This design comes from an exercise in tuning for small area on the open sky130 flow, not from production work.
At most, simulation tests tie the RTL to the original design; equivalence was not proved.
The series may have gaps, and a smaller design here may also do less where the tests do not look.
Function not checked in run 3: the RTL went through the layout flow alone.

**flow/design.v**
```verilog
module converter(
    input clk,
    input rst,
    input [31:0] im,
    input iop,
    output reg [31:0]result,
    output [7:0] pc1,
    output [7:0] pc2,
    output [7:0] pc3,
    output [7:0] pc4,
    output [7:0] pn5,
    output [7:0] pn6,
    output [7:0] pn7,
    output [7:0] pn8
);
    reg [3:0] curr_state;
    reg [3:0] next_state;
    reg [31:0] m;
    reg [31:0] nm;
    reg [31:0] nresult;
    wire [47:0] mprod = m * 48'd62137 + 48'd50000000;
    wire [47:0] mmiles = mprod / 48'd100000000;
     drawBits resultado(
        .ingresadoEx(nresult[13:0]), 
        .valor1(pc1), 
        .valor2(pc2), 
        .valor3(pc3), 
        .valor4(pc4));
     drawBits numero(   
        .ingresadoEx(im[13:0]), 
        .valor1(pn5), 
        .valor2(pn6), 
        .valor3(pn7), 
        .valor4(pn8));
    always @ (posedge clk)
    begin
        if(rst)
            curr_state <= 4'b0000;
        else
            curr_state <= next_state; 
    end
    always @ (posedge clk)
    begin
        m <= nm;
        result <= nresult;
    end
    always @ (*)
    begin
        nm = m;
        nresult = result;
        case (curr_state)
            4'b0001: nresult = 32'd0;
            4'b0010: begin
                nm = im;
            end
            4'b0100: begin
                nm = m / 1000;
            end
            4'b0101: begin
                nm = mmiles[31:0];
            end
            4'b0111: nresult =  nm;
        endcase
    end
    always @ (*)
    begin
        case (curr_state)
        4'b0000:
            if (im == 32'd0)
               next_state = 4'b0001;
            else
                next_state = 4'b0010;
        4'b0001:
            next_state = 4'b1000;
        4'b0010:
             next_state = 4'b0011;
        4'b0011:
            if (iop == 32'd1)
                next_state = 4'b0100;
            else
                next_state = 4'b0101;
        4'b0100:
            next_state = 4'b0111;
        4'b0101:
            next_state = 4'b0111;
        4'b1000:
            next_state = 4'b1000;
        default:
            next_state = curr_state;
        endcase
    end
endmodule
module drawBits(
    input [13:0] ingresadoEx,
    output [7:0] valor1,
    output [7:0] valor2,
    output [7:0] valor3,
    output [7:0] valor4
);
    reg [13:0] contador, contador2, contador3;
    reg [13:0] comparador;
    reg [13:0] pantalla1;
    reg [13:0] pantalla2;
    reg [13:0] pantalla3;
    reg [13:0] pantalla4;
    integer i;
    dTB np1(
        .ingresado(pantalla1), 
        .valorBits(valor1));
    dTB np2(
        .ingresado(pantalla2), 
        .valorBits(valor2));
    dTB np3(
        .ingresado(pantalla3), 
        .valorBits(valor3));
    dTB np4(
        .ingresado(pantalla4), 
        .valorBits(valor4));
     always @(*) 
        begin
            comparador = ingresadoEx;
            contador = 14'b0;
            contador2 = 14'b0;
            contador3 = 14'b0;
            pantalla1 = 14'b0;
            pantalla2 = 14'b0;
            pantalla3 = 14'b0;
            pantalla4 = 14'b0;
            if (comparador < 10) begin
                pantalla1 = 14'b0;
                pantalla2 = 14'b0;
                pantalla3 = 14'b0;
                pantalla4 = comparador;
            end
            else if(comparador < 100) begin
                contador = 14'b0;
                pantalla1 = 14'b0;
                pantalla2 = 14'b0;
                for (i = 0; i < 10; i = i + 1) if (comparador >= 10) 
                begin
                    contador = contador + 4'd1;
                    comparador = comparador - 10;
                end
                pantalla3 = contador;
                pantalla4 = comparador;
            end
            else if (comparador < 1000) begin
                contador = 14'b0;
                contador2 = 14'b0;
                pantalla1 = 14'b0;
                for (i = 0; i < 10; i = i + 1) if (comparador >= 100) begin
                    comparador = comparador - 100;
                    contador2 = contador2 + 4'd1;
                end
                for (i = 0; i < 10; i = i + 1) if (comparador >= 10) 
                begin
                    contador = contador + 4'd1;
                    comparador = comparador - 10;
                end
                pantalla2 = contador2;
                pantalla3 = contador;
                pantalla4 = comparador;
            end 
            else
            begin
                contador = 14'b0;
                contador2 = 14'b0;
                contador3 = 14'b0;
                for (i = 0; i < 17; i = i + 1) if (comparador >= 1000) begin 
                    comparador = comparador - 1000;
                    contador3 = contador3 + 4'd1;
                end
                for (i = 0; i < 10; i = i + 1) if (comparador >= 100) begin
                    comparador = comparador - 100;
                    contador2 = contador2 + 4'd1;
                end
                for (i = 0; i < 10; i = i + 1) if (comparador >= 10) 
                begin
                    contador = contador + 4'd1;
                    comparador = comparador - 10;
                end
                pantalla1 = contador3;
                pantalla2 = contador2;
                pantalla3 = contador;
                pantalla4 = comparador;
            end      
        end
endmodule
module dTB(
        input [13:0] ingresado,
        output [7:0] valorBits
        );
        reg [7:0] screen;
        assign valorBits = screen;
        always @ (*)
        begin
            if(ingresado == 0)begin
                screen <= 8'b11111100;
            end
            else if(ingresado == 1)begin
                screen <= 8'b01100000;
            end
            else if (ingresado == 2) begin
                screen <= 8'b11011010;
            end
            else if (ingresado == 3) begin
                screen <= 8'b11110010;
            end
            else if (ingresado == 4) begin
                screen <= 8'b01100110;
            end
            else if (ingresado == 5) begin
                screen <= 8'b10110110;
            end
            else if (ingresado == 6) begin
                screen <= 8'b00111110;
            end
            else if (ingresado == 7) begin
                screen <= 8'b11100000;
            end
            else if (ingresado == 8) begin
                screen <= 8'b11111110;
            end
            else if (ingresado == 9) begin
                screen <= 8'b11100110;
            end
            else
            begin
                screen <= 8'b00000000;
            end
        end
    endmodule   
```
**flow/run.sh**
```bash
#!/bin/bash
# synth_recipe.tcl (not shown) runs the flow's synth.tcl, then flattens the netlist and writes it again
# the make line also repeats each setting of config.mk as NAME=value (left out here)
make -C /OpenROAD-flow-scripts/flow DESIGN_CONFIG=/design/flow/config.mk WORK_HOME=/design/flow/orfs CLKGATE_MAP_FILE= SYNTH_SCRIPT=/design/flow/synth_recipe.tcl finish
```
**flow/config.mk**
```make
export PLATFORM = sky130hd
export DESIGN_NAME = converter
export DESIGN_NICKNAME = converter
export VERILOG_FILES = /design/flow/design.v
export SDC_FILE = /design/flow/constraint.sdc
export NUM_CORES = 4
export LEC_CHECK = 0
export CAP_MARGIN = 20
export CORE_MARGIN = 2
export CORE_UTILIZATION = 40
export SLEW_MARGIN = 20
```
**flow/constraint.sdc**
```tcl
create_clock -name core_clock -period 90.0 [get_ports {clk}]
set_input_delay 18.0000 -clock core_clock [delete_from_list [all_inputs] [get_ports {clk}]]
set_output_delay 18.0000 -clock core_clock [all_outputs]
set_load 0.01 [all_outputs]
```
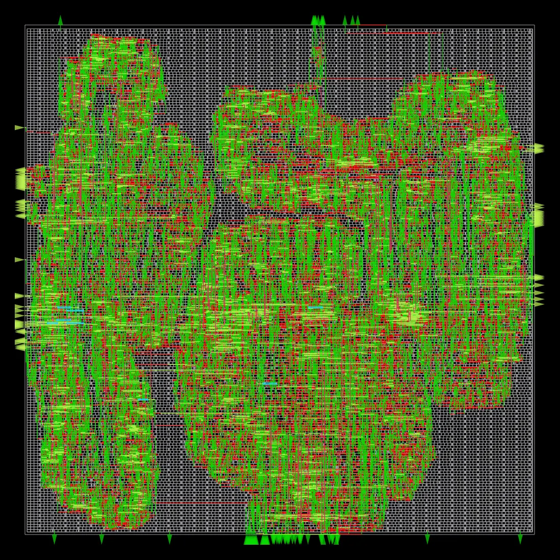
run_1/routed.png
total detailed-routing wirelength: 366000 um
Total Routing Usage GR: 23.1%

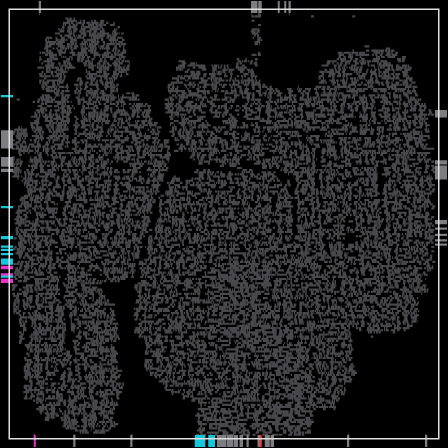
run_1/pinout.png
Pins as bars across the die edge, other pins in gray.
`rst` -> red  # pins 1, direction input, edge bottom
`pn5` -> magenta  # pins 8, direction output, edge 7 left, 1 bottom
`im` -> cyan  # pins 32, direction input, edge 19 bottom, 13 left
all pins by edge = 52 bottom, 41 left, 26 right, 12 top

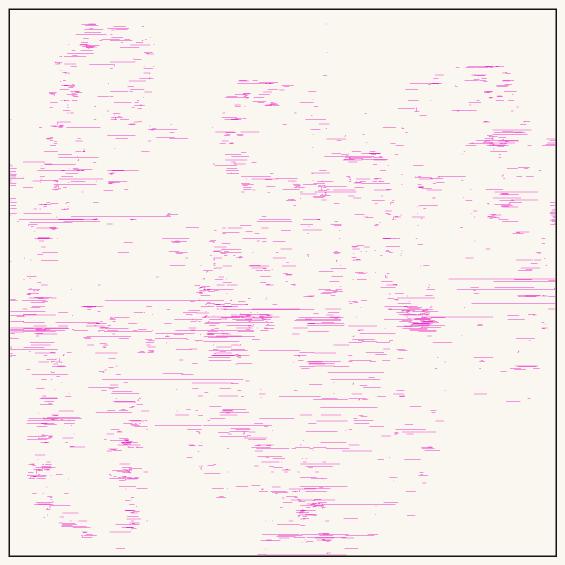
run_1/m3.png
(1 px per um)
longest straight run = 141 um
share of all routed wire = 4.6%
main direction = horizontal
nets with wire on the layer = 1391

==> run summary, run 1 <==
The flow ran to the end and the layout has no timing, DRC or antenna violations. The number of hold violations in the final report is 0, and the delay contributed by the slowest stage of the critical path is 0.74 ns. Setup violations remaining at the end of the flow were counted as 0. The count of cell types in the netlist was 219. Clock-pin slew was measured on the worst setup and hold paths at 0.07 ns. The tools report the maximum level of the CTS H-tree as 3. STA classifies the critical path endpoint as a primary output. The worst pin sits at a relative slew slack of 28.1%. The run gives -0.627 ns as the post-placement setup slack. The sequential-to-total area share from yosys stat is 1.59%, and the instance count after placement with tap cells included is 20400. Routability-driven placement finished with a final weighted congestion of 0.931. For the total clock sinks, the log shows 68. The vertical extent of the die was 545 um; the initial antenna violation count was 17. Based on the critical path, the design can be clocked at up to 0.0116 GHz. The worst path needs 86.51 ns of the cycle, external delays included. The count of buffers inserted at the top-level ports was 122. TritonCTS built the clock tree. The placed instances occupy a cell area of 0.122 sq mm.

Summed over all nets, the half-perimeter wirelength after detailed placement is 298000 um. The share of synthesized registers carrying an async set or reset was 0%. Post-synthesis to final-layout area growth: 5.28%. After global routing the overflow that remains totals 0. Measured on the finished design, the core utilization comes to 42.4%. Met1 usage in global routing: 32.1%.

In the synthesized netlist the dominant register cell turns out to be edfxtp_1. Highest-delay cell along the critical path: o31ai_1. The tools report the wire length of the first global-routing pass as 600000 um. Global routing used 39.5% of the available met2 tracks.

In the final routed layout, each cell accounts on average for 17.9 um. For the worst setup path, the data required time is 72.00 ns. The maximum number of pins on one net before global-route repair is 53, and the number of synthesized register bits is 68. In the final layout, the share of cells above drive strength 1 is 10.3%. For this run, design rule violations remaining after detail routing come to 0. The number of nets in the layout was 17400.

The number of nets with antenna violations after routing is 0. The first detailed-routing pass took 7 iterations. The tools report the final number of max-transition violations as 0. For met3 alone, demand over resource in global routing was 1.31%. The synthesized netlist occupies a cell area of 0.117 sq mm. The count of vias placed by the detailed router is 126000, and the number of hold-repair buffers added at the cts stage is 0. After filler insertion, the fill cell instance count of the layout stands at 30600. Setup slack closes at 3.49 ns.

The finished layout holds 20400 standard cells, fillers aside. The total CTS buffers was 9; the sum of negative setup slack was 0 ns. Max-cap check violation count: 0. The number of synthesized flops with an enable pin was 50; the number of warnings printed during yosys synthesis was 3. The width of the die was 545 um; the area of all placed cells without fillers was 0.123 sq mm. In this run the most used layer during global routing was met2. In this run the mean area of a mapped cell was 7.06 sq um. The die covers 0.297 sq mm. The worst setup path is of the in -> out kind. For the placeable core region, the log shows 0.291 sq mm.

Clock tree root buffer cell: clkbuf_16. The longest clock path from root to sink contains 2 buffers. STA classifies the critical path startpoint as an input pin. The tools report the site row count as 198. The worst hold path belongs to the class reg -> reg. Data arrives at the worst endpoint at 68.51 ns. The worst clock skew on the final layout came out at 0.0156 ns.

The number of vias per cell after detailed routing works out to 6.15. The initial utilization of the core area, before any placement, comes to 40.2%. The clock reaches the later pin of the worst-skew pair after 0.39 ns. The number of global-route vias before repair was 116000; the count of pins on the block boundary was 131. Of the available clock period, the critical path in the final layout requires 96.1%.

After technology mapping, the gate count stands at 16600. The iteration-0 DRC count of the detailed router came out at 9673. For the pin with the worst max-slew slack, the measured transition is 1.05 ns. In this run the worst path has a maximum fanout of 20.
==> run 1: synthesized netlist by cell type (all sizes together) (254+ instances only) <==
| cell type | n | area (sq um) |
|---|---|---|
| a31oi | 282 | 1920 |
| nand2 | 1538 | 5820 |
| mux2i | 272 | 2790 |
| a21oi | 897 | 4600 |
| and2 | 317 | 2010 |
| nor3 | 558 | 3040 |
| nand4 | 254 | 1680 |
| xor2 | 515 | 4580 |
| inv | 980 | 3710 |
| nor4 | 254 | 1960 |
| nor2 | 1451 | 5530 |
| and3 | 278 | 1770 |
| xnor2 | 1303 | 11600 |
| nand3 | 670 | 3430 |
| buf | 374 | 2900 |
| o21ai | 937 | 4850 |
| ha | 645 | 8070 |
==> run 1: metal layers <==
| layer | wire (um) | part of all wire [%] | vias to the layer above |
|---|---|---|---|
| li1 | - | - | 62300 |
| met1 | 172000 | 47 | 59500 |
| met2 | 171000 | 47 | 3374 |
| met3 | 17000 | 4.6 | 399 |
| met4 | 6380 | 1.7 | 16 |
| met5 | 106 | 0.029 | - |
==> run 1: metrics by stage <==
stage	hold slack [ns]
after floorplan	0.652
after global placement	0.712
after detailed placement	0.732
after CTS	0.744
after global routing	0.817
final	0.746
==> run 1: registers in the layout (all words and copies together), names as in the netlist <==
register	cells
m	32
result	32
curr_state	4
==> run 1: placed cells by master, fill, tap and decap left out, drive strengths merged, types with 210 or more instances in the layout <==
cell type  netlist  routed
nand2         1538    1538
nor2          1451    1451
xnor2         1303    1303
inv            980     982
o21ai          937     937
a21oi          897     897
nand3          670     670
ha             645     645
nor3           558     558
xor2           515     515
buf            374     358
and2           317     317
a31oi          282     283
and3           278     278
mux2i          272     272
nand4          254     254
nor4           254     254
a211oi         248     248
or2            240     240
fa             230     230
o211ai         226     226
or3            214     214
mux2           210     210
==> run 1: path summary, 6_finish.rpt <==
check,from,to,slack (ns),cells past startpoint
setup / recovery,im[4],pn8[2],3.49,231
hold / removal,curr_state[3]$_SDFFE_PP0P_,curr_state[3]$_SDFFE_PP0P_,0.75,2
setup reg to reg,m[3]$_DFFE_PP_,m[0]$_DFFE_PP_,39.98,134
hold reg to reg,curr_state[3]$_SDFFE_PP0P_,curr_state[3]$_SDFFE_PP0P_,0.75,2
==> run 1: kinds of logic after synthesis <==
kind of cell	synth area share [%]
mux	4.45
compound gates	31.9
buf+inv	6.47
simple gates	30.5
xor+xnor	13.9
other cells	0.00320
fa+ha+maj	11.1
flops	1.59
==> run 1: repair_timing <==
| action | CTS | global route |
|---|---|---|
| resized for setup | 6 | 117 |
| cloned | 0 | 2 |
| setup endpoints to repair | 14 | 14 |
| pin swaps | 2 | 21 |
| buffers inserted | 5 | 45 |
==> run 1: critical path: cells and delay by family <==
kind	cells	cell delay, ns
adders and majority gates	28	6.01
buffers and inverters	29	4.84
AOI/OAI and AO/OA	62	14.97
and+or+nand+nor	86	18.51
xor gates and xnor gates	13	2.63
muxes	13	3.44
==> run 1: area by class of cell <==
cell class,instances,area (sq um),area share [%]
clock buffer,9,225,0.182
multi-input combinational,15000,109000,88.0
timing repair buffer,479,3930,3.18
antenna,4,10.0,0.00811
inverter,991,3780,3.06
sequential,68,1860,1.51
tap,3900,4880,3.95
clock inverter,7,97.6,0.0791
run_1/ff_map.png
(1 px per um)
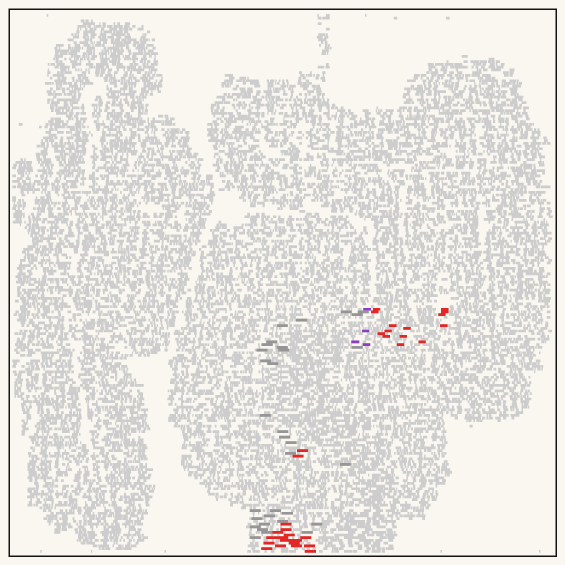

==> run 1 -> run 2 <==
==> flow/design.v (replaced) <==
module converter(
    input clk,
    input rst,
    input [31:0] im,
    input iop,
    output [31:0] result,
    output [7:0] pc1,
    output [7:0] pc2,
    output [7:0] pc3,
    output [7:0] pc4,
    output [7:0] pn5,
    output [7:0] pn6,
    output [7:0] pn7,
    output [7:0] pn8
);
    reg [2:0] ph;        
    reg [27:0] rem;      
    reg [22:0] q;        
    assign result = {9'd0, q};
    reg [6:0] bits;
    always @(*) begin
        if (rst) bits = {3'b000, im[31:28]};
        else case (ph)
            3'd1: bits = im[27:21];
            3'd2: bits = im[20:14];
            3'd3: bits = im[13:7];
            default: bits = im[6:0];
        endcase
    end
    function [27:0] add28(input [27:0] a, input [27:0] b);
        reg c;
        integer k;
        begin
            c = 1'b0;
            for (k = 0; k < 28; k = k + 1) begin
                add28[k] = a[k] ^ b[k] ^ c;
                c = (a[k] & b[k]) | (c & (a[k] ^ b[k]));
            end
        end
    endfunction
    reg [27:0] r, addend;
    reg [6:0] d0, d1;
    integer i;
    always @(*) begin
        r = rst ? 28'd0 : rem;
        for (i = 6; i >= 0; i = i - 1) begin
            if (iop) begin
                d1[i] = r[10];
                d0[i] = !r[10] && r[9];
            end else begin
                d1[i] = r[27] || (r[26] && r[25]);
                d0[i] = !d1[i] && r[26];
            end
            case ({iop, bits[i], d1[i], d0[i]})
                4'b0000: addend = 28'd0;
                4'b0001: addend = -28'd100000000;
                4'b0010: addend = -28'd200000000;
                4'b0100: addend = 28'd62137;
                4'b0101: addend = 28'd62137 - 28'd100000000;
                4'b0110: addend = 28'd62137 - 28'd200000000;
                4'b1000: addend = 28'd0;
                4'b1001: addend = -28'd1000;
                4'b1010: addend = -28'd2000;
                4'b1100: addend = 28'd1;
                4'b1101: addend = 28'd1 - 28'd1000;
                4'b1110: addend = 28'd1 - 28'd2000;
                default: addend = 28'd0;
            endcase
            r = add28({r[26:0], 1'b0}, addend);
        end
    end
    wire last = !rst && ph == 3'd4;
    wire corr = last && (iop ? (r >= 28'd1000) : (r >= 28'd50000000));
    reg [7:0] s;
    reg [15:0] qhi;
    reg c;
    integer k;
    always @(*) begin
        c = corr;
        for (k = 0; k < 7; k = k + 1) begin
            s[k] = d0[k] ^ (k > 0 ? d1[k-1] : 1'b0) ^ c;
            c = (d0[k] & (k > 0 ? d1[k-1] : 1'b0)) | (c & (d0[k] ^ (k > 0 ? d1[k-1] : 1'b0)));
        end
        s[7] = d1[6] | c;
        c = s[7];
        for (k = 0; k < 16; k = k + 1) begin
            qhi[k] = (q[k] & !rst) ^ c;
            c = c & q[k] & !rst;
        end
    end
    always @(posedge clk) begin
        if (rst) ph <= 3'd1;
        else if (ph != 3'd5) ph <= ph + 3'd1;
        if (rst || ph != 3'd5) begin
            rem <= r;
            q <= {qhi, s[6:0]};
        end
    end
    drawBits resultado(.v(q[13:0]), .s1(pc1), .s2(pc2), .s3(pc3), .s4(pc4));
    drawBits numero(.v(im[13:0]), .s1(pn5), .s2(pn6), .s3(pn7), .s4(pn8));
endmodule
module drawBits(
    input [13:0] v,
    output [7:0] s1,
    output [7:0] s2,
    output [7:0] s3,
    output [7:0] s4
);
    function [3:0] add3(input [3:0] x);
        case (x)
            4'd5: add3 = 4'd8;
            4'd6: add3 = 4'd9;
            4'd7: add3 = 4'd10;
            4'd8: add3 = 4'd11;
            4'd9: add3 = 4'd12;
            default: add3 = x;
        endcase
    endfunction
    reg [19:0] b;
    integer i;
    always @(*) begin
        b = 20'd0;
        for (i = 13; i >= 0; i = i - 1) begin
            b[3:0] = add3(b[3:0]);
            b[7:4] = add3(b[7:4]);
            b[11:8] = add3(b[11:8]);
            b[15:12] = add3(b[15:12]);
            b = {b[18:0], v[i]};
        end
    end
    wire [7:0] t1;
    dTB a(.d(b[15:12]), .s(t1));
    dTB c(.d(b[11:8]), .s(s2));
    dTB e(.d(b[7:4]), .s(s3));
    dTB f(.d(b[3:0]), .s(s4));
    assign s1 = (b[19:16] != 4'd0) ? 8'd0 : t1;
endmodule
module dTB(
    input [3:0] d,
    output reg [7:0] s
);
    always @(*) begin
        case (d)
            4'd0: s = 8'b11111100;
            4'd1: s = 8'b01100000;
            4'd2: s = 8'b11011010;
            4'd3: s = 8'b11110010;
            4'd4: s = 8'b01100110;
            4'd5: s = 8'b10110110;
            4'd6: s = 8'b00111110;
            4'd7: s = 8'b11100000;
            4'd8: s = 8'b11111110;
            4'd9: s = 8'b11100110;
            default: s = 8'b00000000;
        endcase
    end
endmodule
--- a/flow/config.mk
+++ b/flow/config.mk
@@ -7,2 +7,3 @@
 export LEC_CHECK = 0
+export ABC_AREA = 1
 export CAP_MARGIN = 20
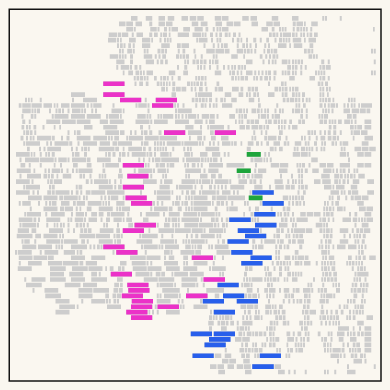
run_2/ff_map.png
(2 px per um)
`rem` -> magenta  # flops 28
`ph` -> green  # flops 3
`q` -> blue  # flops 23

==> run 2 against run 1 <==
  * Area after synthesis decreased by 89%
  * Die area decreased by 88%
  * Setup slack got worse by 0.12 ns
  * Utilization increased by 5.1 points
  * Largest cell class unchanged
==> run summary, run 2 <==
Type of origin of the critical path: an input pin (unchanged). The vertical extent of the die is 185 um (was 545 um). Counting flops per register, the top entry is rem. Width of the die: 185 um (was 545 um).

The fraction of post-synthesis cell area in the top cell type by area is 24.4% (was 9.52%), and the shortest clock period the worst path allows after layout is 86.63 ns (was 86.51 ns). The combined area of all synthesized cells is 0.0131 sq mm (was 0.117 sq mm), and the flip-flop count of the largest register after layout is 28. Ranking of synthesized cells by area: fa_1, nand2_1, inv_1 (was xnor2_1, ha_1, nand2_1).

The maximum number of pins on one net before global-route repair was 59 (was 53). The flip-flop cell with the highest count after synthesis is edfxtp_1 (unchanged). Number of nets in the layout: 2294 (was 17400). The top fanout value on the critical path was 6 (was 20). The highest-delay cell along the critical path was fa_2 (was o31ai_1).

The critical path arrival came out at 86.69 ns (was 68.51 ns). The max-cap check violation count was 0 (unchanged); the post-route clock period utilization was 96.3% (was 96.1%). The final number of max-transition violations is 0 (unchanged). Synth cell count leaders: nand2_1, inv_1, fa_1 (was nand2_1, nor2_1, xnor2_1). The number of hold violations in the final report is 0 (unchanged). The tools report the die footprint as 0.0343 sq mm (was 0.297 sq mm). The kind of critical path is in -> reg (was in -> out).

Most frequent cells in the layout: nand2_1, inv_1, fa_1, nand3_1, nor2_1 (was nand2_1, nor2_1, xnor2_1, inv_1, a21oi_1). For the number of nets with antenna violations after routing, the log shows 0 (unchanged). The tools report the number of hold-repair buffers added at the cts stage as 0 (unchanged).

The detailed placer's ending HPWL came out at 29200 um (was 298000 um). The tools report the clock latency on the worst-skew pair as 0.31 ns (was 0.39 ns). The tools report the number of DRC violations after detailed routing as 0 (unchanged). The clock-pin slew reported for the worst setup and hold paths after clock tree synthesis is 0.08 ns (was 0.07 ns), and the iteration-0 DRC count of the detailed router is 756 (was 9673).

The leading cell type by number of instances after synthesis was nand2_1 (unchanged). The initial cell density of the core was 40.4% (was 40.2%). The most common cell after layout, fill and taps aside is nand2_1 (unchanged).

The delay contributed by the slowest stage of the critical path is 0.59 ns (was 0.74 ns), and the transition time at the pin with the least slew margin is 1.06 ns (was 1.05 ns). The worst clock skew on the final layout came out at 0.00754 ns (was 0.0156 ns).

The largest buffer count on any clock path was 2 (unchanged). The wire length per cell after detailed routing came out at 13.9 um (was 17.9 um). Count of pins on the block boundary: 131 (unchanged). The tools report the total clock sinks as 54 (was 68). TritonCTS built the clock tree.

The detailed-router iteration count before antenna repair is 6 (was 7). The run finished with no timing, DRC or antenna violations. For the number of global-route vias before repair, the log shows 11600 (was 116000). Global router's overall resource usage: 20.4% (was 23.1%). The fraction of final layout cells with drive strength greater than 1 is 13.8% (was 10.3%), and the count of vias placed by the detailed router is 12000 (was 126000).

The count of buffers inserted at the top-level ports came out at 113 (was 122). The required time of the critical path is 90.06 ns (was 72.00 ns). Clock tree root buffer cell: clkbuf_16 (unchanged).

The sequential-to-total area share from yosys stat was 12.1% (was 1.59%). The kind of end point of the critical path is a flip-flop (was a primary output). The placeable core region is 0.0325 sq mm (was 0.291 sq mm), and the total CTS buffers is 5 (was 9). Cell accounting for the most synthesized area: fa_1 (was xnor2_1).
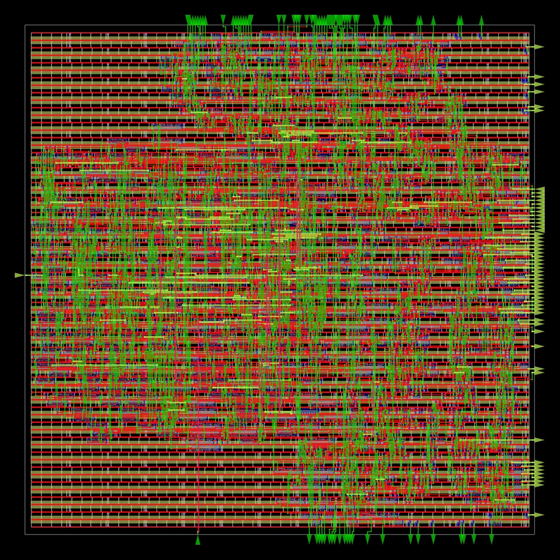
run_2/routed.png
wire length on met3: 1400 um
met2 routed wirelength: 16400 um
total detailed-routing wirelength: 34200 um

## run 2: cell types whose count changed in the layout (fill, tap and decap cells not counted), moves of 510 or more
cell,change
nand3_1,-517
nand2_1,-1101
a21oi_1,-818
xnor2_1,-1252
nor3_1,-510
o21ai_0,-618
inv_1,-549
nor2_1,-1291
ha_1,-563
## run 2: cell families after synthesis
family,after synthesis,share of synthesized area [%]
simple gates,848,28.8
buf+inv,486,14.4
fa+ha+maj,246,32.6
compound gates,230,10.8
flops,54,12.1
xor+xnor,19,1.27
other cells,1,0.0286
## run 2: final cells by class
cell class | count | area [sq um]
multi-input cells | 1360 | 10100
clock inverters | 3 | 28.8
fillers | 3293 | 17100
repair buffers | 140 | 1350
inverters | 452 | 1700
flip-flops and latches | 54 | 1590
well taps | 442 | 553
clock buffers | 5 | 125
## run 2: what timing repair did
action | CTS | global route
gates resized for setup | 3 | 113
pin swaps | 0 | 22
buffers inserted | 0 | 19
endpoints found under the setup margin | 3 | 22
## run 2: critical path, delay by kind of cell
kind	cells	cell delay (ns)
AO/OA/AOI/OAI	17	2.66
XOR/XNOR	7	1.15
adder cells (fa/ha/maj)	181	53.89
buffers and inverters	86	5.95
AND/OR/NAND/NOR	43	4.95
## run 2: final timing paths
check	startpoint	endpoint	slack [ns]	cells past startpoint
hold / removal	ph[1]$_SDFFE_PP0P_	ph[1]$_SDFFE_PP0P_	0.54	2
setup reg to reg	ph[0]$_SDFFE_PP1P_	q[22]$_DFFE_PP_	20.20	333
setup / recovery	rst	q[22]$_DFFE_PP_	3.37	334
hold reg to reg	ph[1]$_SDFFE_PP0P_	ph[1]$_SDFFE_PP0P_	0.54	2
## run 2: metrics by stage
step / setup WS [ns] / hold WS [ns] / instances / cell area (sq um)
detailed placement: -0.786 / 0.529 / 2429 / 14700
global placement: 0.248 / 0.517 / 2429 / 14700
floorplan: 6.01 / 0.491 / 1900 / 13200
CTS: 0.0368 / 0.540 / 2437 / 14900
finish: 3.37 / 0.537 / 2456 / 15400
global route: -0.0932 / 0.588 / 2456 / 15400
## run 2: layer usage
layer | global-route usage, % | vias up | wire, um
li1 | - | 6058 | -
met1 | 28.5 | 5631 | 15900
met2 | 35.0 | 258 | 16400
met3 | 1.49 | 29 | 1400
met4 | 4.00 | 0 | 442
met5 | 0 | - | 0
run_2/port_trees.png
(2 px per um)
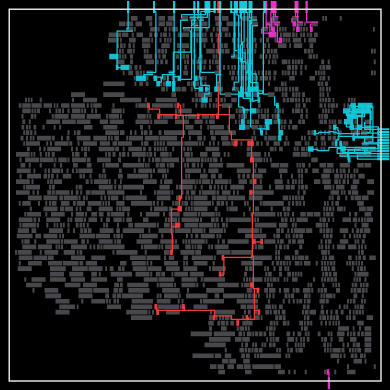

==> run 2 -> run 3 <==
--- a/flow/design.v
+++ b/flow/design.v
@@ -40,32 +40,35 @@
     endfunction
-    reg [27:0] r, addend;
-    reg [6:0] d0, d1;
-    integer i;
+    function [30:0] step4(input [27:0] r, input [1:0] m, input op);
+        reg [2:0] d;
+        reg [4:0] u;
+        reg [27:0] a;
+        begin
+            if (op) d = r[10:8];
+            else begin
+                u = r[27:23];
+                d = (u >= 5'd4) + (u >= 5'd6) + (u >= 5'd9) + (u >= 5'd12) + (u >= 5'd15);
+            end
+            a = (op ? {26'd0, m} : 28'd62137 * m) - (op ? 28'd1000 : 28'd100000000) * d;
+            step4 = {d, add28({r[25:0], 2'b00}, a)};
+        end
+    endfunction
+    function [29:0] step2(input [27:0] r, input b, input op);
+        reg [1:0] d;
+        reg [27:0] a;
+        begin
+            if (op) d = r[10] ? 2'd2 : r[9] ? 2'd1 : 2'd0;
+            else d = (r[27] || (r[26] && r[25])) ? 2'd2 : r[26] ? 2'd1 : 2'd0;
+            a = (op ? {27'd0, b} : (b ? 28'd62137 : 28'd0)) - (op ? 28'd1000 : 28'd100000000) * d;
+            step2 = {d, add28({r[26:0], 1'b0}, a)};
+        end
+    endfunction
+    reg [27:0] r;
+    reg [2:0] da, db, dc;
+    reg [1:0] de;
     always @(*) begin
         r = rst ? 28'd0 : rem;
-        for (i = 6; i >= 0; i = i - 1) begin
-            if (iop) begin
-                d1[i] = r[10];
-                d0[i] = !r[10] && r[9];
-            end else begin
-                d1[i] = r[27] || (r[26] && r[25]);
-                d0[i] = !d1[i] && r[26];
-            end
-            case ({iop, bits[i], d1[i], d0[i]})
-                4'b0000: addend = 28'd0;
-                4'b0001: addend = -28'd100000000;
-                4'b0010: addend = -28'd200000000;
-                4'b0100: addend = 28'd62137;
-                4'b0101: addend = 28'd62137 - 28'd100000000;
-                4'b0110: addend = 28'd62137 - 28'd200000000;
-                4'b1000: addend = 28'd0;
-                4'b1001: addend = -28'd1000;
-                4'b1010: addend = -28'd2000;
-                4'b1100: addend = 28'd1;
-                4'b1101: addend = 28'd1 - 28'd1000;
-                4'b1110: addend = 28'd1 - 28'd2000;
-                default: addend = 28'd0;
-            endcase
-            r = add28({r[26:0], 1'b0}, addend);
-        end
+        {da, r} = step4(r, bits[6:5], iop);
+        {db, r} = step4(r, bits[4:3], iop);
+        {dc, r} = step4(r, bits[2:1], iop);
+        {de, r} = step2(r, bits[0], iop);
     end
@@ -73,3 +76,3 @@
     wire corr = last && (iop ? (r >= 28'd1000) : (r >= 28'd50000000));
-    reg [7:0] s;
+    wire [7:0] s = {da, 5'd0} + {db, 3'd0} + {dc, 1'b0} + de + corr;
     reg [15:0] qhi;
@@ -78,8 +81,2 @@
     always @(*) begin
-        c = corr;
-        for (k = 0; k < 7; k = k + 1) begin
-            s[k] = d0[k] ^ (k > 0 ? d1[k-1] : 1'b0) ^ c;
-            c = (d0[k] & (k > 0 ? d1[k-1] : 1'b0)) | (c & (d0[k] ^ (k > 0 ? d1[k-1] : 1'b0)));
-        end
-        s[7] = d1[6] | c;
         c = s[7];
@@ -93,6 +90,4 @@
         else if (ph != 3'd5) ph <= ph + 3'd1;
-        if (rst || ph != 3'd5) begin
-            rem <= r;
-            q <= {qhi, s[6:0]};
-        end
+        rem <= r;
+        if (rst || ph != 3'd5) q <= {qhi, s[6:0]};
     end
==> flow/flow/run.sh (new file) <==
#!/bin/bash
# Own layout flow: the standard ORFS flow, with an area-oriented ABC script
# for synthesis (no buffering/upsizing, no full-adder extraction) and small
# buffers on the ports. Each tool's full log stays under orfs/logs/; make's own
# output goes to flow_make.log in the work folder.
set -euo pipefail
W=$(pwd)
rm -rf "$W/myscripts"
cp -r "$FLOW_HOME/scripts" "$W/myscripts"
cp "$W/flow/abc_area.script" "$W/myscripts/abc_area.script"
bash "$W/standard.sh" \
    SCRIPTS_DIR="$W/myscripts" \
    ADDER_MAP_FILE= \
    ABC_AREA=1 \
    "BUFFER_PORTS_ARGS=-buffer_cell sky130_fd_sc_hd__buf_1" \
    finish > "$W/flow_make.log" 2>&1
==> flow/flow/abc_area.script (new file) <==
strash
&get -n
&deepsyn -T 20
&put
dch -f
amap
topo
==> flow/standard.sh (new file) <==
#!/bin/bash
# synth_recipe.tcl (not shown) runs the flow's synth.tcl, then flattens the netlist and writes it again
# the make line also repeats each setting of config.mk as NAME=value (left out here)
make -C /OpenROAD-flow-scripts/flow DESIGN_CONFIG=/design/flow/config.mk WORK_HOME=/design/flow/orfs CLKGATE_MAP_FILE= SYNTH_SCRIPT=/design/flow/synth_recipe.tcl "${@:-finish}"
--- a/flow/config.mk
+++ b/flow/config.mk
@@ -11,2 +11,3 @@
 export CORE_UTILIZATION = 40
+export CTS_BUF_LIST = sky130_fd_sc_hd__clkbuf_8
 export SLEW_MARGIN = 20
removed: flow/run.sh
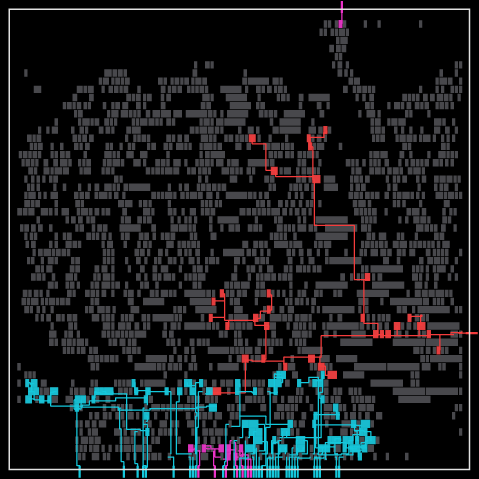
run_3/port_trees.png
(3 px per um)
`im` -> cyan  # bits 32, direction input, edge bottom, end cells 77, buffers 32, wire 924 um
`pn5` -> magenta  # bits 8, direction output, edge 7 bottom, 1 top, end cells 8, buffers 7, wire 77.1 um
`rst` -> red  # bits 1, direction input, edge right, end cells 32, buffers 2, wire 337 um

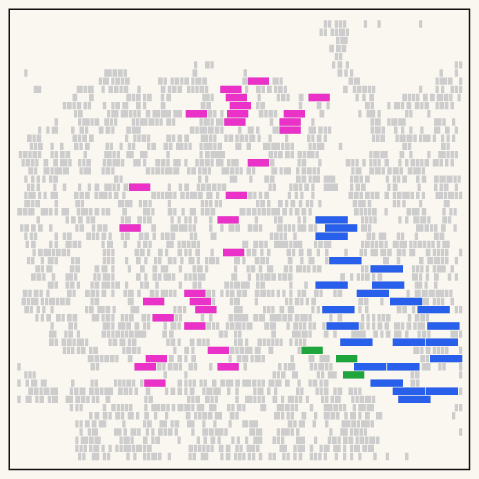
run_3/ff_map.png
(3 px per um)
`ph` -> green  # flops 3
`q` -> blue  # flops 23
`rem` -> magenta  # flops 28

==> run 3 against run 2 <==
  * Cell count decreased by 16%
  * Utilization decreased by 2.9 points
  * Wire length decreased by 19%
  * Via count decreased by 5.4%
  * Cell area decreased by 37%
  * Largest cell class unchanged
==> run summary, run 3 <==
The flow ran to the end and the layout has no timing, DRC or antenna violations. For the number of warnings printed during yosys synthesis, the log shows 3 (unchanged). The mean instance size in the synthesized netlist is 5.35 sq um (was 6.96 sq um), and the clock latency on the worst-skew pair is 0.35 ns (was 0.31 ns).

The number of gates given a new drive strength after cts came out at 0 (was 3). The largest buffer count on any clock path is 2 (unchanged). The number of synthesized register bits came out at 54 (unchanged). The number of buffers inserted to repair setup after CTS came out at 0 (unchanged).

The tools report the kind of end point of the critical path as a flip-flop (unchanged). The detailed placer's ending HPWL is 23200 um (was 29200 um), and the number of global-route vias before repair is 9721 (was 11600). Remaining global-route overflow: 0 (unchanged).

The tools report the worst hold endpoint as ph[2]$_SDFFE_PP0P_ (was ph[1]$_SDFFE_PP0P_). The clock-pin slew reported for the worst setup and hold paths after clock tree synthesis works out to 0.12 ns (was 0.08 ns). Worst slew slack as a fraction of its limit: 45.5% (was 28.6%). The leading cell type by number of instances after synthesis is nor2_1 (was nand2_1). The detailed-router iteration count before antenna repair was 5 (was 6). The count of buffers inserted at the top-level ports works out to 113 (unchanged).

The number of synthesized flops with an enable pin is 23 (was 51), and the number of nets in the layout is 1818 (was 2294). The number of DRC violations after detailed routing is 0 (unchanged), and the worst clock skew on the final layout is 0.0173 ns (was 0.00754 ns). Global routing's busiest layer: met2 (unchanged). For the total CTS buffers, the log shows 5 (unchanged).

For the met1 usage in global routing, the log shows 32.5% (was 28.5%). The post-route clock period utilization came out at 58.1% (was 96.3%). The number of hold-repair buffers added at the cts stage is 0 (unchanged), and the wire length of the first global-routing pass is 46000 um (was 56400 um). The tools report the site row count as 54 (was 66). The fraction of final layout cells with drive strength greater than 1 was 0.841% (was 13.8%). The width of the die was 153 um (was 185 um); the top fanout value on the critical path was 34 (was 6). The hold-critical path depth was 2 (unchanged); the die footprint was 0.0234 sq mm (was 0.0343 sq mm).

The run gives 0.00684 sq mm (was 0.0101 sq mm) as the multi-input gate area in the final layout. Highest-delay cell along the critical path: o21ai_0 (was fa_2). The tools report the total routed wirelength as 27800 um (was 34200 um). The initial cell density of the core is 40.6% (was 40.4%), and the post-synthesis to final-layout area growth is 9.63% (was 17.4%). The flip-flop count of the largest register after layout is 28 (unchanged), and the wire length per cell after detailed routing is 13.5 um (was 13.9 um). Delay contributed by the slowest stage of the critical path: 0.64 ns (was 0.59 ns). Capture instance of the worst register-to-register path: q[22]$_DFFE_PP_ (unchanged). The global routing met2 resource utilization was 39.1% (was 35.0%). Register with the most flip-flops: rem (unchanged). TritonCTS built the clock tree. The run gives 43 (was 51) as the count of cell types in the netlist.

Synth cell count leaders: nor2_1, o21ai_0, nand2_1 (was nand2_1, inv_1, fa_1). The register-to-register path setup slack came out at 54.94 ns (was 20.20 ns). The cell accounting for the most synthesized area was nor2_1 (was fa_1). The shortest clock period the worst path allows after layout works out to 52.30 ns (was 86.63 ns).

The tools report the final number of max-transition violations as 0 (unchanged). For the count of vias placed by the detailed router, the log shows 11300 (was 12000). The iteration-0 DRC count of the detailed router was 760 (was 756); the fraction of post-synthesis cell area in the top cell type by area was 19.0% (was 24.4%). The number of hold violations in the final report came out at 0 (unchanged). Kind of critical path: in -> reg (unchanged). Most frequent cells in the layout: nor2_1, o21ai_0, nand2_1, a21oi_1, clkinv_1 (was nand2_1, inv_1, fa_1, nand3_1, nor2_1). The run gives 0.0218 sq mm (was 0.0325 sq mm) as the placeable core region. The transition time at the pin with the least slew margin works out to 0.809 ns (was 1.06 ns). The type of the worst min-delay path is reg -> reg (unchanged). The share of synthesized registers carrying an async set or reset is 0% (unchanged), and the final instance count without filler cells is 2064 (was 2456). The maximum level of the CTS H-tree was 2 (unchanged).

Final estimated routing congestion in global placement: 0.890 (was 0.885). The tools report the storage element area as 0.00131 sq mm (was 0.00159 sq mm). The tools report the origin of the worst min-delay path as ph[2]$_SDFFE_PP0P_ (was ph[1]$_SDFFE_PP0P_). The filler cell count in the final layout was 2447 (was 3293); the number of vias per cell after detailed routing was 5.49 (was 4.88). The total clock sinks was 54 (unchanged). For the combined area of all synthesized cells, the log shows 0.00887 sq mm (was 0.0131 sq mm). The tools report the clock tree root buffer cell as clkbuf_8 (was clkbuf_16). For the sequential-to-total area share from yosys stat, the log shows 14.8% (was 12.1%).

The vertical extent of the die is 153 um (was 185 um). The run gives 23.3% (was 20.4%) as the global router's overall resource usage. The worst-case reg-to-reg path depth is 240 (was 333). The tools report the launching point of the worst reg2reg path as ph[1]$_SDFFE_PP0P_ (was ph[0]$_SDFFE_PP1P_).

The initial antenna violation count was 0 (unchanged); the critical path arrival was 52.39 ns (was 86.69 ns). The count of final setup violators was 0 (unchanged).
## run 3: cell types whose count changed after synthesis, moves of 50 or more
cell      previous run  this run
nor2_1             140       450
clkinv_1             3       175
o21ai_0             83       240
nand2_2             50         0
a21oi_1             47       192
nand2_1            435       220
nand3_1            138        13
fa_1               160         0
ha_1                86         0
inv_1              410         0
## run 3: final cells by class
| class | instances | area share (%) |
|---|---|---|
| clock buffers | 5 | 0.708 |
| clock inverters | 3 | 0.296 |
| inverters | 175 | 6.75 |
| multi-input cells | 1428 | 70.3 |
| flip-flops and latches | 54 | 13.5 |
| well taps | 280 | 3.60 |
| repair buffers | 119 | 4.82 |
## run 3: how the worst max path moves through the flow
stage,endpoint,from
finish,q[22]$_DFFE_PP_,rst
CTS,q[22]$_DFFE_PP_,rst
global route,q[22]$_DFFE_PP_,rst
floorplan,q[22]$_DFFE_PP_,rst
global placement,q[22]$_DFFE_PP_,rst
detailed placement,q[22]$_DFFE_PP_,rst
## run 3: metal layers
metal / wire length, um / vias up
li1: - / 6023
met1: 13300 / 4916
met2: 12400 / 349
met3: 1550 / 43
met4: 526 / 0
met5: 0 / -
## run 3: logic make-up (layout without fill, tap and decap cells)
logic type | count (synthesis) | after routing | share of synthesized area, %
DFF | 54 | 54 | 14.8
AOI/OAI and AO/OA | 627 | 627 | 40.4
and+or+nand+nor | 781 | 781 | 35.7
xor gates and xnor gates | 3 | 3 | 0.296
buffers and inverters | 192 | 302 | 8.84
other | 1 | 17 | 0.0423
## run 3: through the flow
| stage | hold WS (ns) | setup WS, ns | cell area [sq um] | util [%] |
|---|---|---|---|---|
| 3_3_place_gp | 0.485 | 39.05 | 9620 | 44.1 |
| 4_1_cts | 0.518 | 38.25 | 9720 | 44.5 |
| 6_report | 0.527 | 37.70 | 9730 | 44.6 |
| 5_1_grt | 0.542 | 32.34 | 9730 | 44.6 |
| 2_1_floorplan | 0.448 | 43.79 | 8930 | - |
| 3_5_place_dp | 0.495 | 38.08 | 9620 | 44.1 |
## run 3: critical path, delay by kind of cell
family	cells	cell delay, ns
and+or+nand+nor	142	16.35
AOI/OAI and AO/OA	85	15.36
buffers and inverters	15	2.62
run_3/pinout.png
(2 px per um) Pins as bars across the die edge, other pins in gray.
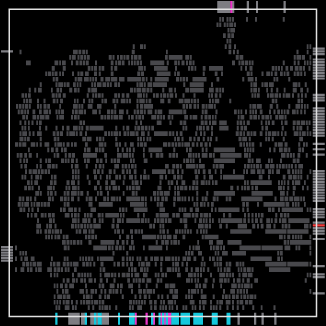

==> run 3 -> run 4 <==
--- a/flow/design.v
+++ b/flow/design.v
@@ -16,3 +16,3 @@
     reg [2:0] ph;        
-    reg [27:0] rem;      
+    reg [26:0] rem;      
     reg [22:0] q;        
@@ -29,3 +29,3 @@
     end
-    function [27:0] add28(input [27:0] a, input [27:0] b);
+    function [26:0] add(input [26:0] a, input [26:0] b);
         reg c;
@@ -34,4 +34,4 @@
             c = 1'b0;
-            for (k = 0; k < 28; k = k + 1) begin
-                add28[k] = a[k] ^ b[k] ^ c;
+            for (k = 0; k < 27; k = k + 1) begin
+                add[k] = a[k] ^ b[k] ^ c;
                 c = (a[k] & b[k]) | (c & (a[k] ^ b[k]));
@@ -40,39 +40,35 @@
     endfunction
-    function [30:0] step4(input [27:0] r, input [1:0] m, input op);
+    function [29:0] step4(input [26:0] r, input [1:0] m, input op);
         reg [2:0] d;
-        reg [4:0] u;
-        reg [27:0] a;
+        reg [26:0] a;
         begin
-            if (op) d = r[10:8];
-            else begin
-                u = r[27:23];
-                d = (u >= 5'd4) + (u >= 5'd6) + (u >= 5'd9) + (u >= 5'd12) + (u >= 5'd15);
-            end
-            a = (op ? {26'd0, m} : 28'd62137 * m) - (op ? 28'd1000 : 28'd100000000) * d;
-            step4 = {d, add28({r[25:0], 2'b00}, a)};
+            if (op) d = (r[10:8] >= 3'd1) + (r[10:8] >= 3'd2) + (r[10:8] >= 3'd3) + (r[10:8] >= 3'd4) + (r[10:8] >= 3'd5);
+            else d = (r[26:23] >= 4'd3) + (r[26:23] >= 4'd6) + (r[26:23] >= 4'd9) + (r[26:23] >= 4'd12) + (r[26:23] >= 4'd15);
+            a = (op ? {25'd0, m} : 27'd62137 * m) - (op ? 27'd1000 : 27'd100000000) * d;
+            step4 = {d, add({r[24:0], 2'd0}, a)};
         end
     endfunction
-    function [29:0] step2(input [27:0] r, input b, input op);
-        reg [1:0] d;
-        reg [27:0] a;
+    function [30:0] step8(input [26:0] r, input [2:0] m, input op);
+        reg [3:0] d;
+        reg [26:0] a;
         begin
-            if (op) d = r[10] ? 2'd2 : r[9] ? 2'd1 : 2'd0;
-            else d = (r[27] || (r[26] && r[25])) ? 2'd2 : r[26] ? 2'd1 : 2'd0;
-            a = (op ? {27'd0, b} : (b ? 28'd62137 : 28'd0)) - (op ? 28'd1000 : 28'd100000000) * d;
-            step2 = {d, add28({r[26:0], 1'b0}, a)};
+            if (op) d = (r[10:7] >= 4'd1) + (r[10:7] >= 4'd2) + (r[10:7] >= 4'd3) + (r[10:7] >= 4'd4) + (r[10:7] >= 4'd5) + (r[10:7] >= 4'd6) + (r[10:7] >= 4'd7) + (r[10:7] >= 4'd8) + (r[10:7] >= 4'd9) + (r[10:7] >= 4'd10) + (r[10:7] >= 4'd11);
+            else d = (r[26:22] >= 5'd3) + (r[26:22] >= 5'd6) + (r[26:22] >= 5'd9) + (r[26:22] >= 5'd12) + (r[26:22] >= 5'd15) + (r[26:22] >= 5'd18) + (r[26:22] >= 5'd21) + (r[26:22] >= 5'd24) + (r[26:22] >= 5'd27) + (r[26:22] >= 5'd30);
+            a = (op ? {24'd0, m} : 27'd62137 * m) - (op ? 27'd1000 : 27'd100000000) * d;
+            step8 = {d, add({r[23:0], 3'd0}, a)};
         end
     endfunction
-    reg [27:0] r;
-    reg [2:0] da, db, dc;
-    reg [1:0] de;
+    reg [26:0] r;
+    reg [3:0] d0;
+    reg [2:0] d1;
+    reg [2:0] d2;
     always @(*) begin
-        r = rst ? 28'd0 : rem;
-        {da, r} = step4(r, bits[6:5], iop);
-        {db, r} = step4(r, bits[4:3], iop);
-        {dc, r} = step4(r, bits[2:1], iop);
-        {de, r} = step2(r, bits[0], iop);
+        r = rst ? 27'd0 : rem;
+        {d0, r} = step8(r, bits[6:4], iop);
+        {d1, r} = step4(r, bits[3:2], iop);
+        {d2, r} = step4(r, bits[1:0], iop);
     end
     wire last = !rst && ph == 3'd4;
-    wire corr = last && (iop ? (r >= 28'd1000) : (r >= 28'd50000000));
-    wire [7:0] s = {da, 5'd0} + {db, 3'd0} + {dc, 1'b0} + de + corr;
+    wire corr = last && (iop ? (r >= 27'd1000) : (r >= 27'd50000000));
+    wire [7:0] s = ({5'd0, d0} << 4) + ({5'd0, d1} << 2) + ({5'd0, d2} << 0) + corr;
     reg [15:0] qhi;
--- a/flow/config.mk
+++ b/flow/config.mk
@@ -12,2 +12,3 @@
 export CTS_BUF_LIST = sky130_fd_sc_hd__clkbuf_8
+export CTS_CLUSTER_SIZE = 10
 export SLEW_MARGIN = 20
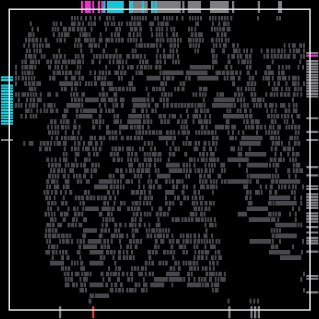
run_4/pinout.png
(2 px per um) Pins as bars across the die edge, other pins in gray.
`im` -> cyan  # pins 32, direction input, edge 17 left, 15 top
`rst` -> red  # pins 1, direction input, edge bottom
`pn5` -> magenta  # pins 8, direction output, edge 7 top, 1 right

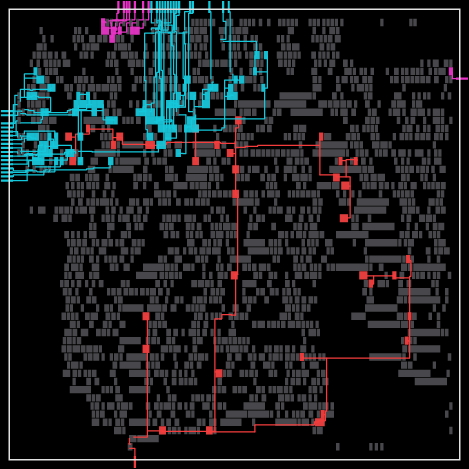
run_4/port_trees.png
(3 px per um)
`rst` -> red  # bits 1, direction input, edge bottom, end cells 34, buffers 2, wire 514 um
`im` -> cyan  # bits 32, direction input, edge 17 left, 15 top, end cells 74, buffers 32, wire 1210 um
`pn5` -> magenta  # bits 8, direction output, edge 7 top, 1 right, end cells 8, buffers 7, wire 71.8 um

==> run 4 against run 3 <==
  * Critical path depth shrank 185
  * Synthesized cell count decreased by 4.4%
  * Wire length shrank 8.0%
  * Fmax rose by 16%
  * Area after synthesis fell by 4.3%
  * Setup slack improved by 7.1 ns
==> run summary, run 4 <==
The site row count is 53 (was 54), and the detailed-router iteration count before antenna repair is 6 (was 5). Leading cell type by number of instances after synthesis: nor2_1 (unchanged). The top fanout value on the critical path is 6 (was 34), and the wire length of the first global-routing pass is 41500 um (was 46000 um). The fraction of final layout cells with drive strength greater than 1 was 0.991% (was 0.841%); the final instance count without filler cells was 1990 (was 2064). The count of cell types in the netlist was 40 (was 43). The tools report the number of warnings printed during yosys synthesis as 3 (unchanged). The initial antenna violation count is 0 (unchanged), and the vertical extent of the die is 150 um (was 153 um).

For the maximum achievable frequency, the log shows 0.0221 GHz (was 0.0191 GHz). The width of the die is 150 um (was 153 um), and the post-route clock period utilization is 50.2% (was 58.1%). The fraction of post-synthesis cell area in the top cell type by area was 19.1% (was 19.0%). For the instance count after placement with tap cells included, the log shows 1982 (was 2056). The flip-flop count of the largest register after layout is 27 (was 28).

The number of hold-repair buffers added at the cts stage is 0 (unchanged). Ranking of synthesized cells by area: nor2_1, o21ai_0, a21oi_1 (unchanged). The launching point of the worst reg2reg path is ph[1]$_SDFFE_PP0P_ (unchanged). The logs give 708 (was 760) for the iteration-0 DRC count of the detailed router and 0 (unchanged) for the number of nets with antenna violations after routing. The launching instance or port of the critical path is im[13] (was rst). Number of diodes: 0 (unchanged).

Cell accounting for the most synthesized area: nor2_1 (unchanged). The maximum number of pins on one net before global-route repair was 35 (unchanged). The worst slew slack as a fraction of its limit was 38.9% (was 45.5%); the number of nets in the layout was 1749 (was 1818). TritonCTS built the clock tree. The run gives 0 (unchanged) as the final number of max-transition violations. The die footprint was 0.0224 sq mm (was 0.0234 sq mm). The type of origin of the critical path was an input pin (unchanged). Regs by FF count: rem: 27 flops, q: 23 flops, ph: 3 flops (was rem: 28 flops, q: 23 flops, ph: 3 flops). The flow ran to the end and the layout has no timing, DRC or antenna violations. The mean instance size in the synthesized netlist came out at 5.36 sq um (was 5.35 sq um). The count of final setup violators was 0 (unchanged); the worst clock skew on the final layout was 0.00907 ns (was 0.0173 ns). The logs give 0 (unchanged) for the number of DRC violations after detailed routing and 22.4% (was 23.3%) for the global router's overall resource usage. Most frequent cells in the layout: nor2_1, o21ai_0, nand2_1, a21oi_1, clkinv_1 (unchanged). The number of gates given a new drive strength after cts was 0 (unchanged); the number of synthesized register bits was 53 (was 54).

The max-cap check violation count came out at 0 (unchanged). For the post-layout utilization of the core, the log shows 44.7% (was 44.6%). The number of buffer and inverter instances along the worst setup path is 14 (was 15), and the remaining global-route overflow is 0 (unchanged). The sum of negative setup slack is 0 ns (unchanged), and the maximum level of the CTS H-tree is 2 (unchanged). Post-synthesis to final-layout area growth: 10.4% (was 9.63%). The type of the worst min-delay path is reg -> reg (unchanged). The number of hold violations in the final report is 0 (unchanged), and the total clock sinks is 53 (was 54). The count of pins on the block boundary was 131 (unchanged). The kind of end point of the critical path is a primary output (was a flip-flop).

Setup repair after global routing left no endpoint under its margin. The clock tree root buffer cell is clkbuf_8 (unchanged). The worst hold slack after final layout was 0.425 ns (was 0.527 ns).

The most common cell after layout, fill and taps aside is nor2_1 (unchanged). The most repeated library cell on the critical path is nor2_1 (was nand2_1).

Final estimated routing congestion in global placement: 0.891 (was 0.890). The tools report the placeable core region as 0.0210 sq mm (was 0.0218 sq mm). The number of vias per cell after detailed routing was 5.33 (was 5.49); the clock-pin slew reported for the worst setup and hold paths after clock tree synthesis was 0.11 ns (was 0.12 ns).

The highest-delay cell along the critical path is o21ai_0 (unchanged). The wire length per cell after detailed routing was 12.9 um (was 13.5 um); the number of instances in the synthesized netlist was 1585 (was 1658). The number of cells on the critical path was 57 (was 242). The shortest clock period the worst path allows after layout came out at 45.16 ns (was 52.30 ns).

The filler cell count in the final layout is 2314 (was 2447). Flip-flop cell with the highest count after synthesis: dfxtp_1 (unchanged). The number of global-route vias before repair was 8989 (was 9721).

The count of vias placed by the detailed router came out at 10600 (was 11300). The share of synthesized registers carrying an async set or reset is 0% (unchanged). The register with the most flip-flops is rem (unchanged). The largest buffer count on any clock path was 2 (unchanged); the clock latency on the worst-skew pair was 0.34 ns (was 0.35 ns).

The total routed wirelength came out at 25600 um (was 27800 um). Origin of the worst min-delay path: ph[0]$_SDFFE_PP1P_ (was ph[2]$_SDFFE_PP0P_). Required time of the critical path: 72.00 ns (was 90.09 ns). Synth cell count leaders: nor2_1, o21ai_0, nand2_1 (unchanged).

The tools report the initial cell density of the core as 40.5% (was 40.6%). The kind of critical path was in -> out (was in -> reg). The logs give 27.16 ns (was 52.39 ns) for the critical path arrival and 5 (unchanged) for the total CTS buffers.

The worst-case reg-to-reg path depth was 150 (was 240); the delay contributed by the slowest stage of the critical path was 0.35 ns (was 0.64 ns). The tools report the number of buffers inserted to repair setup after CTS as 0 (unchanged). Count of buffers inserted at the top-level ports: 113 (unchanged). Combined area of all synthesized cells: 0.00849 sq mm (was 0.00887 sq mm).

Number of synthesized flops with an enable pin: 23 (unchanged). The logs give 21200 um (was 23200 um) for the detailed placer's ending HPWL and 0.00937 sq mm (was 0.00973 sq mm) for the area of all placed cells without fillers. The cell area after placement was 0.00927 sq mm (was 0.00962 sq mm). The tools report the sequential-to-total area share from yosys stat as 15.2% (was 14.8%).

The family of cells with the greatest summed delay on the critical path is simple AND/OR/NAND/NOR gates (unchanged). The hold-critical path depth is 1 (was 2), and the transition time at the pin with the least slew margin is 0.908 ns (was 0.809 ns).
==> run 4: kinds of logic after synthesis <==
group	Yosys count	share of synthesized area, %
simple gates	741	35.2
other cells	1	0.0442
flops	53	15.2
buf+inv	190	9.15
compound gates	600	40.4
==> run 4: layout make-up <==
class | count | area (sq um) | area share (%)
Inverter | 173 | 649 | 6.93
Multi-Input combinational cell | 1358 | 6480 | 69.1
Sequential cell | 53 | 1290 | 13.8
Clock buffer | 5 | 68.8 | 0.734
Timing Repair Buffer | 123 | 500 | 5.34
Clock inverter | 3 | 37.5 | 0.401
Tap cell | 275 | 344 | 3.67
==> run 4: path summary, 6_finish.rpt <==
| kind | end | slack [ns] |
|---|---|---|
| setup reg to reg | q[22]$_DFFE_PP_ | 65.25 |
| hold reg to reg | ph[0]$_SDFFE_PP1P_ | 0.43 |
| hold / removal | ph[0]$_SDFFE_PP1P_ | 0.43 |
| setup / recovery | pn7[1] | 44.84 |
==> run 4: routing by layer <==
| layer | vias up | share of wire, % | global-route usage [%] |
|---|---|---|---|
| met4 | 0 | 2.0 | 5.61 |
| met3 | 36 | 4.8 | 2.87 |
| li1 | 5776 | - | - |
| met2 | 248 | 46 | 38.1 |
| met1 | 4549 | 48 | 30.0 |
| met5 | - | 0 | 0 |
==> run 4: through the flow <==
step	worst slack [ns]
after CTS	44.91
after detailed placement	44.95
after global placement	45.52
final	44.84
after global routing	43.49
after floorplan	46.46
run_4/ff_map.png
(3 px per um)
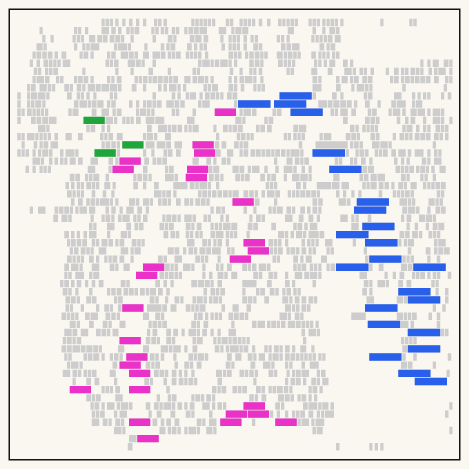

==> run 5: a larger rewrite; changed files in full <==
==> flow/design.v <==
module converter(
    input clk,
    input rst,
    input [31:0] im,
    input iop,
    output [31:0] result,
    output [7:0] pc1,
    output [7:0] pc2,
    output [7:0] pc3,
    output [7:0] pc4,
    output [7:0] pn5,
    output [7:0] pn6,
    output [7:0] pn7,
    output [7:0] pn8
);
    reg [2:0] ph;        
    reg [26:0] rem;      
    reg [22:0] q;        
    assign result = {9'd0, q};
    function [6:0] pick(input first, input [2:0] p, input [31:0] x);
        begin
            if (first) pick = {3'b000, x[31:28]};
            else case (p)
                3'd1: pick = x[27:21];
                3'd2: pick = x[20:14];
                3'd3: pick = x[13:7];
                default: pick = x[6:0];
            endcase
        end
    endfunction
    wire [6:0] bits = pick(rst, ph, im);
    function [26:0] add(input [26:0] a, input [26:0] b);
        reg c;
        integer k;
        begin
            c = 1'b0;
            for (k = 0; k < 27; k = k + 1) begin
                add[k] = a[k] ^ b[k] ^ c;
                c = (a[k] & b[k]) | (c & (a[k] ^ b[k]));
            end
        end
    endfunction
    function [29:0] step4(input [26:0] r, input [1:0] m, input op);
        reg [2:0] d;
        reg [26:0] a;
        begin
            if (op) d = (r[10:8] >= 3'd1) + (r[10:8] >= 3'd2) + (r[10:8] >= 3'd3) + (r[10:8] >= 3'd4) + (r[10:8] >= 3'd5);
            else d = (r[26:23] >= 4'd3) + (r[26:23] >= 4'd6) + (r[26:23] >= 4'd9) + (r[26:23] >= 4'd12);
            a = (op ? {25'd0, m} : 27'd62137 * m) - (op ? 27'd1000 : 27'd100000000) * d;
            step4 = {d, add({r[24:0], 2'd0}, a)};
        end
    endfunction
    function [30:0] step8(input [26:0] r, input [2:0] m, input op);
        reg [3:0] d;
        reg [26:0] a;
        begin
            if (op) d = (r[10:7] >= 4'd1) + (r[10:7] >= 4'd2) + (r[10:7] >= 4'd3) + (r[10:7] >= 4'd4) + (r[10:7] >= 4'd5) + (r[10:7] >= 4'd6) + (r[10:7] >= 4'd7) + (r[10:7] >= 4'd8) + (r[10:7] >= 4'd9) + (r[10:7] >= 4'd10) + (r[10:7] >= 4'd11);
            else d = (r[26:22] >= 5'd3) + (r[26:22] >= 5'd6) + (r[26:22] >= 5'd9) + (r[26:22] >= 5'd12) + (r[26:22] >= 5'd15) + (r[26:22] >= 5'd18) + (r[26:22] >= 5'd21) + (r[26:22] >= 5'd24) + (r[26:22] >= 5'd27);
            a = (op ? {24'd0, m} : 27'd62137 * m) - (op ? 27'd1000 : 27'd100000000) * d;
            step8 = {d, add({r[23:0], 3'd0}, a)};
        end
    endfunction
    function [36:0] steps(input [26:0] r0, input [6:0] x, input op);
        reg [26:0] r;
        reg [3:0] d0;
        reg [2:0] d1;
        reg [2:0] d2;
        begin
            r = r0;
            {d0, r} = step8(r, x[6:4], op);
            {d1, r} = step4(r, x[3:2], op);
            {d2, r} = step4(r, x[1:0], op);
            steps = {d0, d1, d2, r};
        end
    endfunction
    wire [26:0] r;
    wire [3:0] d0;
    wire [2:0] d1;
    wire [2:0] d2;
    assign {d0, d1, d2, r} = steps(rst ? 27'd0 : rem, bits, iop);
    wire last = !rst && ph == 3'd4;
    wire corr = last && (iop ? (r >= 27'd1000) : (r >= 27'd50000000));
    wire [7:0] s = ({5'd0, d0} << 4) + ({5'd0, d1} << 2) + ({5'd0, d2} << 0) + corr;
    function [15:0] inc(input [15:0] x, input c0);
        reg c;
        integer k;
        begin
            c = c0;
            for (k = 0; k < 16; k = k + 1) begin
                inc[k] = x[k] ^ c;
                c = c & x[k];
            end
        end
    endfunction
    wire [15:0] qhi = inc(rst ? 16'd0 : q[15:0], s[7]);
    always @(posedge clk) begin
        if (rst) ph <= 3'd1;
        else if (ph != 3'd5) ph <= ph + 3'd1;
        rem <= r;
        if (rst || ph != 3'd5) q <= {qhi, s[6:0]};
    end
    drawBits resultado(.v(q[13:0]), .s1(pc1), .s2(pc2), .s3(pc3), .s4(pc4));
    drawBits numero(.v(im[13:0]), .s1(pn5), .s2(pn6), .s3(pn7), .s4(pn8));
endmodule
module drawBits(
    input [13:0] v,
    output [7:0] s1,
    output [7:0] s2,
    output [7:0] s3,
    output [7:0] s4
);
    function [3:0] add3(input [3:0] x);
        case (x)
            4'd5: add3 = 4'd8;
            4'd6: add3 = 4'd9;
            4'd7: add3 = 4'd10;
            4'd8: add3 = 4'd11;
            4'd9: add3 = 4'd12;
            default: add3 = x;
        endcase
    endfunction
    function [19:0] dd(input [13:0] x);
        integer i;
        begin
            dd = 20'd0;
            for (i = 13; i >= 0; i = i - 1) begin
                dd[3:0] = add3(dd[3:0]);
                dd[7:4] = add3(dd[7:4]);
                dd[11:8] = add3(dd[11:8]);
                dd[15:12] = add3(dd[15:12]);
                dd = {dd[18:0], x[i]};
            end
        end
    endfunction
    wire [19:0] b = dd(v);
    wire [7:0] t1;
    dTB a(.d(b[15:12]), .s(t1));
    dTB c(.d(b[11:8]), .s(s2));
    dTB e(.d(b[7:4]), .s(s3));
    dTB f(.d(b[3:0]), .s(s4));
    assign s1 = (b[19:16] != 4'd0) ? 8'd0 : t1;
endmodule
module dTB(
    input [3:0] d,
    output [7:0] s
);
    function [7:0] seg(input [3:0] x);
        case (x)
            4'd0: seg = 8'b11111100;
            4'd1: seg = 8'b01100000;
            4'd2: seg = 8'b11011010;
            4'd3: seg = 8'b11110010;
            4'd4: seg = 8'b01100110;
            4'd5: seg = 8'b10110110;
            4'd6: seg = 8'b00111110;
            4'd7: seg = 8'b11100000;
            4'd8: seg = 8'b11111110;
            4'd9: seg = 8'b11100110;
            default: seg = 8'b00000000;
        endcase
    endfunction
    assign s = seg(d);
endmodule
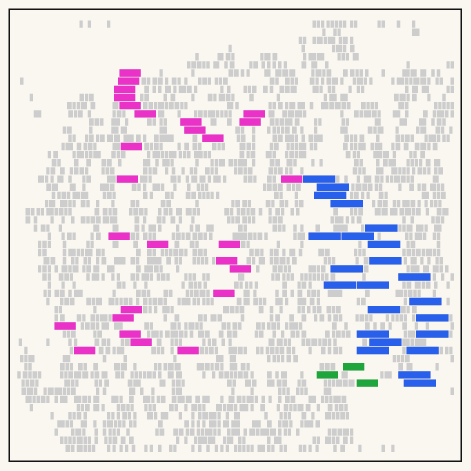
run_5/ff_map.png
(3 px per um)
`rem` -> magenta  # flops 27
`ph` -> green  # flops 3
`q` -> blue  # flops 23

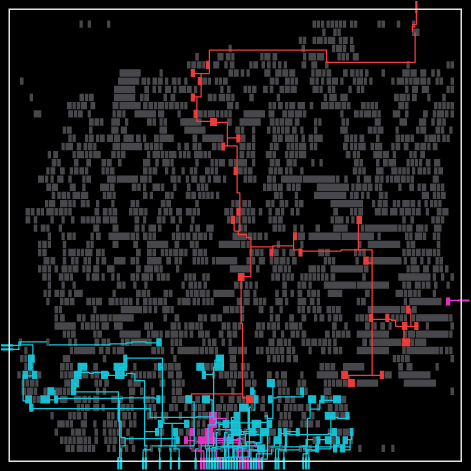
run_5/port_trees.png
(3 px per um)
`rst` -> red  # bits 1, direction input, edge top, end cells 28, buffers 2, wire 419 um
`im` -> cyan  # bits 32, direction input, edge 30 bottom, 2 left, end cells 72, buffers 32, wire 1020 um
`pn5` -> magenta  # bits 8, direction output, edge 7 bottom, 1 right, end cells 8, buffers 7, wire 127 um

==> run 5 against run 4 <==
  * Flip-flop and latch count unchanged
  * Utilization about the same
  * Fmax down 2.3%
  * First-iteration DRC count up 11%
  * Die area up 0.72%
  * Area after synthesis up 0.74%
  * Worst hold slack better by 0.060 ns
==> run summary, run 5 <==
The tools report the number of DRC violations after detailed routing as 0 (unchanged). Synth cell count leaders: nor2_1, o21ai_0, nand2_1 (unchanged). Combined area of all synthesized cells: 0.00855 sq mm (was 0.00849 sq mm). For the clock latency on the worst-skew pair, the log shows 0.34 ns (about the same).

The tools report the number of diodes as 0 (unchanged). The logs give 0.0226 sq mm (was 0.0224 sq mm) for the die footprint and 6 (unchanged) for the detailed-router iteration count before antenna repair. The placeable core region was 0.0210 sq mm (about the same); the required time of the critical path was 90.20 ns (was 72.00 ns).

The fraction of post-synthesis cell area in the top cell type by area is 19.8% (was 19.1%). Number of hold-repair buffers added at the cts stage: 0 (unchanged). The transition time at the pin with the least slew margin came out at 0.931 ns (was 0.908 ns). The clock-pin slew reported for the worst setup and hold paths after clock tree synthesis is 0.12 ns (was 0.11 ns), and the remaining global-route overflow is 0 (unchanged). The logs give 46.42 ns (was 27.16 ns) for the critical path arrival and 0 (unchanged) for the number of buffers inserted to repair setup after CTS.

The number of nets with antenna violations after routing is 0 (unchanged), and the worst clock skew on the final layout is 0.0210 ns (was 0.00907 ns). The clock tree root buffer cell was clkbuf_8 (unchanged). The most common cell after layout, fill and taps aside is nor2_1 (unchanged). For the sequential-to-total area share from yosys stat, the log shows 15.1% (was 15.2%).

The number of synthesized flops with an enable pin is 23 (unchanged), and the count of buffers inserted at the top-level ports is 113 (unchanged). The flow ran to the end and the layout has no timing, DRC or antenna violations. For the number of warnings printed during yosys synthesis, the log shows 3 (unchanged). The logs give 42900 um (was 41500 um) for the wire length of the first global-routing pass and 53 (unchanged) for the site row count.

The initial cell density of the core is 40.7% (was 40.5%), and the initial antenna violation count is 0 (unchanged). The number of synthesized register bits came out at 53 (unchanged). The maximum number of pins on one net before global-route repair came out at 36 (was 35).

The flip-flop cell with the highest count after synthesis was dfxtp_1 (unchanged). The run gives 1603 (was 1585) as the number of instances in the synthesized netlist. The least setup slack across all paths after layout is 43.78 ns (was 44.84 ns).

The flip-flop count of the largest register after layout came out at 27 (unchanged). The share of synthesized registers carrying an async set or reset is 0% (unchanged), and the maximum level of the CTS H-tree is 2 (unchanged). The type of the worst min-delay path was reg -> reg (unchanged). The worst slew slack as a fraction of its limit is 37.3% (was 38.9%). The largest buffer count on any clock path is 2 (unchanged), and the number of global-route vias before repair is 9360 (was 8989). The most repeated library cell on the critical path is nor2_1 (unchanged). The wire length per cell after detailed routing came out at 13.2 um (was 12.9 um). The number of vias per cell after detailed routing came out at 5.34 (was 5.33). Most frequent cells in the layout: nor2_1, o21ai_0, nand2_1, clkinv_1, a21oi_1 (was nor2_1, o21ai_0, nand2_1, a21oi_1, clkinv_1).
run 5: final cells by class:
class | instances | area [sq um]
sequential | 53 | 1290
timing repair buffer | 119 | 473
clock buffer | 5 | 68.8
tap | 275 | 344
multi-input combinational | 1356 | 6470
inverter | 193 | 724
fill | 2303 | 11600
clock inverter | 3 | 25.0
run 5: worst max-delay path, delay by kind of cell:
kind            cells  cell delay (ns)
compound gates     73            13.73
xor+xnor            1             0.16
buf+inv            19             2.59
simple gates       97            11.80
run 5: path summary, 6_finish.rpt:
check | from | to | slack [ns] | cells past startpoint
setup / recovery | rst | q[22]$_DFFE_PP_ | 43.78 | 190
hold / removal | ph[2]$_SDFFE_PP0P_ | ph[2]$_SDFFE_PP0P_ | 0.49 | 1
setup reg to reg | ph[1]$_SDFFE_PP0P_ | q[22]$_DFFE_PP_ | 61.17 | 187
hold reg to reg | ph[2]$_SDFFE_PP0P_ | ph[2]$_SDFFE_PP0P_ | 0.49 | 1
run 5: cell families after synthesis:
| group | synth area share, % |
|---|---|
| AND/OR/NAND/NOR | 35.4 |
| AO/OA/AOI/OAI | 39.4 |
| buffers and inverters | 9.96 |
| flip-flops | 15.1 |
| XOR/XNOR | 0.102 |
| other | 0.0439 |
run 5: routing by layer:
layer | vias to the layer above | global-route usage, % | routed length (um)
met4 | 0 | 6.42 | 477
met3 | 39 | 2.21 | 1260
met1 | 4630 | 32.0 | 13000
met5 | - | 0 | 0
met2 | 287 | 38.8 | 11700
li1 | 5747 | - | -
run 5: through the flow:
stage                     std cells  hold WS [ns]  cell area (sq um)
after floorplan                1619         0.439               8610
after global placement         1995         0.456               9290
after detailed placement       1995         0.462               9290
after CTS                      2003         0.484               9380
after global routing           2004         0.516               9390
final                          2004         0.485               9390
run_5/m3.png
(3 px per um)
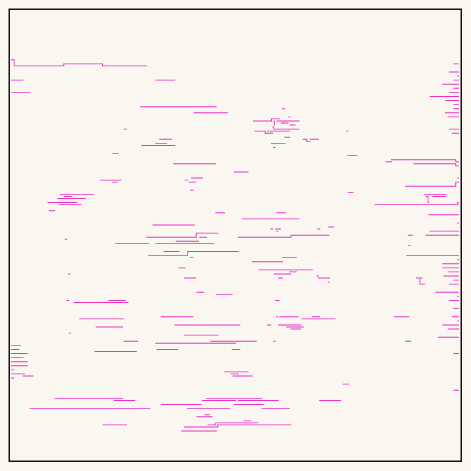

==> run 5 -> run 6 <==
--- a/flow/design.v
+++ b/flow/design.v
@@ -46,5 +46,4 @@
         begin
-            if (op) d = (r[10:8] >= 3'd1) + (r[10:8] >= 3'd2) + (r[10:8] >= 3'd3) + (r[10:8] >= 3'd4) + (r[10:8] >= 3'd5);
-            else d = (r[26:23] >= 4'd3) + (r[26:23] >= 4'd6) + (r[26:23] >= 4'd9) + (r[26:23] >= 4'd12);
-            a = (op ? {25'd0, m} : 27'd62137 * m) - (op ? 27'd1000 : 27'd100000000) * d;
+            d = (r[26:23] >= 4'd3) + (r[26:23] >= 4'd6) + (r[26:23] >= 4'd9) + (r[26:23] >= 4'd12);
+            a = (op ? 27'd100000 : 27'd62137) * m - 27'd100000000 * d;
             step4 = {d, add({r[24:0], 2'd0}, a)};
@@ -56,5 +55,4 @@
         begin
-            if (op) d = (r[10:7] >= 4'd1) + (r[10:7] >= 4'd2) + (r[10:7] >= 4'd3) + (r[10:7] >= 4'd4) + (r[10:7] >= 4'd5) + (r[10:7] >= 4'd6) + (r[10:7] >= 4'd7) + (r[10:7] >= 4'd8) + (r[10:7] >= 4'd9) + (r[10:7] >= 4'd10) + (r[10:7] >= 4'd11);
-            else d = (r[26:22] >= 5'd3) + (r[26:22] >= 5'd6) + (r[26:22] >= 5'd9) + (r[26:22] >= 5'd12) + (r[26:22] >= 5'd15) + (r[26:22] >= 5'd18) + (r[26:22] >= 5'd21) + (r[26:22] >= 5'd24) + (r[26:22] >= 5'd27);
-            a = (op ? {24'd0, m} : 27'd62137 * m) - (op ? 27'd1000 : 27'd100000000) * d;
+            d = (r[26:22] >= 5'd3) + (r[26:22] >= 5'd6) + (r[26:22] >= 5'd9) + (r[26:22] >= 5'd12) + (r[26:22] >= 5'd15) + (r[26:22] >= 5'd18) + (r[26:22] >= 5'd21) + (r[26:22] >= 5'd24) + (r[26:22] >= 5'd27);
+            a = (op ? 27'd100000 : 27'd62137) * m - 27'd100000000 * d;
             step8 = {d, add({r[23:0], 3'd0}, a)};
@@ -81,3 +79,3 @@
     wire last = !rst && ph == 3'd4;
-    wire corr = last && (iop ? (r >= 27'd1000) : (r >= 27'd50000000));
+    wire corr = last && (iop ? (r >= 27'd100000000) : (r >= 27'd50000000));
     wire [7:0] s = ({5'd0, d0} << 4) + ({5'd0, d1} << 2) + ({5'd0, d2} << 0) + corr;
@@ -140,3 +138,3 @@
     dTB f(.d(b[3:0]), .s(s4));
-    assign s1 = (b[19:16] != 4'd0) ? 8'd0 : t1;
+    assign s1 = b[16] ? 8'd0 : t1;   
 endmodule
==> flow/flow/abc_area.script (replaced) <==
strash
&get -n
&deepsyn -T 20
&put
dch -f
amap
strash
&get -n
&deepsyn -T 20
&put
dch -f
amap
topo
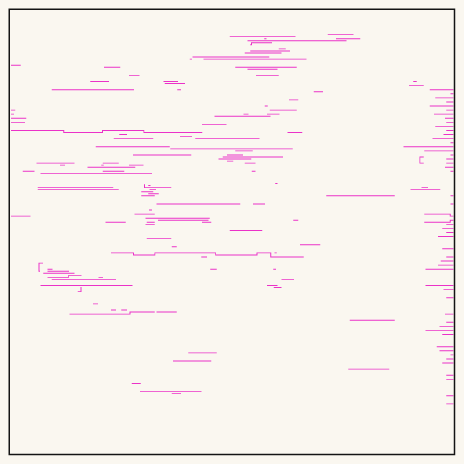
run_6/m3.png
(3 px per um)
longest straight run = 40.5 um
share of all routed wire = 5.5%
wire length on this layer = 1380 um

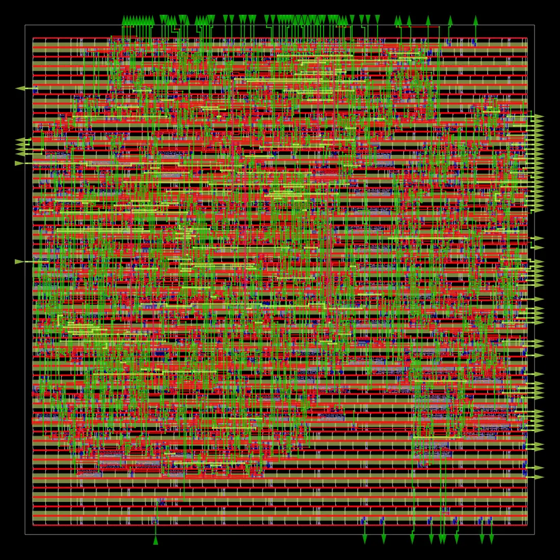
run_6/routed.png
topmost layer with routed signal wires: met4
Total Routing Usage GR: 22.1%
met2 routed wirelength: 11400 um
total detailed-routing wirelength: 25200 um

==> run 6 against run 5 <==
  * Non-clock buffer count increased by 5
  * Worst hold slack better by 0.11 ns
  * Still clean on timing, DRC and antenna
  * Setup slack better by 0.29 ns
  * Largest cell class unchanged
  * Via count fell by 3.5%
  * Cell count shrank 2.8%
  * Global-route usage down 1.1 points
  * Clock skew decreased by 0.0047 ns
==> run summary, run 6 <==
The tools report the clock latency on the worst-skew pair as 0.33 ns (was 0.34 ns). The run gives 0 (unchanged) as the number of buffers inserted to repair setup after CTS. The clock-pin slew reported for the worst setup and hold paths after clock tree synthesis is 0.10 ns (was 0.12 ns). Most common cell after layout, fill and taps aside: nor2_1 (unchanged). The logs give 0 (unchanged) for the final number of max-transition violations and 0 (unchanged) for the number of gates given a new drive strength after cts. For the count of vias placed by the detailed router, the log shows 10300 (was 10700). The worst hold slack after final layout came out at 0.597 ns (was 0.485 ns).

Most frequent cells in the layout: nor2_1, o21ai_0, nand2_1, clkinv_1, a21oi_1 (unchanged). Clock tree root buffer cell: clkbuf_8 (unchanged). The combined area of all synthesized cells was 0.00829 sq mm (was 0.00855 sq mm). The logs give 8723 (was 9360) for the number of global-route vias before repair and 35 (was 36) for the maximum number of pins on one net before global-route repair. The final estimated routing congestion in global placement is 0.923 (was 0.964). The placeable core region is 0.0203 sq mm (was 0.0210 sq mm), and the flip-flop count of the largest register after layout is 27 (unchanged).

The required time of the critical path was 72.00 ns (was 90.20 ns). The flow ran to the end and the layout has no timing, DRC or antenna violations. The tools report the number of nets in the layout as 1712 (was 1763). The register with the most flip-flops is rem (unchanged).

The type of the worst min-delay path was reg -> reg (unchanged). Wire length per cell after detailed routing: 12.9 um (was 13.2 um). The kind of critical path was in -> out (was in -> reg). Shortest clock period the worst path allows after layout: 45.93 ns (was 46.22 ns).

The leading cell type by number of instances after synthesis was nor2_1 (unchanged). The width of the die came out at 148 um (was 150 um). The logs give 1940 (was 1995) for the instance count after placement with tap cells included and 7 (was 6) for the detailed-router iteration count before antenna repair. For the sequential-to-total area share from yosys stat, the log shows 15.6% (was 15.1%).

The largest buffer count on any clock path is 2 (unchanged), and the fraction of final layout cells with drive strength greater than 1 is 1.25% (was 0.810%). Kind of end point of the critical path: a primary output (was a flip-flop). The number of hold-repair buffers added at the cts stage is 0 (unchanged).

The maximum achievable frequency is 0.0218 GHz (was 0.0216 GHz), and the number of synthesized flops with an enable pin is 23 (unchanged). The initial antenna violation count was 0 (unchanged). The transition time at the pin with the least slew margin is 0.846 ns (was 0.931 ns). The critical path arrival is 27.93 ns (was 46.42 ns). For the iteration-0 DRC count of the detailed router, the log shows 724 (was 784). The worst clock skew on the final layout came out at 0.0163 ns (was 0.0210 ns). Synth cell count leaders: nor2_1, o21ai_0, nand2_1 (unchanged). The filler cell count in the final layout came out at 2224 (was 2303).

Mean instance size in the synthesized netlist: 5.36 sq um (was 5.33 sq um). The cell accounting for the most synthesized area was nor2_1 (unchanged). The tools report the total CTS buffers as 5 (unchanged). Regs by FF count: rem: 27 flops, q: 23 flops, ph: 3 flops (unchanged). Number of hold violations in the final report: 0 (unchanged).

Remaining global-route overflow: 0 (unchanged). The number of vias per cell after detailed routing was 5.30 (was 5.34). Setup repair after global routing left no endpoint under its margin.

The max-cap check violation count is 0 (unchanged), and the post-route clock period utilization is 51.0% (was 51.4%). The register-to-register path setup slack is 61.74 ns (was 61.17 ns), and the number of synthesized register bits is 53 (unchanged). The tools report the count of cell types in the netlist as 37 (was 40). The count of pins on the block boundary came out at 131 (unchanged). The final instance count without filler cells came out at 1948 (was 2004).

Type of origin of the critical path: an input pin (unchanged). The highest-delay cell along the critical path is o21ai_0 (was a211oi_1). The run gives 40500 um (was 42900 um) as the wire length of the first global-routing pass.

Ranking of synthesized cells by area: nor2_1, o21ai_0, a21oi_1 (unchanged). The post-synthesis to final-layout area growth was 10.6% (was 9.86%); the detailed placer's ending HPWL was 21000 um (was 22100 um).
==> run 6: final cells by class <==
class | instances | area [sq um] | share of cell area, %
Multi-Input combinational cell | 1312 | 6250 | 68.2
Clock buffer | 5 | 68.8 | 0.751
Timing Repair Buffer | 124 | 508 | 5.54
Inverter | 181 | 679 | 7.41
Tap cell | 270 | 338 | 3.68
Sequential cell | 53 | 1290 | 14.1
Clock inverter | 3 | 28.8 | 0.314
==> run 6: path summary, 6_finish.rpt <==
path                                         start                 end  depth (start not counted)
worst max-delay path                        im[13]              pn6[1]                         54
worst min-delay path            ph[2]$_SDFFE_PP0P_  ph[2]$_SDFFE_PP0P_                          2
worst max register to register  ph[0]$_SDFFE_PP1P_     q[21]$_DFFE_PP_                        175
worst min register to register  ph[2]$_SDFFE_PP0P_  ph[2]$_SDFFE_PP0P_                          2
==> run 6: worst max-delay path: cells and delay by family <==
kind                   cells  cell delay, ns
AO/OA/AOI/OAI             21            5.07
buffers and inverters     12            1.92
AND/OR/NAND/NOR           21            2.91
==> run 6: cells by family (layout without fill, tap and decap cells) <==
| group | Yosys count | count (layout) | synth area share, % |
|---|---|---|---|
| AOI/OAI and AO/OA | 594 | 594 | 40.6 |
| buffers and inverters | 198 | 313 | 9.74 |
| DFF | 53 | 53 | 15.6 |
| other | 1 | 17 | 0.0452 |
| and+or+nand+nor | 701 | 701 | 34.0 |
==> run 6: through the flow <==
step,instance area (sq um),worst slack (ns)
2_1_floorplan,8350,46.27
3_3_place_gp,9070,44.53
3_5_place_dp,9070,44.37
4_1_cts,9160,44.32
5_1_grt,9170,39.91
6_report,9170,44.07
==> run 6: routing by layer <==
layer / part of all wire [%] / vias up / GRT usage [%]
li1: - / 5628 / -
met2: 45 / 285 / 37.6
met4: 1.0 / 0 / 3.05
met3: 5.5 / 20 / 2.04
met1: 48 / 4394 / 31.2
met5: 0 / - / 0
run_6/ff_map.png
(3 px per um)
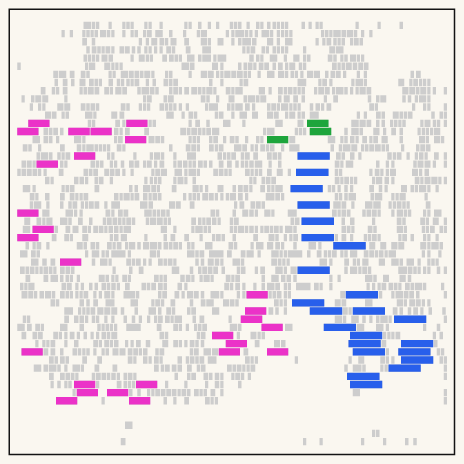

==> run 6 -> run 7 <==
--- a/flow/design.v
+++ b/flow/design.v
@@ -92,3 +92,3 @@
     endfunction
-    wire [15:0] qhi = inc(rst ? 16'd0 : q[15:0], s[7]);
+    wire [15:0] qhi = inc(q[15:0], s[7]);
     always @(posedge clk) begin
@@ -97,3 +97,3 @@
         rem <= r;
-        if (rst || ph != 3'd5) q <= {qhi, s[6:0]};
+        if (ph != 3'd5) q <= {qhi, s[6:0]};
     end
==> flow/flow/abc_area.script (replaced) <==
strash
&get -n
&deepsyn -T 20
&put
dch -f
amap
strash
&get -n
&deepsyn -T 20
&put
dch -f
amap -m
topo
--- a/flow/config.mk
+++ b/flow/config.mk
@@ -12,3 +12,3 @@
 export CTS_BUF_LIST = sky130_fd_sc_hd__clkbuf_8
-export CTS_CLUSTER_SIZE = 10
+export CTS_CLUSTER_SIZE = 6
 export SLEW_MARGIN = 20
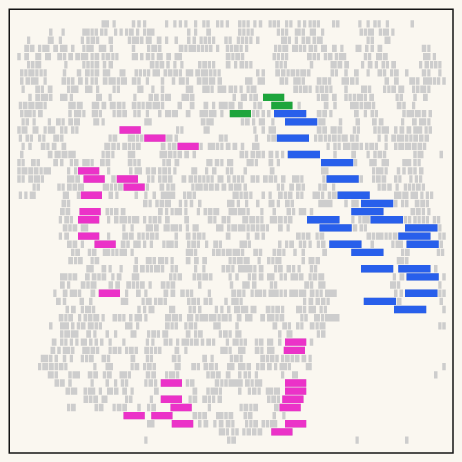
run_7/ff_map.png
(3 px per um)
`ph` -> green  # flops 3
`rem` -> magenta  # flops 27
`q` -> blue  # flops 23, where right middle

==> run 7 against run 6 <==
  * Critical path depth grew 5
  * Highest routed layer unchanged
  * Flip-flop and latch count unchanged
  * Cell area down 1.3%
==> run summary, run 7 <==
The count of pins on the block boundary was 131 (unchanged). The type of origin of the critical path is an input pin (unchanged). The type of the worst min-delay path is reg -> reg (unchanged).

The final estimated routing congestion in global placement was 0.883 (was 0.923); the post-route clock period utilization was 51.3% (was 51.0%). Regs by FF count: rem: 27 flops, q: 23 flops, ph: 3 flops (unchanged).

The share of synthesized registers carrying an async set or reset works out to 0% (unchanged). The sum of negative setup slack came out at 0 ns (unchanged). The register with the most flip-flops was rem (unchanged). The tools report the iteration-0 DRC count of the detailed router as 458 (was 724).

The origin of the worst min-delay path is ph[0]$_SDFFE_PP1P_ (was ph[2]$_SDFFE_PP0P_). The post-placement setup slack was 44.02 ns (was 44.37 ns). The placeable core region was 0.0202 sq mm (was 0.0203 sq mm); the number of DRC violations after detailed routing was 0 (unchanged). For the site row count, the log shows 52 (unchanged). Most frequent cells in the layout: nor2_1, o21ai_0, nand2_1, a21oi_1, clkinv_1 (was nor2_1, o21ai_0, nand2_1, clkinv_1, a21oi_1).

The remaining global-route overflow came out at 0 (unchanged). The tools report the number of hold-repair buffers added at the cts stage as 0 (unchanged). Maximum number of pins on one net before global-route repair: 24 (was 35).

The run gives 0.34 ns (was 0.33 ns) as the clock latency on the worst-skew pair. The sequential-to-total area share from yosys stat was 15.7% (was 15.6%). The wire length of the first global-routing pass came out at 38200 um (was 40500 um).

The tools report the number of instances in the synthesized netlist as 1514 (was 1547). The run gives 0.0118 ns (was 0.0163 ns) as the worst clock skew on the final layout. The run gives 28.17 ns (was 27.93 ns) as the critical path arrival. The number of hold violations in the final report was 0 (unchanged); the count of cell types in the netlist was 39 (was 37).

The multi-input gate area in the final layout was 0.00623 sq mm (was 0.00625 sq mm). The tools report the kind of end point of the critical path as a primary output (unchanged). The count of final setup violators is 0 (unchanged), and the total CTS buffers is 5 (unchanged). The leading cell type by number of instances after synthesis was nor2_1 (unchanged). The final number of max-transition violations came out at 0 (unchanged).

The shortest clock period the worst path allows after layout was 46.17 ns (was 45.93 ns). The tools report the least setup slack across all paths after layout as 43.83 ns (was 44.07 ns). Largest buffer count on any clock path: 2 (unchanged).

Ranking of synthesized cells by area: nor2_1, o21ai_0, a21oi_1 (unchanged). The number of warnings printed during yosys synthesis came out at 3 (unchanged). The number of synthesized flops with an enable pin came out at 23 (unchanged). The most common cell after layout, fill and taps aside was nor2_1 (unchanged).

The initial cell density of the core is 40.7% (was 40.8%), and the number of synthesized register bits is 53 (unchanged). The count of buffers inserted at the top-level ports was 113 (unchanged). The combined area of all synthesized cells was 0.00823 sq mm (was 0.00829 sq mm); the number of vias per cell after detailed routing was 5.22 (was 5.30). Setup repair after global routing left no endpoint under its margin.

The mean instance size in the synthesized netlist is 5.44 sq um (was 5.36 sq um), and the count of vias placed by the detailed router is 9966 (was 10300). The max-cap check violation count is 0 (unchanged). For the maximum achievable frequency, the log shows 0.0217 GHz (was 0.0218 GHz). The number of nets with antenna violations after routing is 0 (unchanged).

The hold-critical path depth is 1 (was 2), and the vertical extent of the die is 147 um (was 148 um). The maximum level of the CTS H-tree is 2 (unchanged). The number of global-route vias before repair was 8479 (was 8723); the storage element area was 0.00129 sq mm (unchanged).

The flow ran to the end and the layout has no timing, DRC or antenna violations. Top fanout value on the critical path: 8 (was 6). The transition time at the pin with the least slew margin was 0.836 ns (was 0.846 ns).

For the number of buffers inserted to repair setup after CTS, the log shows 0 (unchanged).
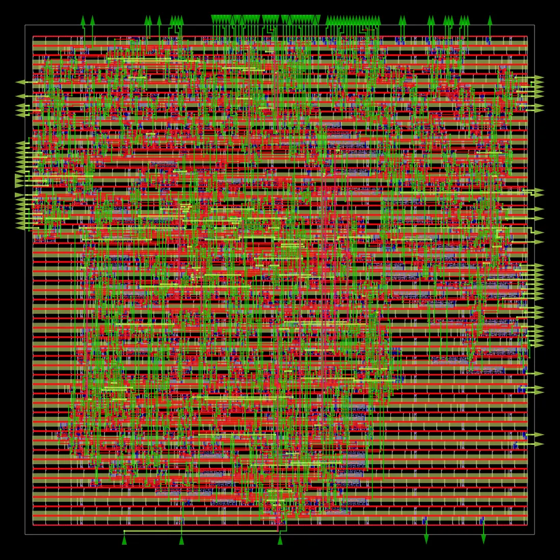
run_7/routed.png
wire length on met3: 978 um
wire length per cell after detailed routing: 12.3 um
total detailed-routing wirelength: 23500 um
met2 routed wirelength: 10800 um

[run 7: cell types whose count changed in the layout (fill, tap and decap cells not counted), moves of 10 or more]
| cell | before | now |
|---|---|---|
| a21o_1 | 11 | 24 |
| nor2_1 | 427 | 391 |
| o22ai_1 | 65 | 55 |
| clkinv_1 | 181 | 170 |
| o21ai_0 | 239 | 227 |
| o21a_1 | 46 | 58 |
[run 7: cells by family (layout without fill, tap and decap cells)]
group	count (synthesis)	after routing	synth area share, %
other	1	17	0.0456
XOR/XNOR	1	1	0.106
flip-flops	53	53	15.7
AND/OR/NAND/NOR	670	670	32.9
AO/OA/AOI/OAI	602	602	42.0
buffers and inverters	187	295	9.30
[run 7: worst max path at each step]
stage	slack, ns	cells past startpoint	start	end
3_3_place_gp	44.46	59	im[13]	pn8[5]
2_1_floorplan	45.69	57	im[13]	pn8[5]
3_5_place_dp	44.02	59	im[13]	pn8[5]
6_report	43.83	59	im[13]	pn8[5]
5_1_grt	41.80	158	rst	q[22]$_DFFE_PP_
4_1_cts	43.95	59	im[13]	pn8[5]
[run 7: metal layers]
layer / global-route usage, % / up-vias / routed length (um)
li1: - / 5509 / -
met1: 27.7 / 4212 / 11100
met2: 36.9 / 209 / 10800
met3: 2.25 / 36 / 978
met4: 5.96 / 0 / 558
met5: 0 / - / 0
[run 7: through the flow]
| stage | cells | hold WS, ns | area, sq um | utilization, % |
|---|---|---|---|---|
| after global placement | 1900 | 0.417 | 8950 | 44.3 |
| after floorplan | 1530 | 0.393 | 8290 | - |
| after global routing | 1908 | 0.471 | 9050 | 44.7 |
| after CTS | 1908 | 0.445 | 9050 | 44.7 |
| after detailed placement | 1900 | 0.419 | 8950 | 44.3 |
| final | 1908 | 0.445 | 9050 | 44.7 |
[run 7: cell type report]
class,instances,area share (%)
Timing Repair Buffer,117,5.02
Clock inverter,3,0.290
Clock buffer,5,0.760
Tap cell,270,3.73
Multi-Input combinational cell,1290,68.9
Sequential cell,53,14.3
Inverter,170,7.05
[run 7: critical path: cells and delay by family]
family / cells / cell delay, ns
compound gates: 21 / 4.74
buf+inv: 15 / 2.10
simple gates: 23 / 3.35
run_7/pinout.png
(2 px per um) Pins as bars across the die edge, other pins in gray.
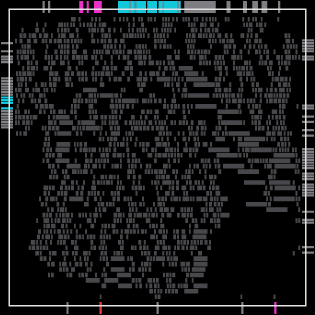

==> run 7 -> run 8 <==
--- a/flow/config.mk
+++ b/flow/config.mk
@@ -11,4 +11,3 @@
 export CORE_UTILIZATION = 40
-export CTS_BUF_LIST = sky130_fd_sc_hd__clkbuf_8
-export CTS_CLUSTER_SIZE = 6
+export CTS_BUF_LIST = sky130_fd_sc_hd__clkbuf_16
 export SLEW_MARGIN = 20
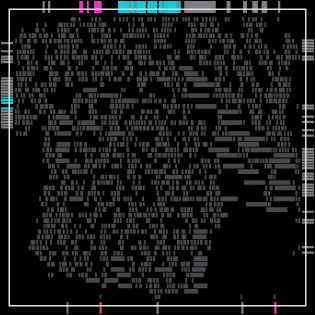
run_8/pinout.png
(2 px per um) Pins as bars across the die edge, other pins in gray.
`rst` -> red  # pins 1, direction input, edge bottom
`im` -> cyan  # pins 32, direction input, edge 28 top, 4 left
`pn5` -> magenta  # pins 8, direction output, edge 7 top, 1 bottom
all pins by edge = 69 top, 34 right, 23 left, 5 bottom

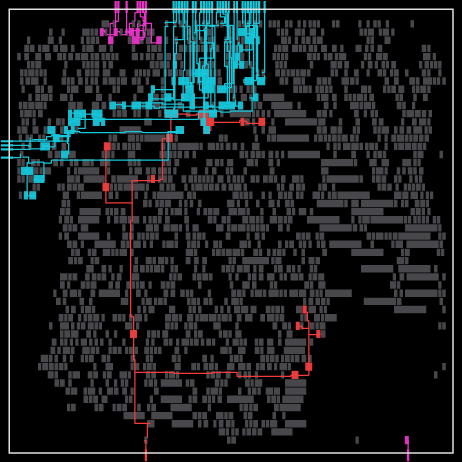
run_8/port_trees.png
(3 px per um)
`im` -> cyan  # bits 32, direction input, edge 28 top, 4 left, end cells 69, buffers 32, wire 1270 um
`pn5` -> magenta  # bits 8, direction output, edge 7 top, 1 bottom, end cells 8, buffers 7, wire 98.3 um
`rst` -> red  # bits 1, direction input, edge bottom, end cells 18, buffers 2, wire 291 um

==> run 8 against run 7 <==
  * Still clean
  * Cell area is 0.62% higher
  * First-iteration DRC count decreased by 1.7%
  * Area after synthesis unchanged
  * Register-to-register slack gained 0.04 ns
  * Sequential share of layout area fell by 0.088 points
  * Setup slack got worse by 0.0021 ns
  * Wire length is 0.18% higher
==> run summary, run 8 <==
The tools report the kind of end point of the critical path as a primary output (unchanged). The count of buffers inserted at the top-level ports works out to 113 (unchanged). The wire length per cell after detailed routing is 12.3 um (about the same). Setup repair after global routing left no endpoint under its margin. The highest-delay cell along the critical path is o21ai_0 (unchanged). The type of origin of the critical path was an input pin (unchanged). The logs give 0.0217 GHz (about the same) for the maximum achievable frequency and 0 ns (unchanged) for the sum of negative setup slack.

The number of synthesized flops with an enable pin was 23 (unchanged). Number of DRC violations after detailed routing: 0 (unchanged). The run gives 19900 um (unchanged) as the detailed placer's ending HPWL.

Sequential-to-total area share from yosys stat: 15.7% (unchanged). The wire length of the first global-routing pass is 38400 um (was 38200 um). The max-cap check violation count was 0 (unchanged); the fraction of final layout cells with drive strength greater than 1 was 0.733% (unchanged).

The tools report the count of vias placed by the detailed router as 9977 (was 9966). The top fanout value on the critical path is 8 (unchanged). The kind of critical path was in -> out (unchanged). The run gives 2 (unchanged) as the maximum level of the CTS H-tree. The iteration-0 DRC count of the detailed router is 450 (was 458), and the area of all placed cells without fillers is 0.00911 sq mm (was 0.00905 sq mm).

Number of diodes: 0 (unchanged). The count of pins on the block boundary is 131 (unchanged). Register with the most flip-flops: rem (unchanged).

The initial cell density of the core was 40.7% (unchanged). The run gives 0 (unchanged) as the number of buffers inserted to repair setup after CTS.

The number of synthesized register bits works out to 53 (unchanged). Detailed-router iteration count before antenna repair: 5 (unchanged). The final estimated routing congestion in global placement is 0.883 (unchanged).

The tools report the number of hold violations in the final report as 0 (unchanged). For the number of gates given a new drive strength after cts, the log shows 0 (unchanged). The count of final setup violators is 0 (unchanged). The worst-case reg-to-reg path depth is 157 (unchanged), and the number of vias per cell after detailed routing is 5.23 (was 5.22). The total CTS buffers was 5 (unchanged); the number of nets in the layout was 1672 (unchanged).

The worst clock skew on the final layout came out at 0.0109 ns (was 0.0118 ns). The most repeated library cell on the critical path is nor2_1 (unchanged). TritonCTS built the clock tree. The most common cell after layout, fill and taps aside is nor2_1 (unchanged).

The site row count was 52 (unchanged). The post-route clock period utilization came out at 51.3% (about the same). The transition time at the pin with the least slew margin is 0.842 ns (was 0.836 ns).

Synth cell count leaders: nor2_1, o21ai_0, nand2_1 (unchanged). Count of cell types in the netlist: 39 (unchanged). Delay contributed by the slowest stage of the critical path: 0.63 ns (about the same).

The launching instance or port of the critical path is im[13] (unchanged). The capture instance of the worst register-to-register path was q[22]$_DFFE_PP_ (unchanged). The tools report the number of nets with antenna violations after routing as 0 (unchanged).

The register-to-register path setup slack was 62.82 ns (was 62.78 ns). The post-synthesis to final-layout area growth came out at 10.6% (was 9.96%). For the remaining global-route overflow, the log shows 0 (unchanged). The number of warnings printed during yosys synthesis is 3 (unchanged). The critical path arrival is 28.18 ns (was 28.17 ns).

The flip-flop count of the largest register after layout is 27 (unchanged), and the shortest clock period the worst path allows after layout is 46.18 ns (was 46.17 ns). The worst slew slack as a fraction of its limit came out at 43.5% (was 43.9%). The tools report the final number of max-transition violations as 0 (unchanged). The initial antenna violation count is 0 (unchanged). The launching point of the worst reg2reg path is ph[0]$_SDFFE_PP1P_ (unchanged). The placeable core region is 0.0202 sq mm (unchanged).

The fraction of post-synthesis cell area in the top cell type by area works out to 17.8% (unchanged). The tools report the total clock sinks as 53 (unchanged). The tools report the clock latency on the worst-skew pair as 0.31 ns (was 0.34 ns). The leading cell type by number of instances after synthesis was nor2_1 (unchanged). The tools report the number of global-route vias before repair as 8505 (was 8479).

The number of hold-repair buffers added at the cts stage was 0 (unchanged). The vertical extent of the die was 147 um (unchanged). The logs give 0.0217 sq mm (unchanged) for the die footprint and 0.00823 sq mm (unchanged) for the combined area of all synthesized cells.

The width of the die was 147 um (unchanged). Total routed wirelength: 23500 um (about the same). The cell accounting for the most synthesized area was nor2_1 (unchanged). Flip-flop cell with the highest count after synthesis: dfxtp_1 (unchanged). The destination of the critical timing path is pn8[5] (unchanged). The largest buffer count on any clock path came out at 2 (unchanged). The run gives 21.2% (was 21.1%) as the global router's overall resource usage.

Regs by FF count: rem: 27 flops, q: 23 flops, ph: 3 flops (unchanged). Ranking of synthesized cells by area: nor2_1, o21ai_0, a21oi_1 (unchanged). The flow ran to the end and the layout has no timing, DRC or antenna violations. The filler cell count in the final layout is 2250 (was 2261). The share of synthesized registers carrying an async set or reset is 0% (unchanged).
-- run 8: changes by cell type in the layout (fill, tap and decap cells not counted) --
cell / previous run / this run
clkbuf_16: 0 / 5
clkbuf_8: 5 / 0
-- run 8: how the worst min path moves through the flow --
stage                       startpoint                 end  depth (start not counted)
CTS                 ph[0]$_SDFFE_PP1P_  ph[0]$_SDFFE_PP1P_                          1
floorplan           ph[0]$_SDFFE_PP1P_  ph[0]$_SDFFE_PP1P_                          1
finish              ph[0]$_SDFFE_PP1P_  ph[0]$_SDFFE_PP1P_                          1
global placement    ph[0]$_SDFFE_PP1P_  ph[0]$_SDFFE_PP1P_                          1
global route        ph[0]$_SDFFE_PP1P_  ph[0]$_SDFFE_PP1P_                          1
detailed placement  ph[0]$_SDFFE_PP1P_  ph[0]$_SDFFE_PP1P_                          1
-- run 8: cell type report --
class,count,area (sq um),share of cell area [%]
Inverter,170,638,7.01
Tap cell,270,338,3.71
Sequential cell,53,1290,14.2
Timing Repair Buffer,117,454,4.99
Multi-Input combinational cell,1290,6230,68.5
Clock buffer,5,125,1.37
Clock inverter,3,26.3,0.289
-- run 8: critical path: cells and delay by family --
kind	cells	cell delay, ns
AO/OA/AOI/OAI	21	4.74
buffers and inverters	15	2.10
AND/OR/NAND/NOR	23	3.35
-- run 8: cells by family (layout without fill, tap and decap cells) --
logic type	Yosys count	count (layout)	share of synthesized area, %
flops	53	53	15.7
other cells	1	17	0.0456
simple gates	670	670	32.9
xor+xnor	1	1	0.106
buf+inv	187	295	9.30
compound gates	602	602	42.0
-- run 8: through the flow --
stage	setup slack [ns]	instances	util, %	hold WS, ns
5_1_grt	41.73	1908	45.0	0.461
4_1_cts	43.95	1908	45.0	0.437
2_1_floorplan	45.69	1530	-	0.393
6_report	43.82	1908	45.0	0.438
3_3_place_gp	44.46	1900	44.3	0.417
3_5_place_dp	44.02	1900	44.3	0.419
-- run 8: routing by layer --
metal  track usage (%)  up-vias  wire [um]
li1                  -     5496          -
met1              27.8     4251      11100
met2              37.3      203      11000
met3              2.19       27        891
met4              5.67        0        452
met5                 0        -          0
run_8/routed.png
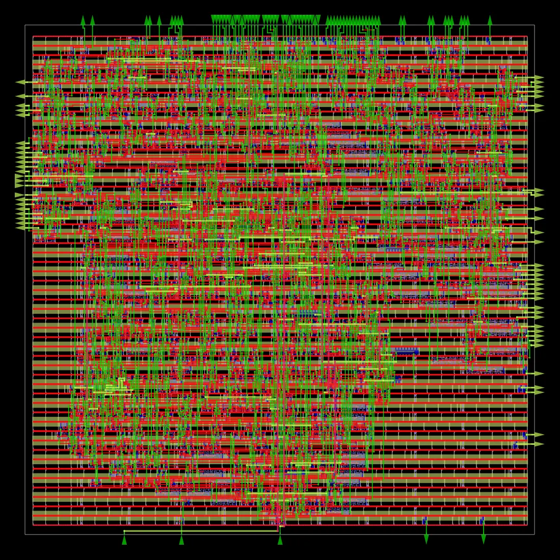

==> run 8 -> run 9 <==
--- a/flow/design.v
+++ b/flow/design.v
@@ -60,3 +60,3 @@
     endfunction
-    function [36:0] steps(input [26:0] r0, input [6:0] x, input op);
+    function [36:0] steps(input [26:0] r0, input [6:0] x, input op, input first);
         reg [26:0] r;
@@ -68,2 +68,3 @@
             {d0, r} = step8(r, x[6:4], op);
+            if (first) begin d0 = 4'd0; r = 27'd0; end
             {d1, r} = step4(r, x[3:2], op);
@@ -77,3 +78,3 @@
     wire [2:0] d2;
-    assign {d0, d1, d2, r} = steps(rst ? 27'd0 : rem, bits, iop);
+    assign {d0, d1, d2, r} = steps(rem, bits, iop, rst);
     wire last = !rst && ph == 3'd4;
--- a/flow/config.mk
+++ b/flow/config.mk
@@ -12,2 +12,4 @@
 export CTS_BUF_LIST = sky130_fd_sc_hd__clkbuf_16
+export CTS_CLUSTER_DIAMETER = 200
+export CTS_CLUSTER_SIZE = 30
 export SLEW_MARGIN = 20
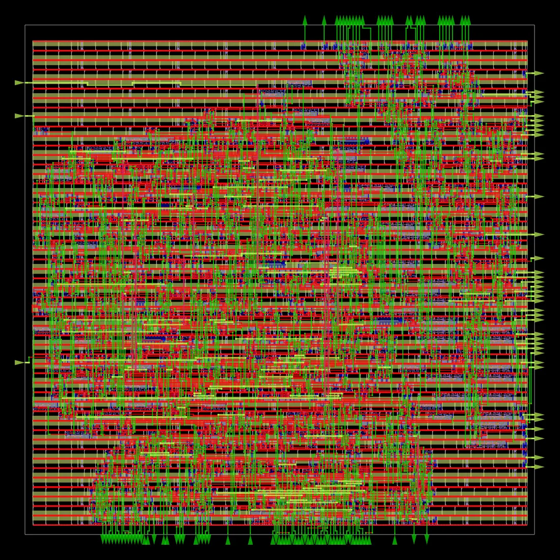
run_9/routed.png
met2 routed wirelength: 10500 um
Total Routing Usage GR: 21.8%

==> run 9 against run 8 <==
  * Synthesized cell count shrank 2.5%
  * Critical path depth down 3
  * Fmax fell by 0.12%
  * Clock skew increased by 0.0060 ns
  * Still clean on timing, DRC and antenna
  * Largest cell class unchanged
  * Critical endpoint unchanged
  * Worst hold slack got worse by 0.018 ns
  * Sequential share of layout area up 0.24 points
  * First-iteration DRC count is 17% higher
  * Die area decreased by 1.8%
  * Register-to-register slack better by 0.87 ns
  * Wire length grew 0.71%
  * Global-route usage rose by 0.60 points
==> run summary, run 9 <==
The run gives 16.0% (was 15.7%) as the sequential-to-total area share from yosys stat. Setup repair after global routing left no endpoint under its margin. The run gives 0.00611 sq mm (was 0.00623 sq mm) as the multi-input gate area in the final layout.

The run gives 0.420 ns (was 0.438 ns) as the worst hold slack after final layout. The launching instance or port of the critical path is im[13] (unchanged). The wire length per cell after detailed routing is 12.7 um (was 12.3 um). The number of vias per cell after detailed routing is 5.29 (was 5.23). The number of global-route vias before repair is 8455 (was 8505).

The detailed placer's ending HPWL is 19800 um (was 19900 um), and the site row count is 51 (was 52). The run gives 1476 (was 1514) as the number of instances in the synthesized netlist. The sum of negative setup slack came out at 0 ns (unchanged). Most frequent cells in the layout: nor2_1, o21ai_0, nand2_1, a21oi_1, clkinv_1 (unchanged). The post-synthesis to final-layout area growth is 10.9% (was 10.6%), and the worst-case reg-to-reg path depth is 157 (unchanged). For the count of vias placed by the detailed router, the log shows 9880 (was 9977). The run gives 0.00808 sq mm (was 0.00823 sq mm) as the combined area of all synthesized cells. Register with the most flip-flops: rem (unchanged). Capture instance of the worst register-to-register path: q[22]$_DFFE_PP_ (unchanged). Type of the worst min-delay path: reg -> reg (unchanged).

The most common cell after layout, fill and taps aside was nor2_1 (unchanged). For the largest buffer count on any clock path, the log shows 2 (unchanged). The die footprint was 0.0213 sq mm (was 0.0217 sq mm).

TritonCTS built the clock tree. The number of warnings printed during yosys synthesis was 3 (unchanged). The count of buffers inserted at the top-level ports was 113 (unchanged); the number of nets with antenna violations after routing was 0 (unchanged). The storage element area came out at 0.00129 sq mm (unchanged). Vertical extent of the die: 146 um (was 147 um).

Synth cell count leaders: nor2_1, o21ai_0, nand2_1 (unchanged). Cell accounting for the most synthesized area: nor2_1 (unchanged). The number of diodes is 0 (unchanged), and the delay contributed by the slowest stage of the critical path is 0.64 ns (was 0.63 ns). The share of synthesized registers carrying an async set or reset is 0% (unchanged).

The tools report the clock tree root buffer cell as clkbuf_16 (unchanged). The tools report the maximum level of the CTS H-tree as 2 (unchanged). The run gives 2176 (was 2250) as the filler cell count in the final layout. Remaining global-route overflow: 0 (unchanged). The number of synthesized flops with an enable pin was 23 (unchanged). The flow ran to the end and the layout has no timing, DRC or antenna violations. The fraction of post-synthesis cell area in the top cell type by area is 18.1% (was 17.8%), and the post-route clock period utilization is 51.4% (was 51.3%).

The origin of the worst min-delay path was ph[0]$_SDFFE_PP1P_ (unchanged). The tools report the kind of end point of the critical path as a primary output (unchanged). Count of cell types in the netlist: 42 (was 39). The number of hold violations in the final report came out at 0 (unchanged).

The fraction of final layout cells with drive strength greater than 1 is 0.812% (was 0.733%). The highest-delay cell along the critical path was o21ai_0 (unchanged). The total clock sinks is 53 (unchanged). The mean instance size in the synthesized netlist is 5.47 sq um (was 5.44 sq um), and the number of nets in the layout is 1635 (was 1672). The top fanout value on the critical path is 9 (was 8).

The tools report the wire length of the first global-routing pass as 39100 um (was 38400 um). Regs by FF count: rem: 27 flops, q: 23 flops, ph: 3 flops (unchanged). The worst hold endpoint was ph[0]$_SDFFE_PP1P_ (unchanged). The tools report the count of pins on the block boundary as 131 (unchanged). Ranking of synthesized cells by area: nor2_1, o21ai_0, a21oi_1 (unchanged).

The required time of the critical path is 72.00 ns (about the same), and the iteration-0 DRC count of the detailed router is 526 (was 450). The width of the die was 146 um (was 147 um); the initial antenna violation count was 0 (unchanged). The run gives 23700 um (was 23500 um) as the total routed wirelength. Kind of critical path: in -> out (unchanged). The number of buffers inserted to repair setup after CTS is 0 (unchanged), and the detailed-router iteration count before antenna repair is 5 (unchanged). The initial cell density of the core is 41.1% (was 40.7%). The leading cell type by number of instances after synthesis is nor2_1 (unchanged). The clock-pin slew reported for the worst setup and hold paths after clock tree synthesis was 0.07 ns (about the same).

The hold-critical path depth is 1 (unchanged). The flip-flop count of the largest register after layout was 27 (unchanged). The number of DRC violations after detailed routing is 0 (unchanged).

The transition time at the pin with the least slew margin came out at 0.795 ns (was 0.842 ns). The final number of max-transition violations came out at 0 (unchanged). The run gives 5 (unchanged) as the total CTS buffers.
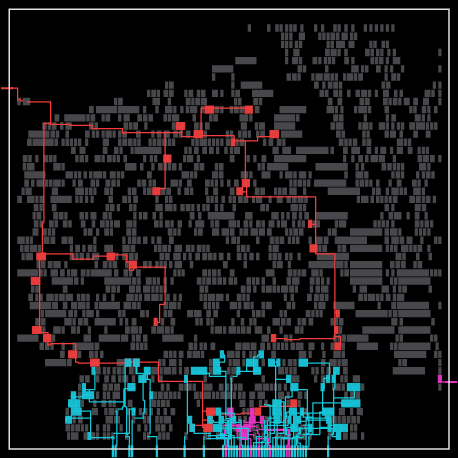
run_9/port_trees.png
(3 px per um)
`rst` -> red  # bits 1, direction input, edge left, end cells 33, buffers 2, wire 561 um
`im` -> cyan  # bits 32, direction input, edge bottom, end cells 70, buffers 32, wire 885 um
`pn5` -> magenta  # bits 8, direction output, edge 7 bottom, 1 right, end cells 8, buffers 7, wire 114 um

[run 9: cells by family after synthesis]
kind of cell | share of synthesized area, %
AND/OR/NAND/NOR | 31.9
AO/OA/AOI/OAI | 42.9
buffers and inverters | 9.11
flip-flops | 16.0
XOR/XNOR | 0.108
other | 0.0464
[run 9: worst max path at each step]
stage | to | slack, ns | cells after the start
3_3_place_gp | pn8[5] | 44.57 | 56
2_1_floorplan | pn8[5] | 45.62 | 55
6_report | pn8[5] | 43.77 | 56
4_1_cts | pn8[5] | 43.94 | 56
5_1_grt | pn8[5] | 42.27 | 56
3_5_place_dp | pn8[5] | 44.00 | 56
[run 9: layer usage]
| metal | up-vias | wire length (um) | part of all wire (%) | track usage [%] |
|---|---|---|---|---|
| met4 | 0 | 376 | 1.6 | 5.10 |
| met1 | 4234 | 11600 | 49 | 30.1 |
| li1 | 5409 | - | - | - |
| met3 | 23 | 1190 | 5.0 | 2.50 |
| met2 | 214 | 10500 | 44 | 36.6 |
| met5 | - | 0 | 0 | 0 |
[run 9: final cells by class]
type	instances	share of cell area [%]
clock buffer	5	1.40
clock inverter	3	0.321
inverter	162	6.79
multi-input combinational	1260	68.2
sequential	53	14.4
tap	265	3.70
timing repair buffer	118	5.16
[run 9: worst max-delay path: cells and delay by family]
kind	cells	cell delay [ns]
AOI/OAI and AO/OA	24	5.00
buffers and inverters	10	1.67
and+or+nand+nor	22	3.58
[run 9: through the flow]
step	setup WS, ns	area [sq um]	util [%]	std cells
CTS	43.94	8960	45.6	1866
detailed placement	44.00	8800	44.8	1858
finish	43.77	8960	45.6	1866
global route	42.27	8960	45.6	1866
floorplan	45.62	8140	-	1492
global placement	44.57	8800	44.8	1858
==> run 9 -> run 10 <==
--- a/flow/config.mk
+++ b/flow/config.mk
@@ -12,4 +12,2 @@
 export CTS_BUF_LIST = sky130_fd_sc_hd__clkbuf_16
-export CTS_CLUSTER_DIAMETER = 200
-export CTS_CLUSTER_SIZE = 30
 export SLEW_MARGIN = 20
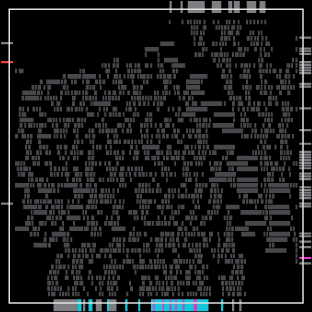
run_10/pinout.png
(2 px per um) Pins as bars across the die edge, other pins in gray.
`rst` -> red  # pins 1, direction input, edge left
`pn5` -> magenta  # pins 8, direction output, edge 7 bottom, 1 right
`im` -> cyan  # pins 32, direction input, edge bottom
all pins by edge = 62 bottom, 37 right, 29 top, 3 left

==> run 10 against run 9 <==
  * Largest cell class unchanged
  * Wire length unchanged
  * Flip-flop and latch count unchanged
  * Setup slack unchanged
  * Utilization unchanged
  * Highest routed layer unchanged
  * Critical endpoint unchanged
  * Register-to-register slack about the same
  * Critical path depth unchanged
  * Die area unchanged
  * Via count unchanged
  * Clock skew unchanged
==> run summary, run 10 <==
The post-synthesis to final-layout area growth works out to 10.9% (unchanged). The worst hold endpoint is ph[0]$_SDFFE_PP1P_ (unchanged).

The total routed wirelength is 23700 um (unchanged). The die footprint was 0.0213 sq mm (unchanged). The number of gates given a new drive strength after cts was 0 (unchanged). The fraction of final layout cells with drive strength greater than 1 came out at 0.812% (unchanged). The site row count is 51 (unchanged), and the vertical extent of the die is 146 um (unchanged).

The highest-delay cell along the critical path is o21ai_0 (unchanged). The logs give 0.32 ns (about the same) for the clock latency on the worst-skew pair and 2 (unchanged) for the largest buffer count on any clock path. Number of instances in the synthesized netlist: 1476 (unchanged). TritonCTS built the clock tree. Most frequent cells in the layout: nor2_1, o21ai_0, nand2_1, a21oi_1, clkinv_1 (unchanged). The kind of critical path is in -> out (unchanged). The tools report the launching point of the worst reg2reg path as rem[25]$_DFF_P_ (unchanged). The count of cell types in the netlist is 42 (unchanged).

The run gives 0 (unchanged) as the number of nets with antenna violations after routing. The run gives 5 (unchanged) as the total CTS buffers. The number of hold violations in the final report was 0 (unchanged).

The logs give 0 ns (unchanged) for the sum of negative setup slack and 0.892 (unchanged) for the final estimated routing congestion in global placement. The flow ran to the end and the layout has no timing, DRC or antenna violations. Required time of the critical path: 72.00 ns (about the same). The post-route clock period utilization is 51.4% (unchanged).

The tools report the final instance count without filler cells as 1866 (unchanged). The mean instance size in the synthesized netlist works out to 5.47 sq um (unchanged).

The count of buffers inserted at the top-level ports is 113 (unchanged). The most repeated library cell on the critical path is nor2_1 (unchanged).

The logs give 0.0169 ns (unchanged) for the worst clock skew on the final layout and 0.00808 sq mm (unchanged) for the combined area of all synthesized cells. The worst-case reg-to-reg path depth is 157 (unchanged), and the placeable core region is 0.0197 sq mm (unchanged). The tools report the total clock sinks as 53 (unchanged). The type of the worst min-delay path is reg -> reg (unchanged). The run gives 0 (unchanged) as the remaining global-route overflow.

Maximum number of pins on one net before global-route repair: 34 (unchanged). The register with the most flip-flops is rem (unchanged). The number of hold-repair buffers added at the cts stage is 0 (unchanged). The logs give 0 (unchanged) for the final number of max-transition violations and 3 (unchanged) for the number of warnings printed during yosys synthesis. The number of DRC violations after detailed routing is 0 (unchanged), and the maximum level of the CTS H-tree is 2 (unchanged). Storage element area: 0.00129 sq mm (unchanged). The initial antenna violation count is 0 (unchanged). The shortest clock period the worst path allows after layout works out to 46.23 ns (unchanged). The run gives 9880 (unchanged) as the count of vias placed by the detailed router. Max-cap check violation count: 0 (unchanged).

The run gives 1635 (unchanged) as the number of nets in the layout. The clock-pin slew reported for the worst setup and hold paths after clock tree synthesis was 0.07 ns (about the same); the wire length per cell after detailed routing was 12.7 um (unchanged). The detailed placer's ending HPWL came out at 19800 um (unchanged). The cell accounting for the most synthesized area was nor2_1 (unchanged). The maximum achievable frequency was 0.0216 GHz (unchanged).

The number of synthesized flops with an enable pin was 23 (unchanged); the worst hold slack after final layout was 0.420 ns (unchanged). The type of origin of the critical path was an input pin (unchanged). For the critical path arrival, the log shows 28.23 ns (about the same). The run gives 0 (unchanged) as the number of buffers inserted to repair setup after CTS. The count of final setup violators is 0 (unchanged).

The width of the die works out to 146 um (unchanged). The tools report the register-to-register path setup slack as 63.69 ns (about the same). The capture instance of the worst register-to-register path was q[22]$_DFFE_PP_ (unchanged). The initial cell density of the core is 41.1% (unchanged). The flip-flop cell with the highest count after synthesis is dfxtp_1 (unchanged).
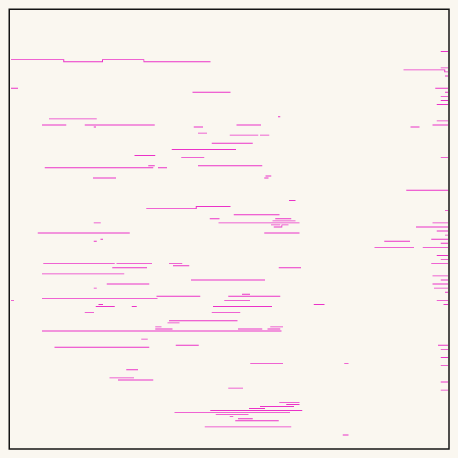
run_10/m3.png
(3 px per um)
longest straight run = 79.6 um
main direction = horizontal
share of all routed wire = 5.0%
nets with wire on the layer = 114

-- run 10: cells by family (layout without fill, tap and decap cells) --
kind of cell | Yosys count | in the layout | share of synthesized area [%]
buffers and inverters | 179 | 288 | 9.11
and+or+nand+nor | 647 | 647 | 31.9
DFF | 53 | 53 | 16.0
other | 1 | 17 | 0.0464
AOI/OAI and AO/OA | 595 | 595 | 42.9
xor gates and xnor gates | 1 | 1 | 0.108
-- run 10: worst register-to-register path, delay by kind of cell, from the launching register on --
kind	cells	cell delay (ns)
compound gates	61	12.21
flops	1	0.39
simple gates	83	10.98
buf+inv	13	2.46
-- run 10: worst max path at each step --
stage | startpoint | to | depth (start not counted)
after floorplan | im[11] | pn8[5] | 55
after global placement | im[13] | pn8[5] | 56
after detailed placement | im[13] | pn8[5] | 56
after CTS | im[13] | pn8[5] | 56
after global routing | im[13] | pn8[5] | 56
final | im[13] | pn8[5] | 56
-- run 10: per-layer routing --
metal  GRT usage (%)  part of all wire (%)
met2            36.6                    44
met3            2.50                   5.0
met1            30.1                    49
met5               0                     0
met4            5.10                   1.6
-- run 10: final cells by class --
| class | instances | share of cell area, % |
|---|---|---|
| Clock inverter | 3 | 0.321 |
| Multi-Input combinational cell | 1260 | 68.2 |
| Tap cell | 265 | 3.70 |
| Timing Repair Buffer | 118 | 5.16 |
| Sequential cell | 53 | 14.4 |
| Clock buffer | 5 | 1.40 |
| Inverter | 162 | 6.79 |
-- run 10: through the flow --
step	instance area [sq um]	util [%]	setup WS, ns
final	8960	45.6	43.77
after global routing	8960	45.6	42.27
after CTS	8960	45.6	43.94
after detailed placement	8800	44.8	44.00
after global placement	8800	44.8	44.57
after floorplan	8140	-	45.62

==> layout pictures side by side <==
Pin map.
(2 px per um) Pins as bars across the die edge, other pins in gray.
image #1
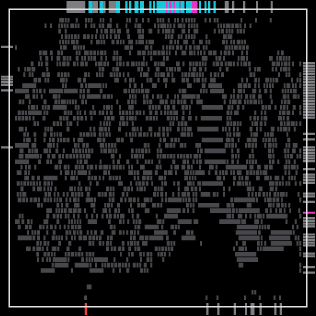
image #2
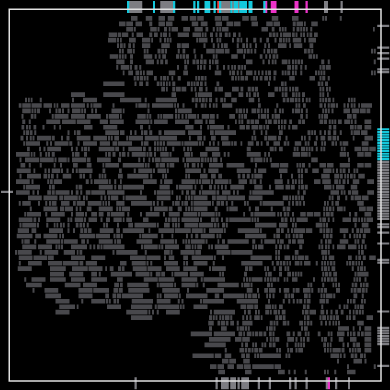
image #3
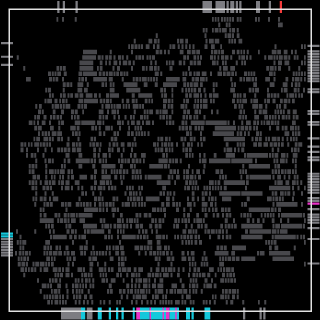
image #2 -> run 2
image #1 -> run 6
image #3 -> run 5
Of these, largest die: image #2


==> gallery <==
I/O nets highlighted.
picture 1
(3 px per um)
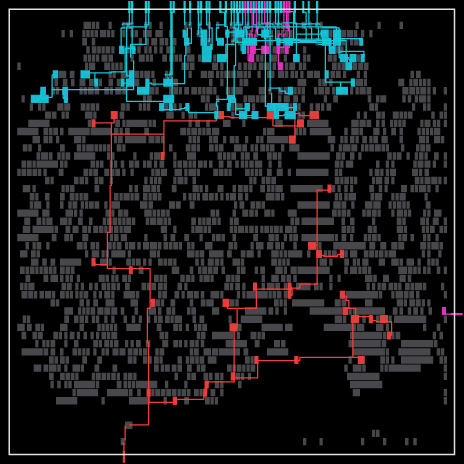
picture 2
(1 px per um)
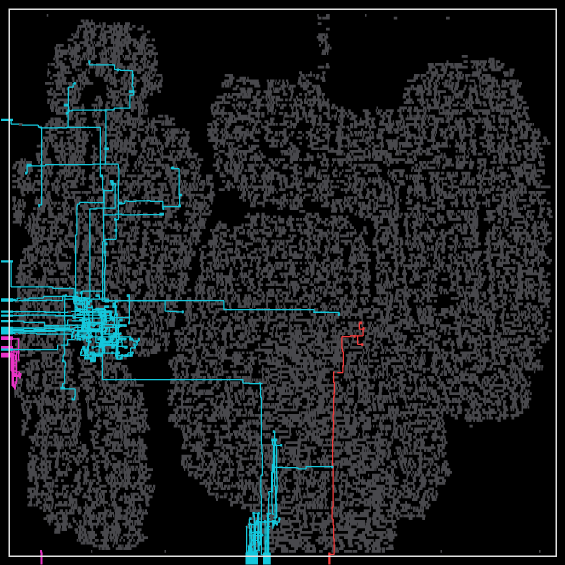
picture 3
(3 px per um)
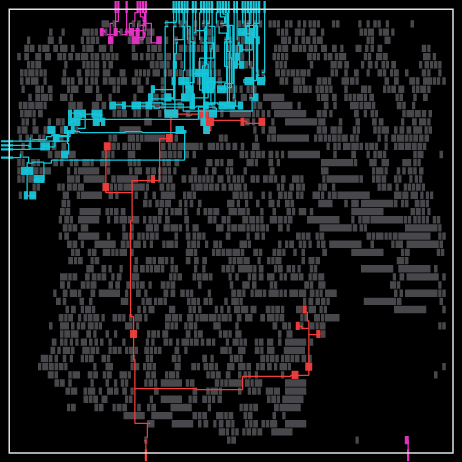
- run 6 = picture 1
- run 1 = picture 2
- run 7 = picture 3

Key to picture 3:
`rst` -> red  # bits 1, direction input, edge bottom, end cells 18, buffers 2, wire 289 um
`pn5` -> magenta  # bits 8, direction output, edge 7 top, 1 bottom, end cells 8, buffers 7, wire 98.3 um
`im` -> cyan  # bits 32, direction input, edge 28 top, 4 left, end cells 69, buffers 32, wire 1270 um

==> afterwards: timing with drivers on the ports <==
How much do the figures lean on ideal ports? The routed layouts below were timed once more, with nothing changed but the port constraints.
Step 1, drivers: a clkbuf_16 drives clk and a buf_2 each remaining input, both assumed.
Step 2, shift: input delay + t, output delay - t, t = (earliest + latest rising clock arrival at the registers) / 2. This alone moves slack from input paths to output paths.
Slacks: ideal / step 1 / step 2; pairs: ideal / step 1.
run | t (ns) | setup WS [ns] | worst register clock-pin slew, ns
run 1 | 0.435 | 3.487 / 3.424 / 3.424 | 0.08 / 0.08
run 2 | 0.343 | 3.371 / 3.360 / 3.017 | 0.08 / 0.08
run 3 | 0.379 | 37.700 / 37.717 / 37.339 | 0.12 / 0.12
run 4 | 0.372 | 44.844 / 44.824 / 44.824 | 0.11 / 0.11
run 5 | 0.369 | 43.783 / 43.804 / 43.435 | 0.12 / 0.12
run 6 | 0.362 | 44.075 / 44.053 / 44.053 | 0.12 / 0.12
run 7 | 0.371 | 43.827 / 43.806 / 43.806 | 0.11 / 0.11
run 8 | 0.349 | 43.825 / 43.803 / 43.803 | 0.08 / 0.08
run 9 | 0.356 | 43.771 / 43.745 / 43.745 | 0.09 / 0.09
run 10 | 0.356 | 43.771 / 43.745 / 43.745 | 0.09 / 0.09
After both steps setup and hold are still met in every run listed. For run 3, which loses most, drivers alone change the setup slack by +0.017 ns; drivers and shift together by -0.361 ns.
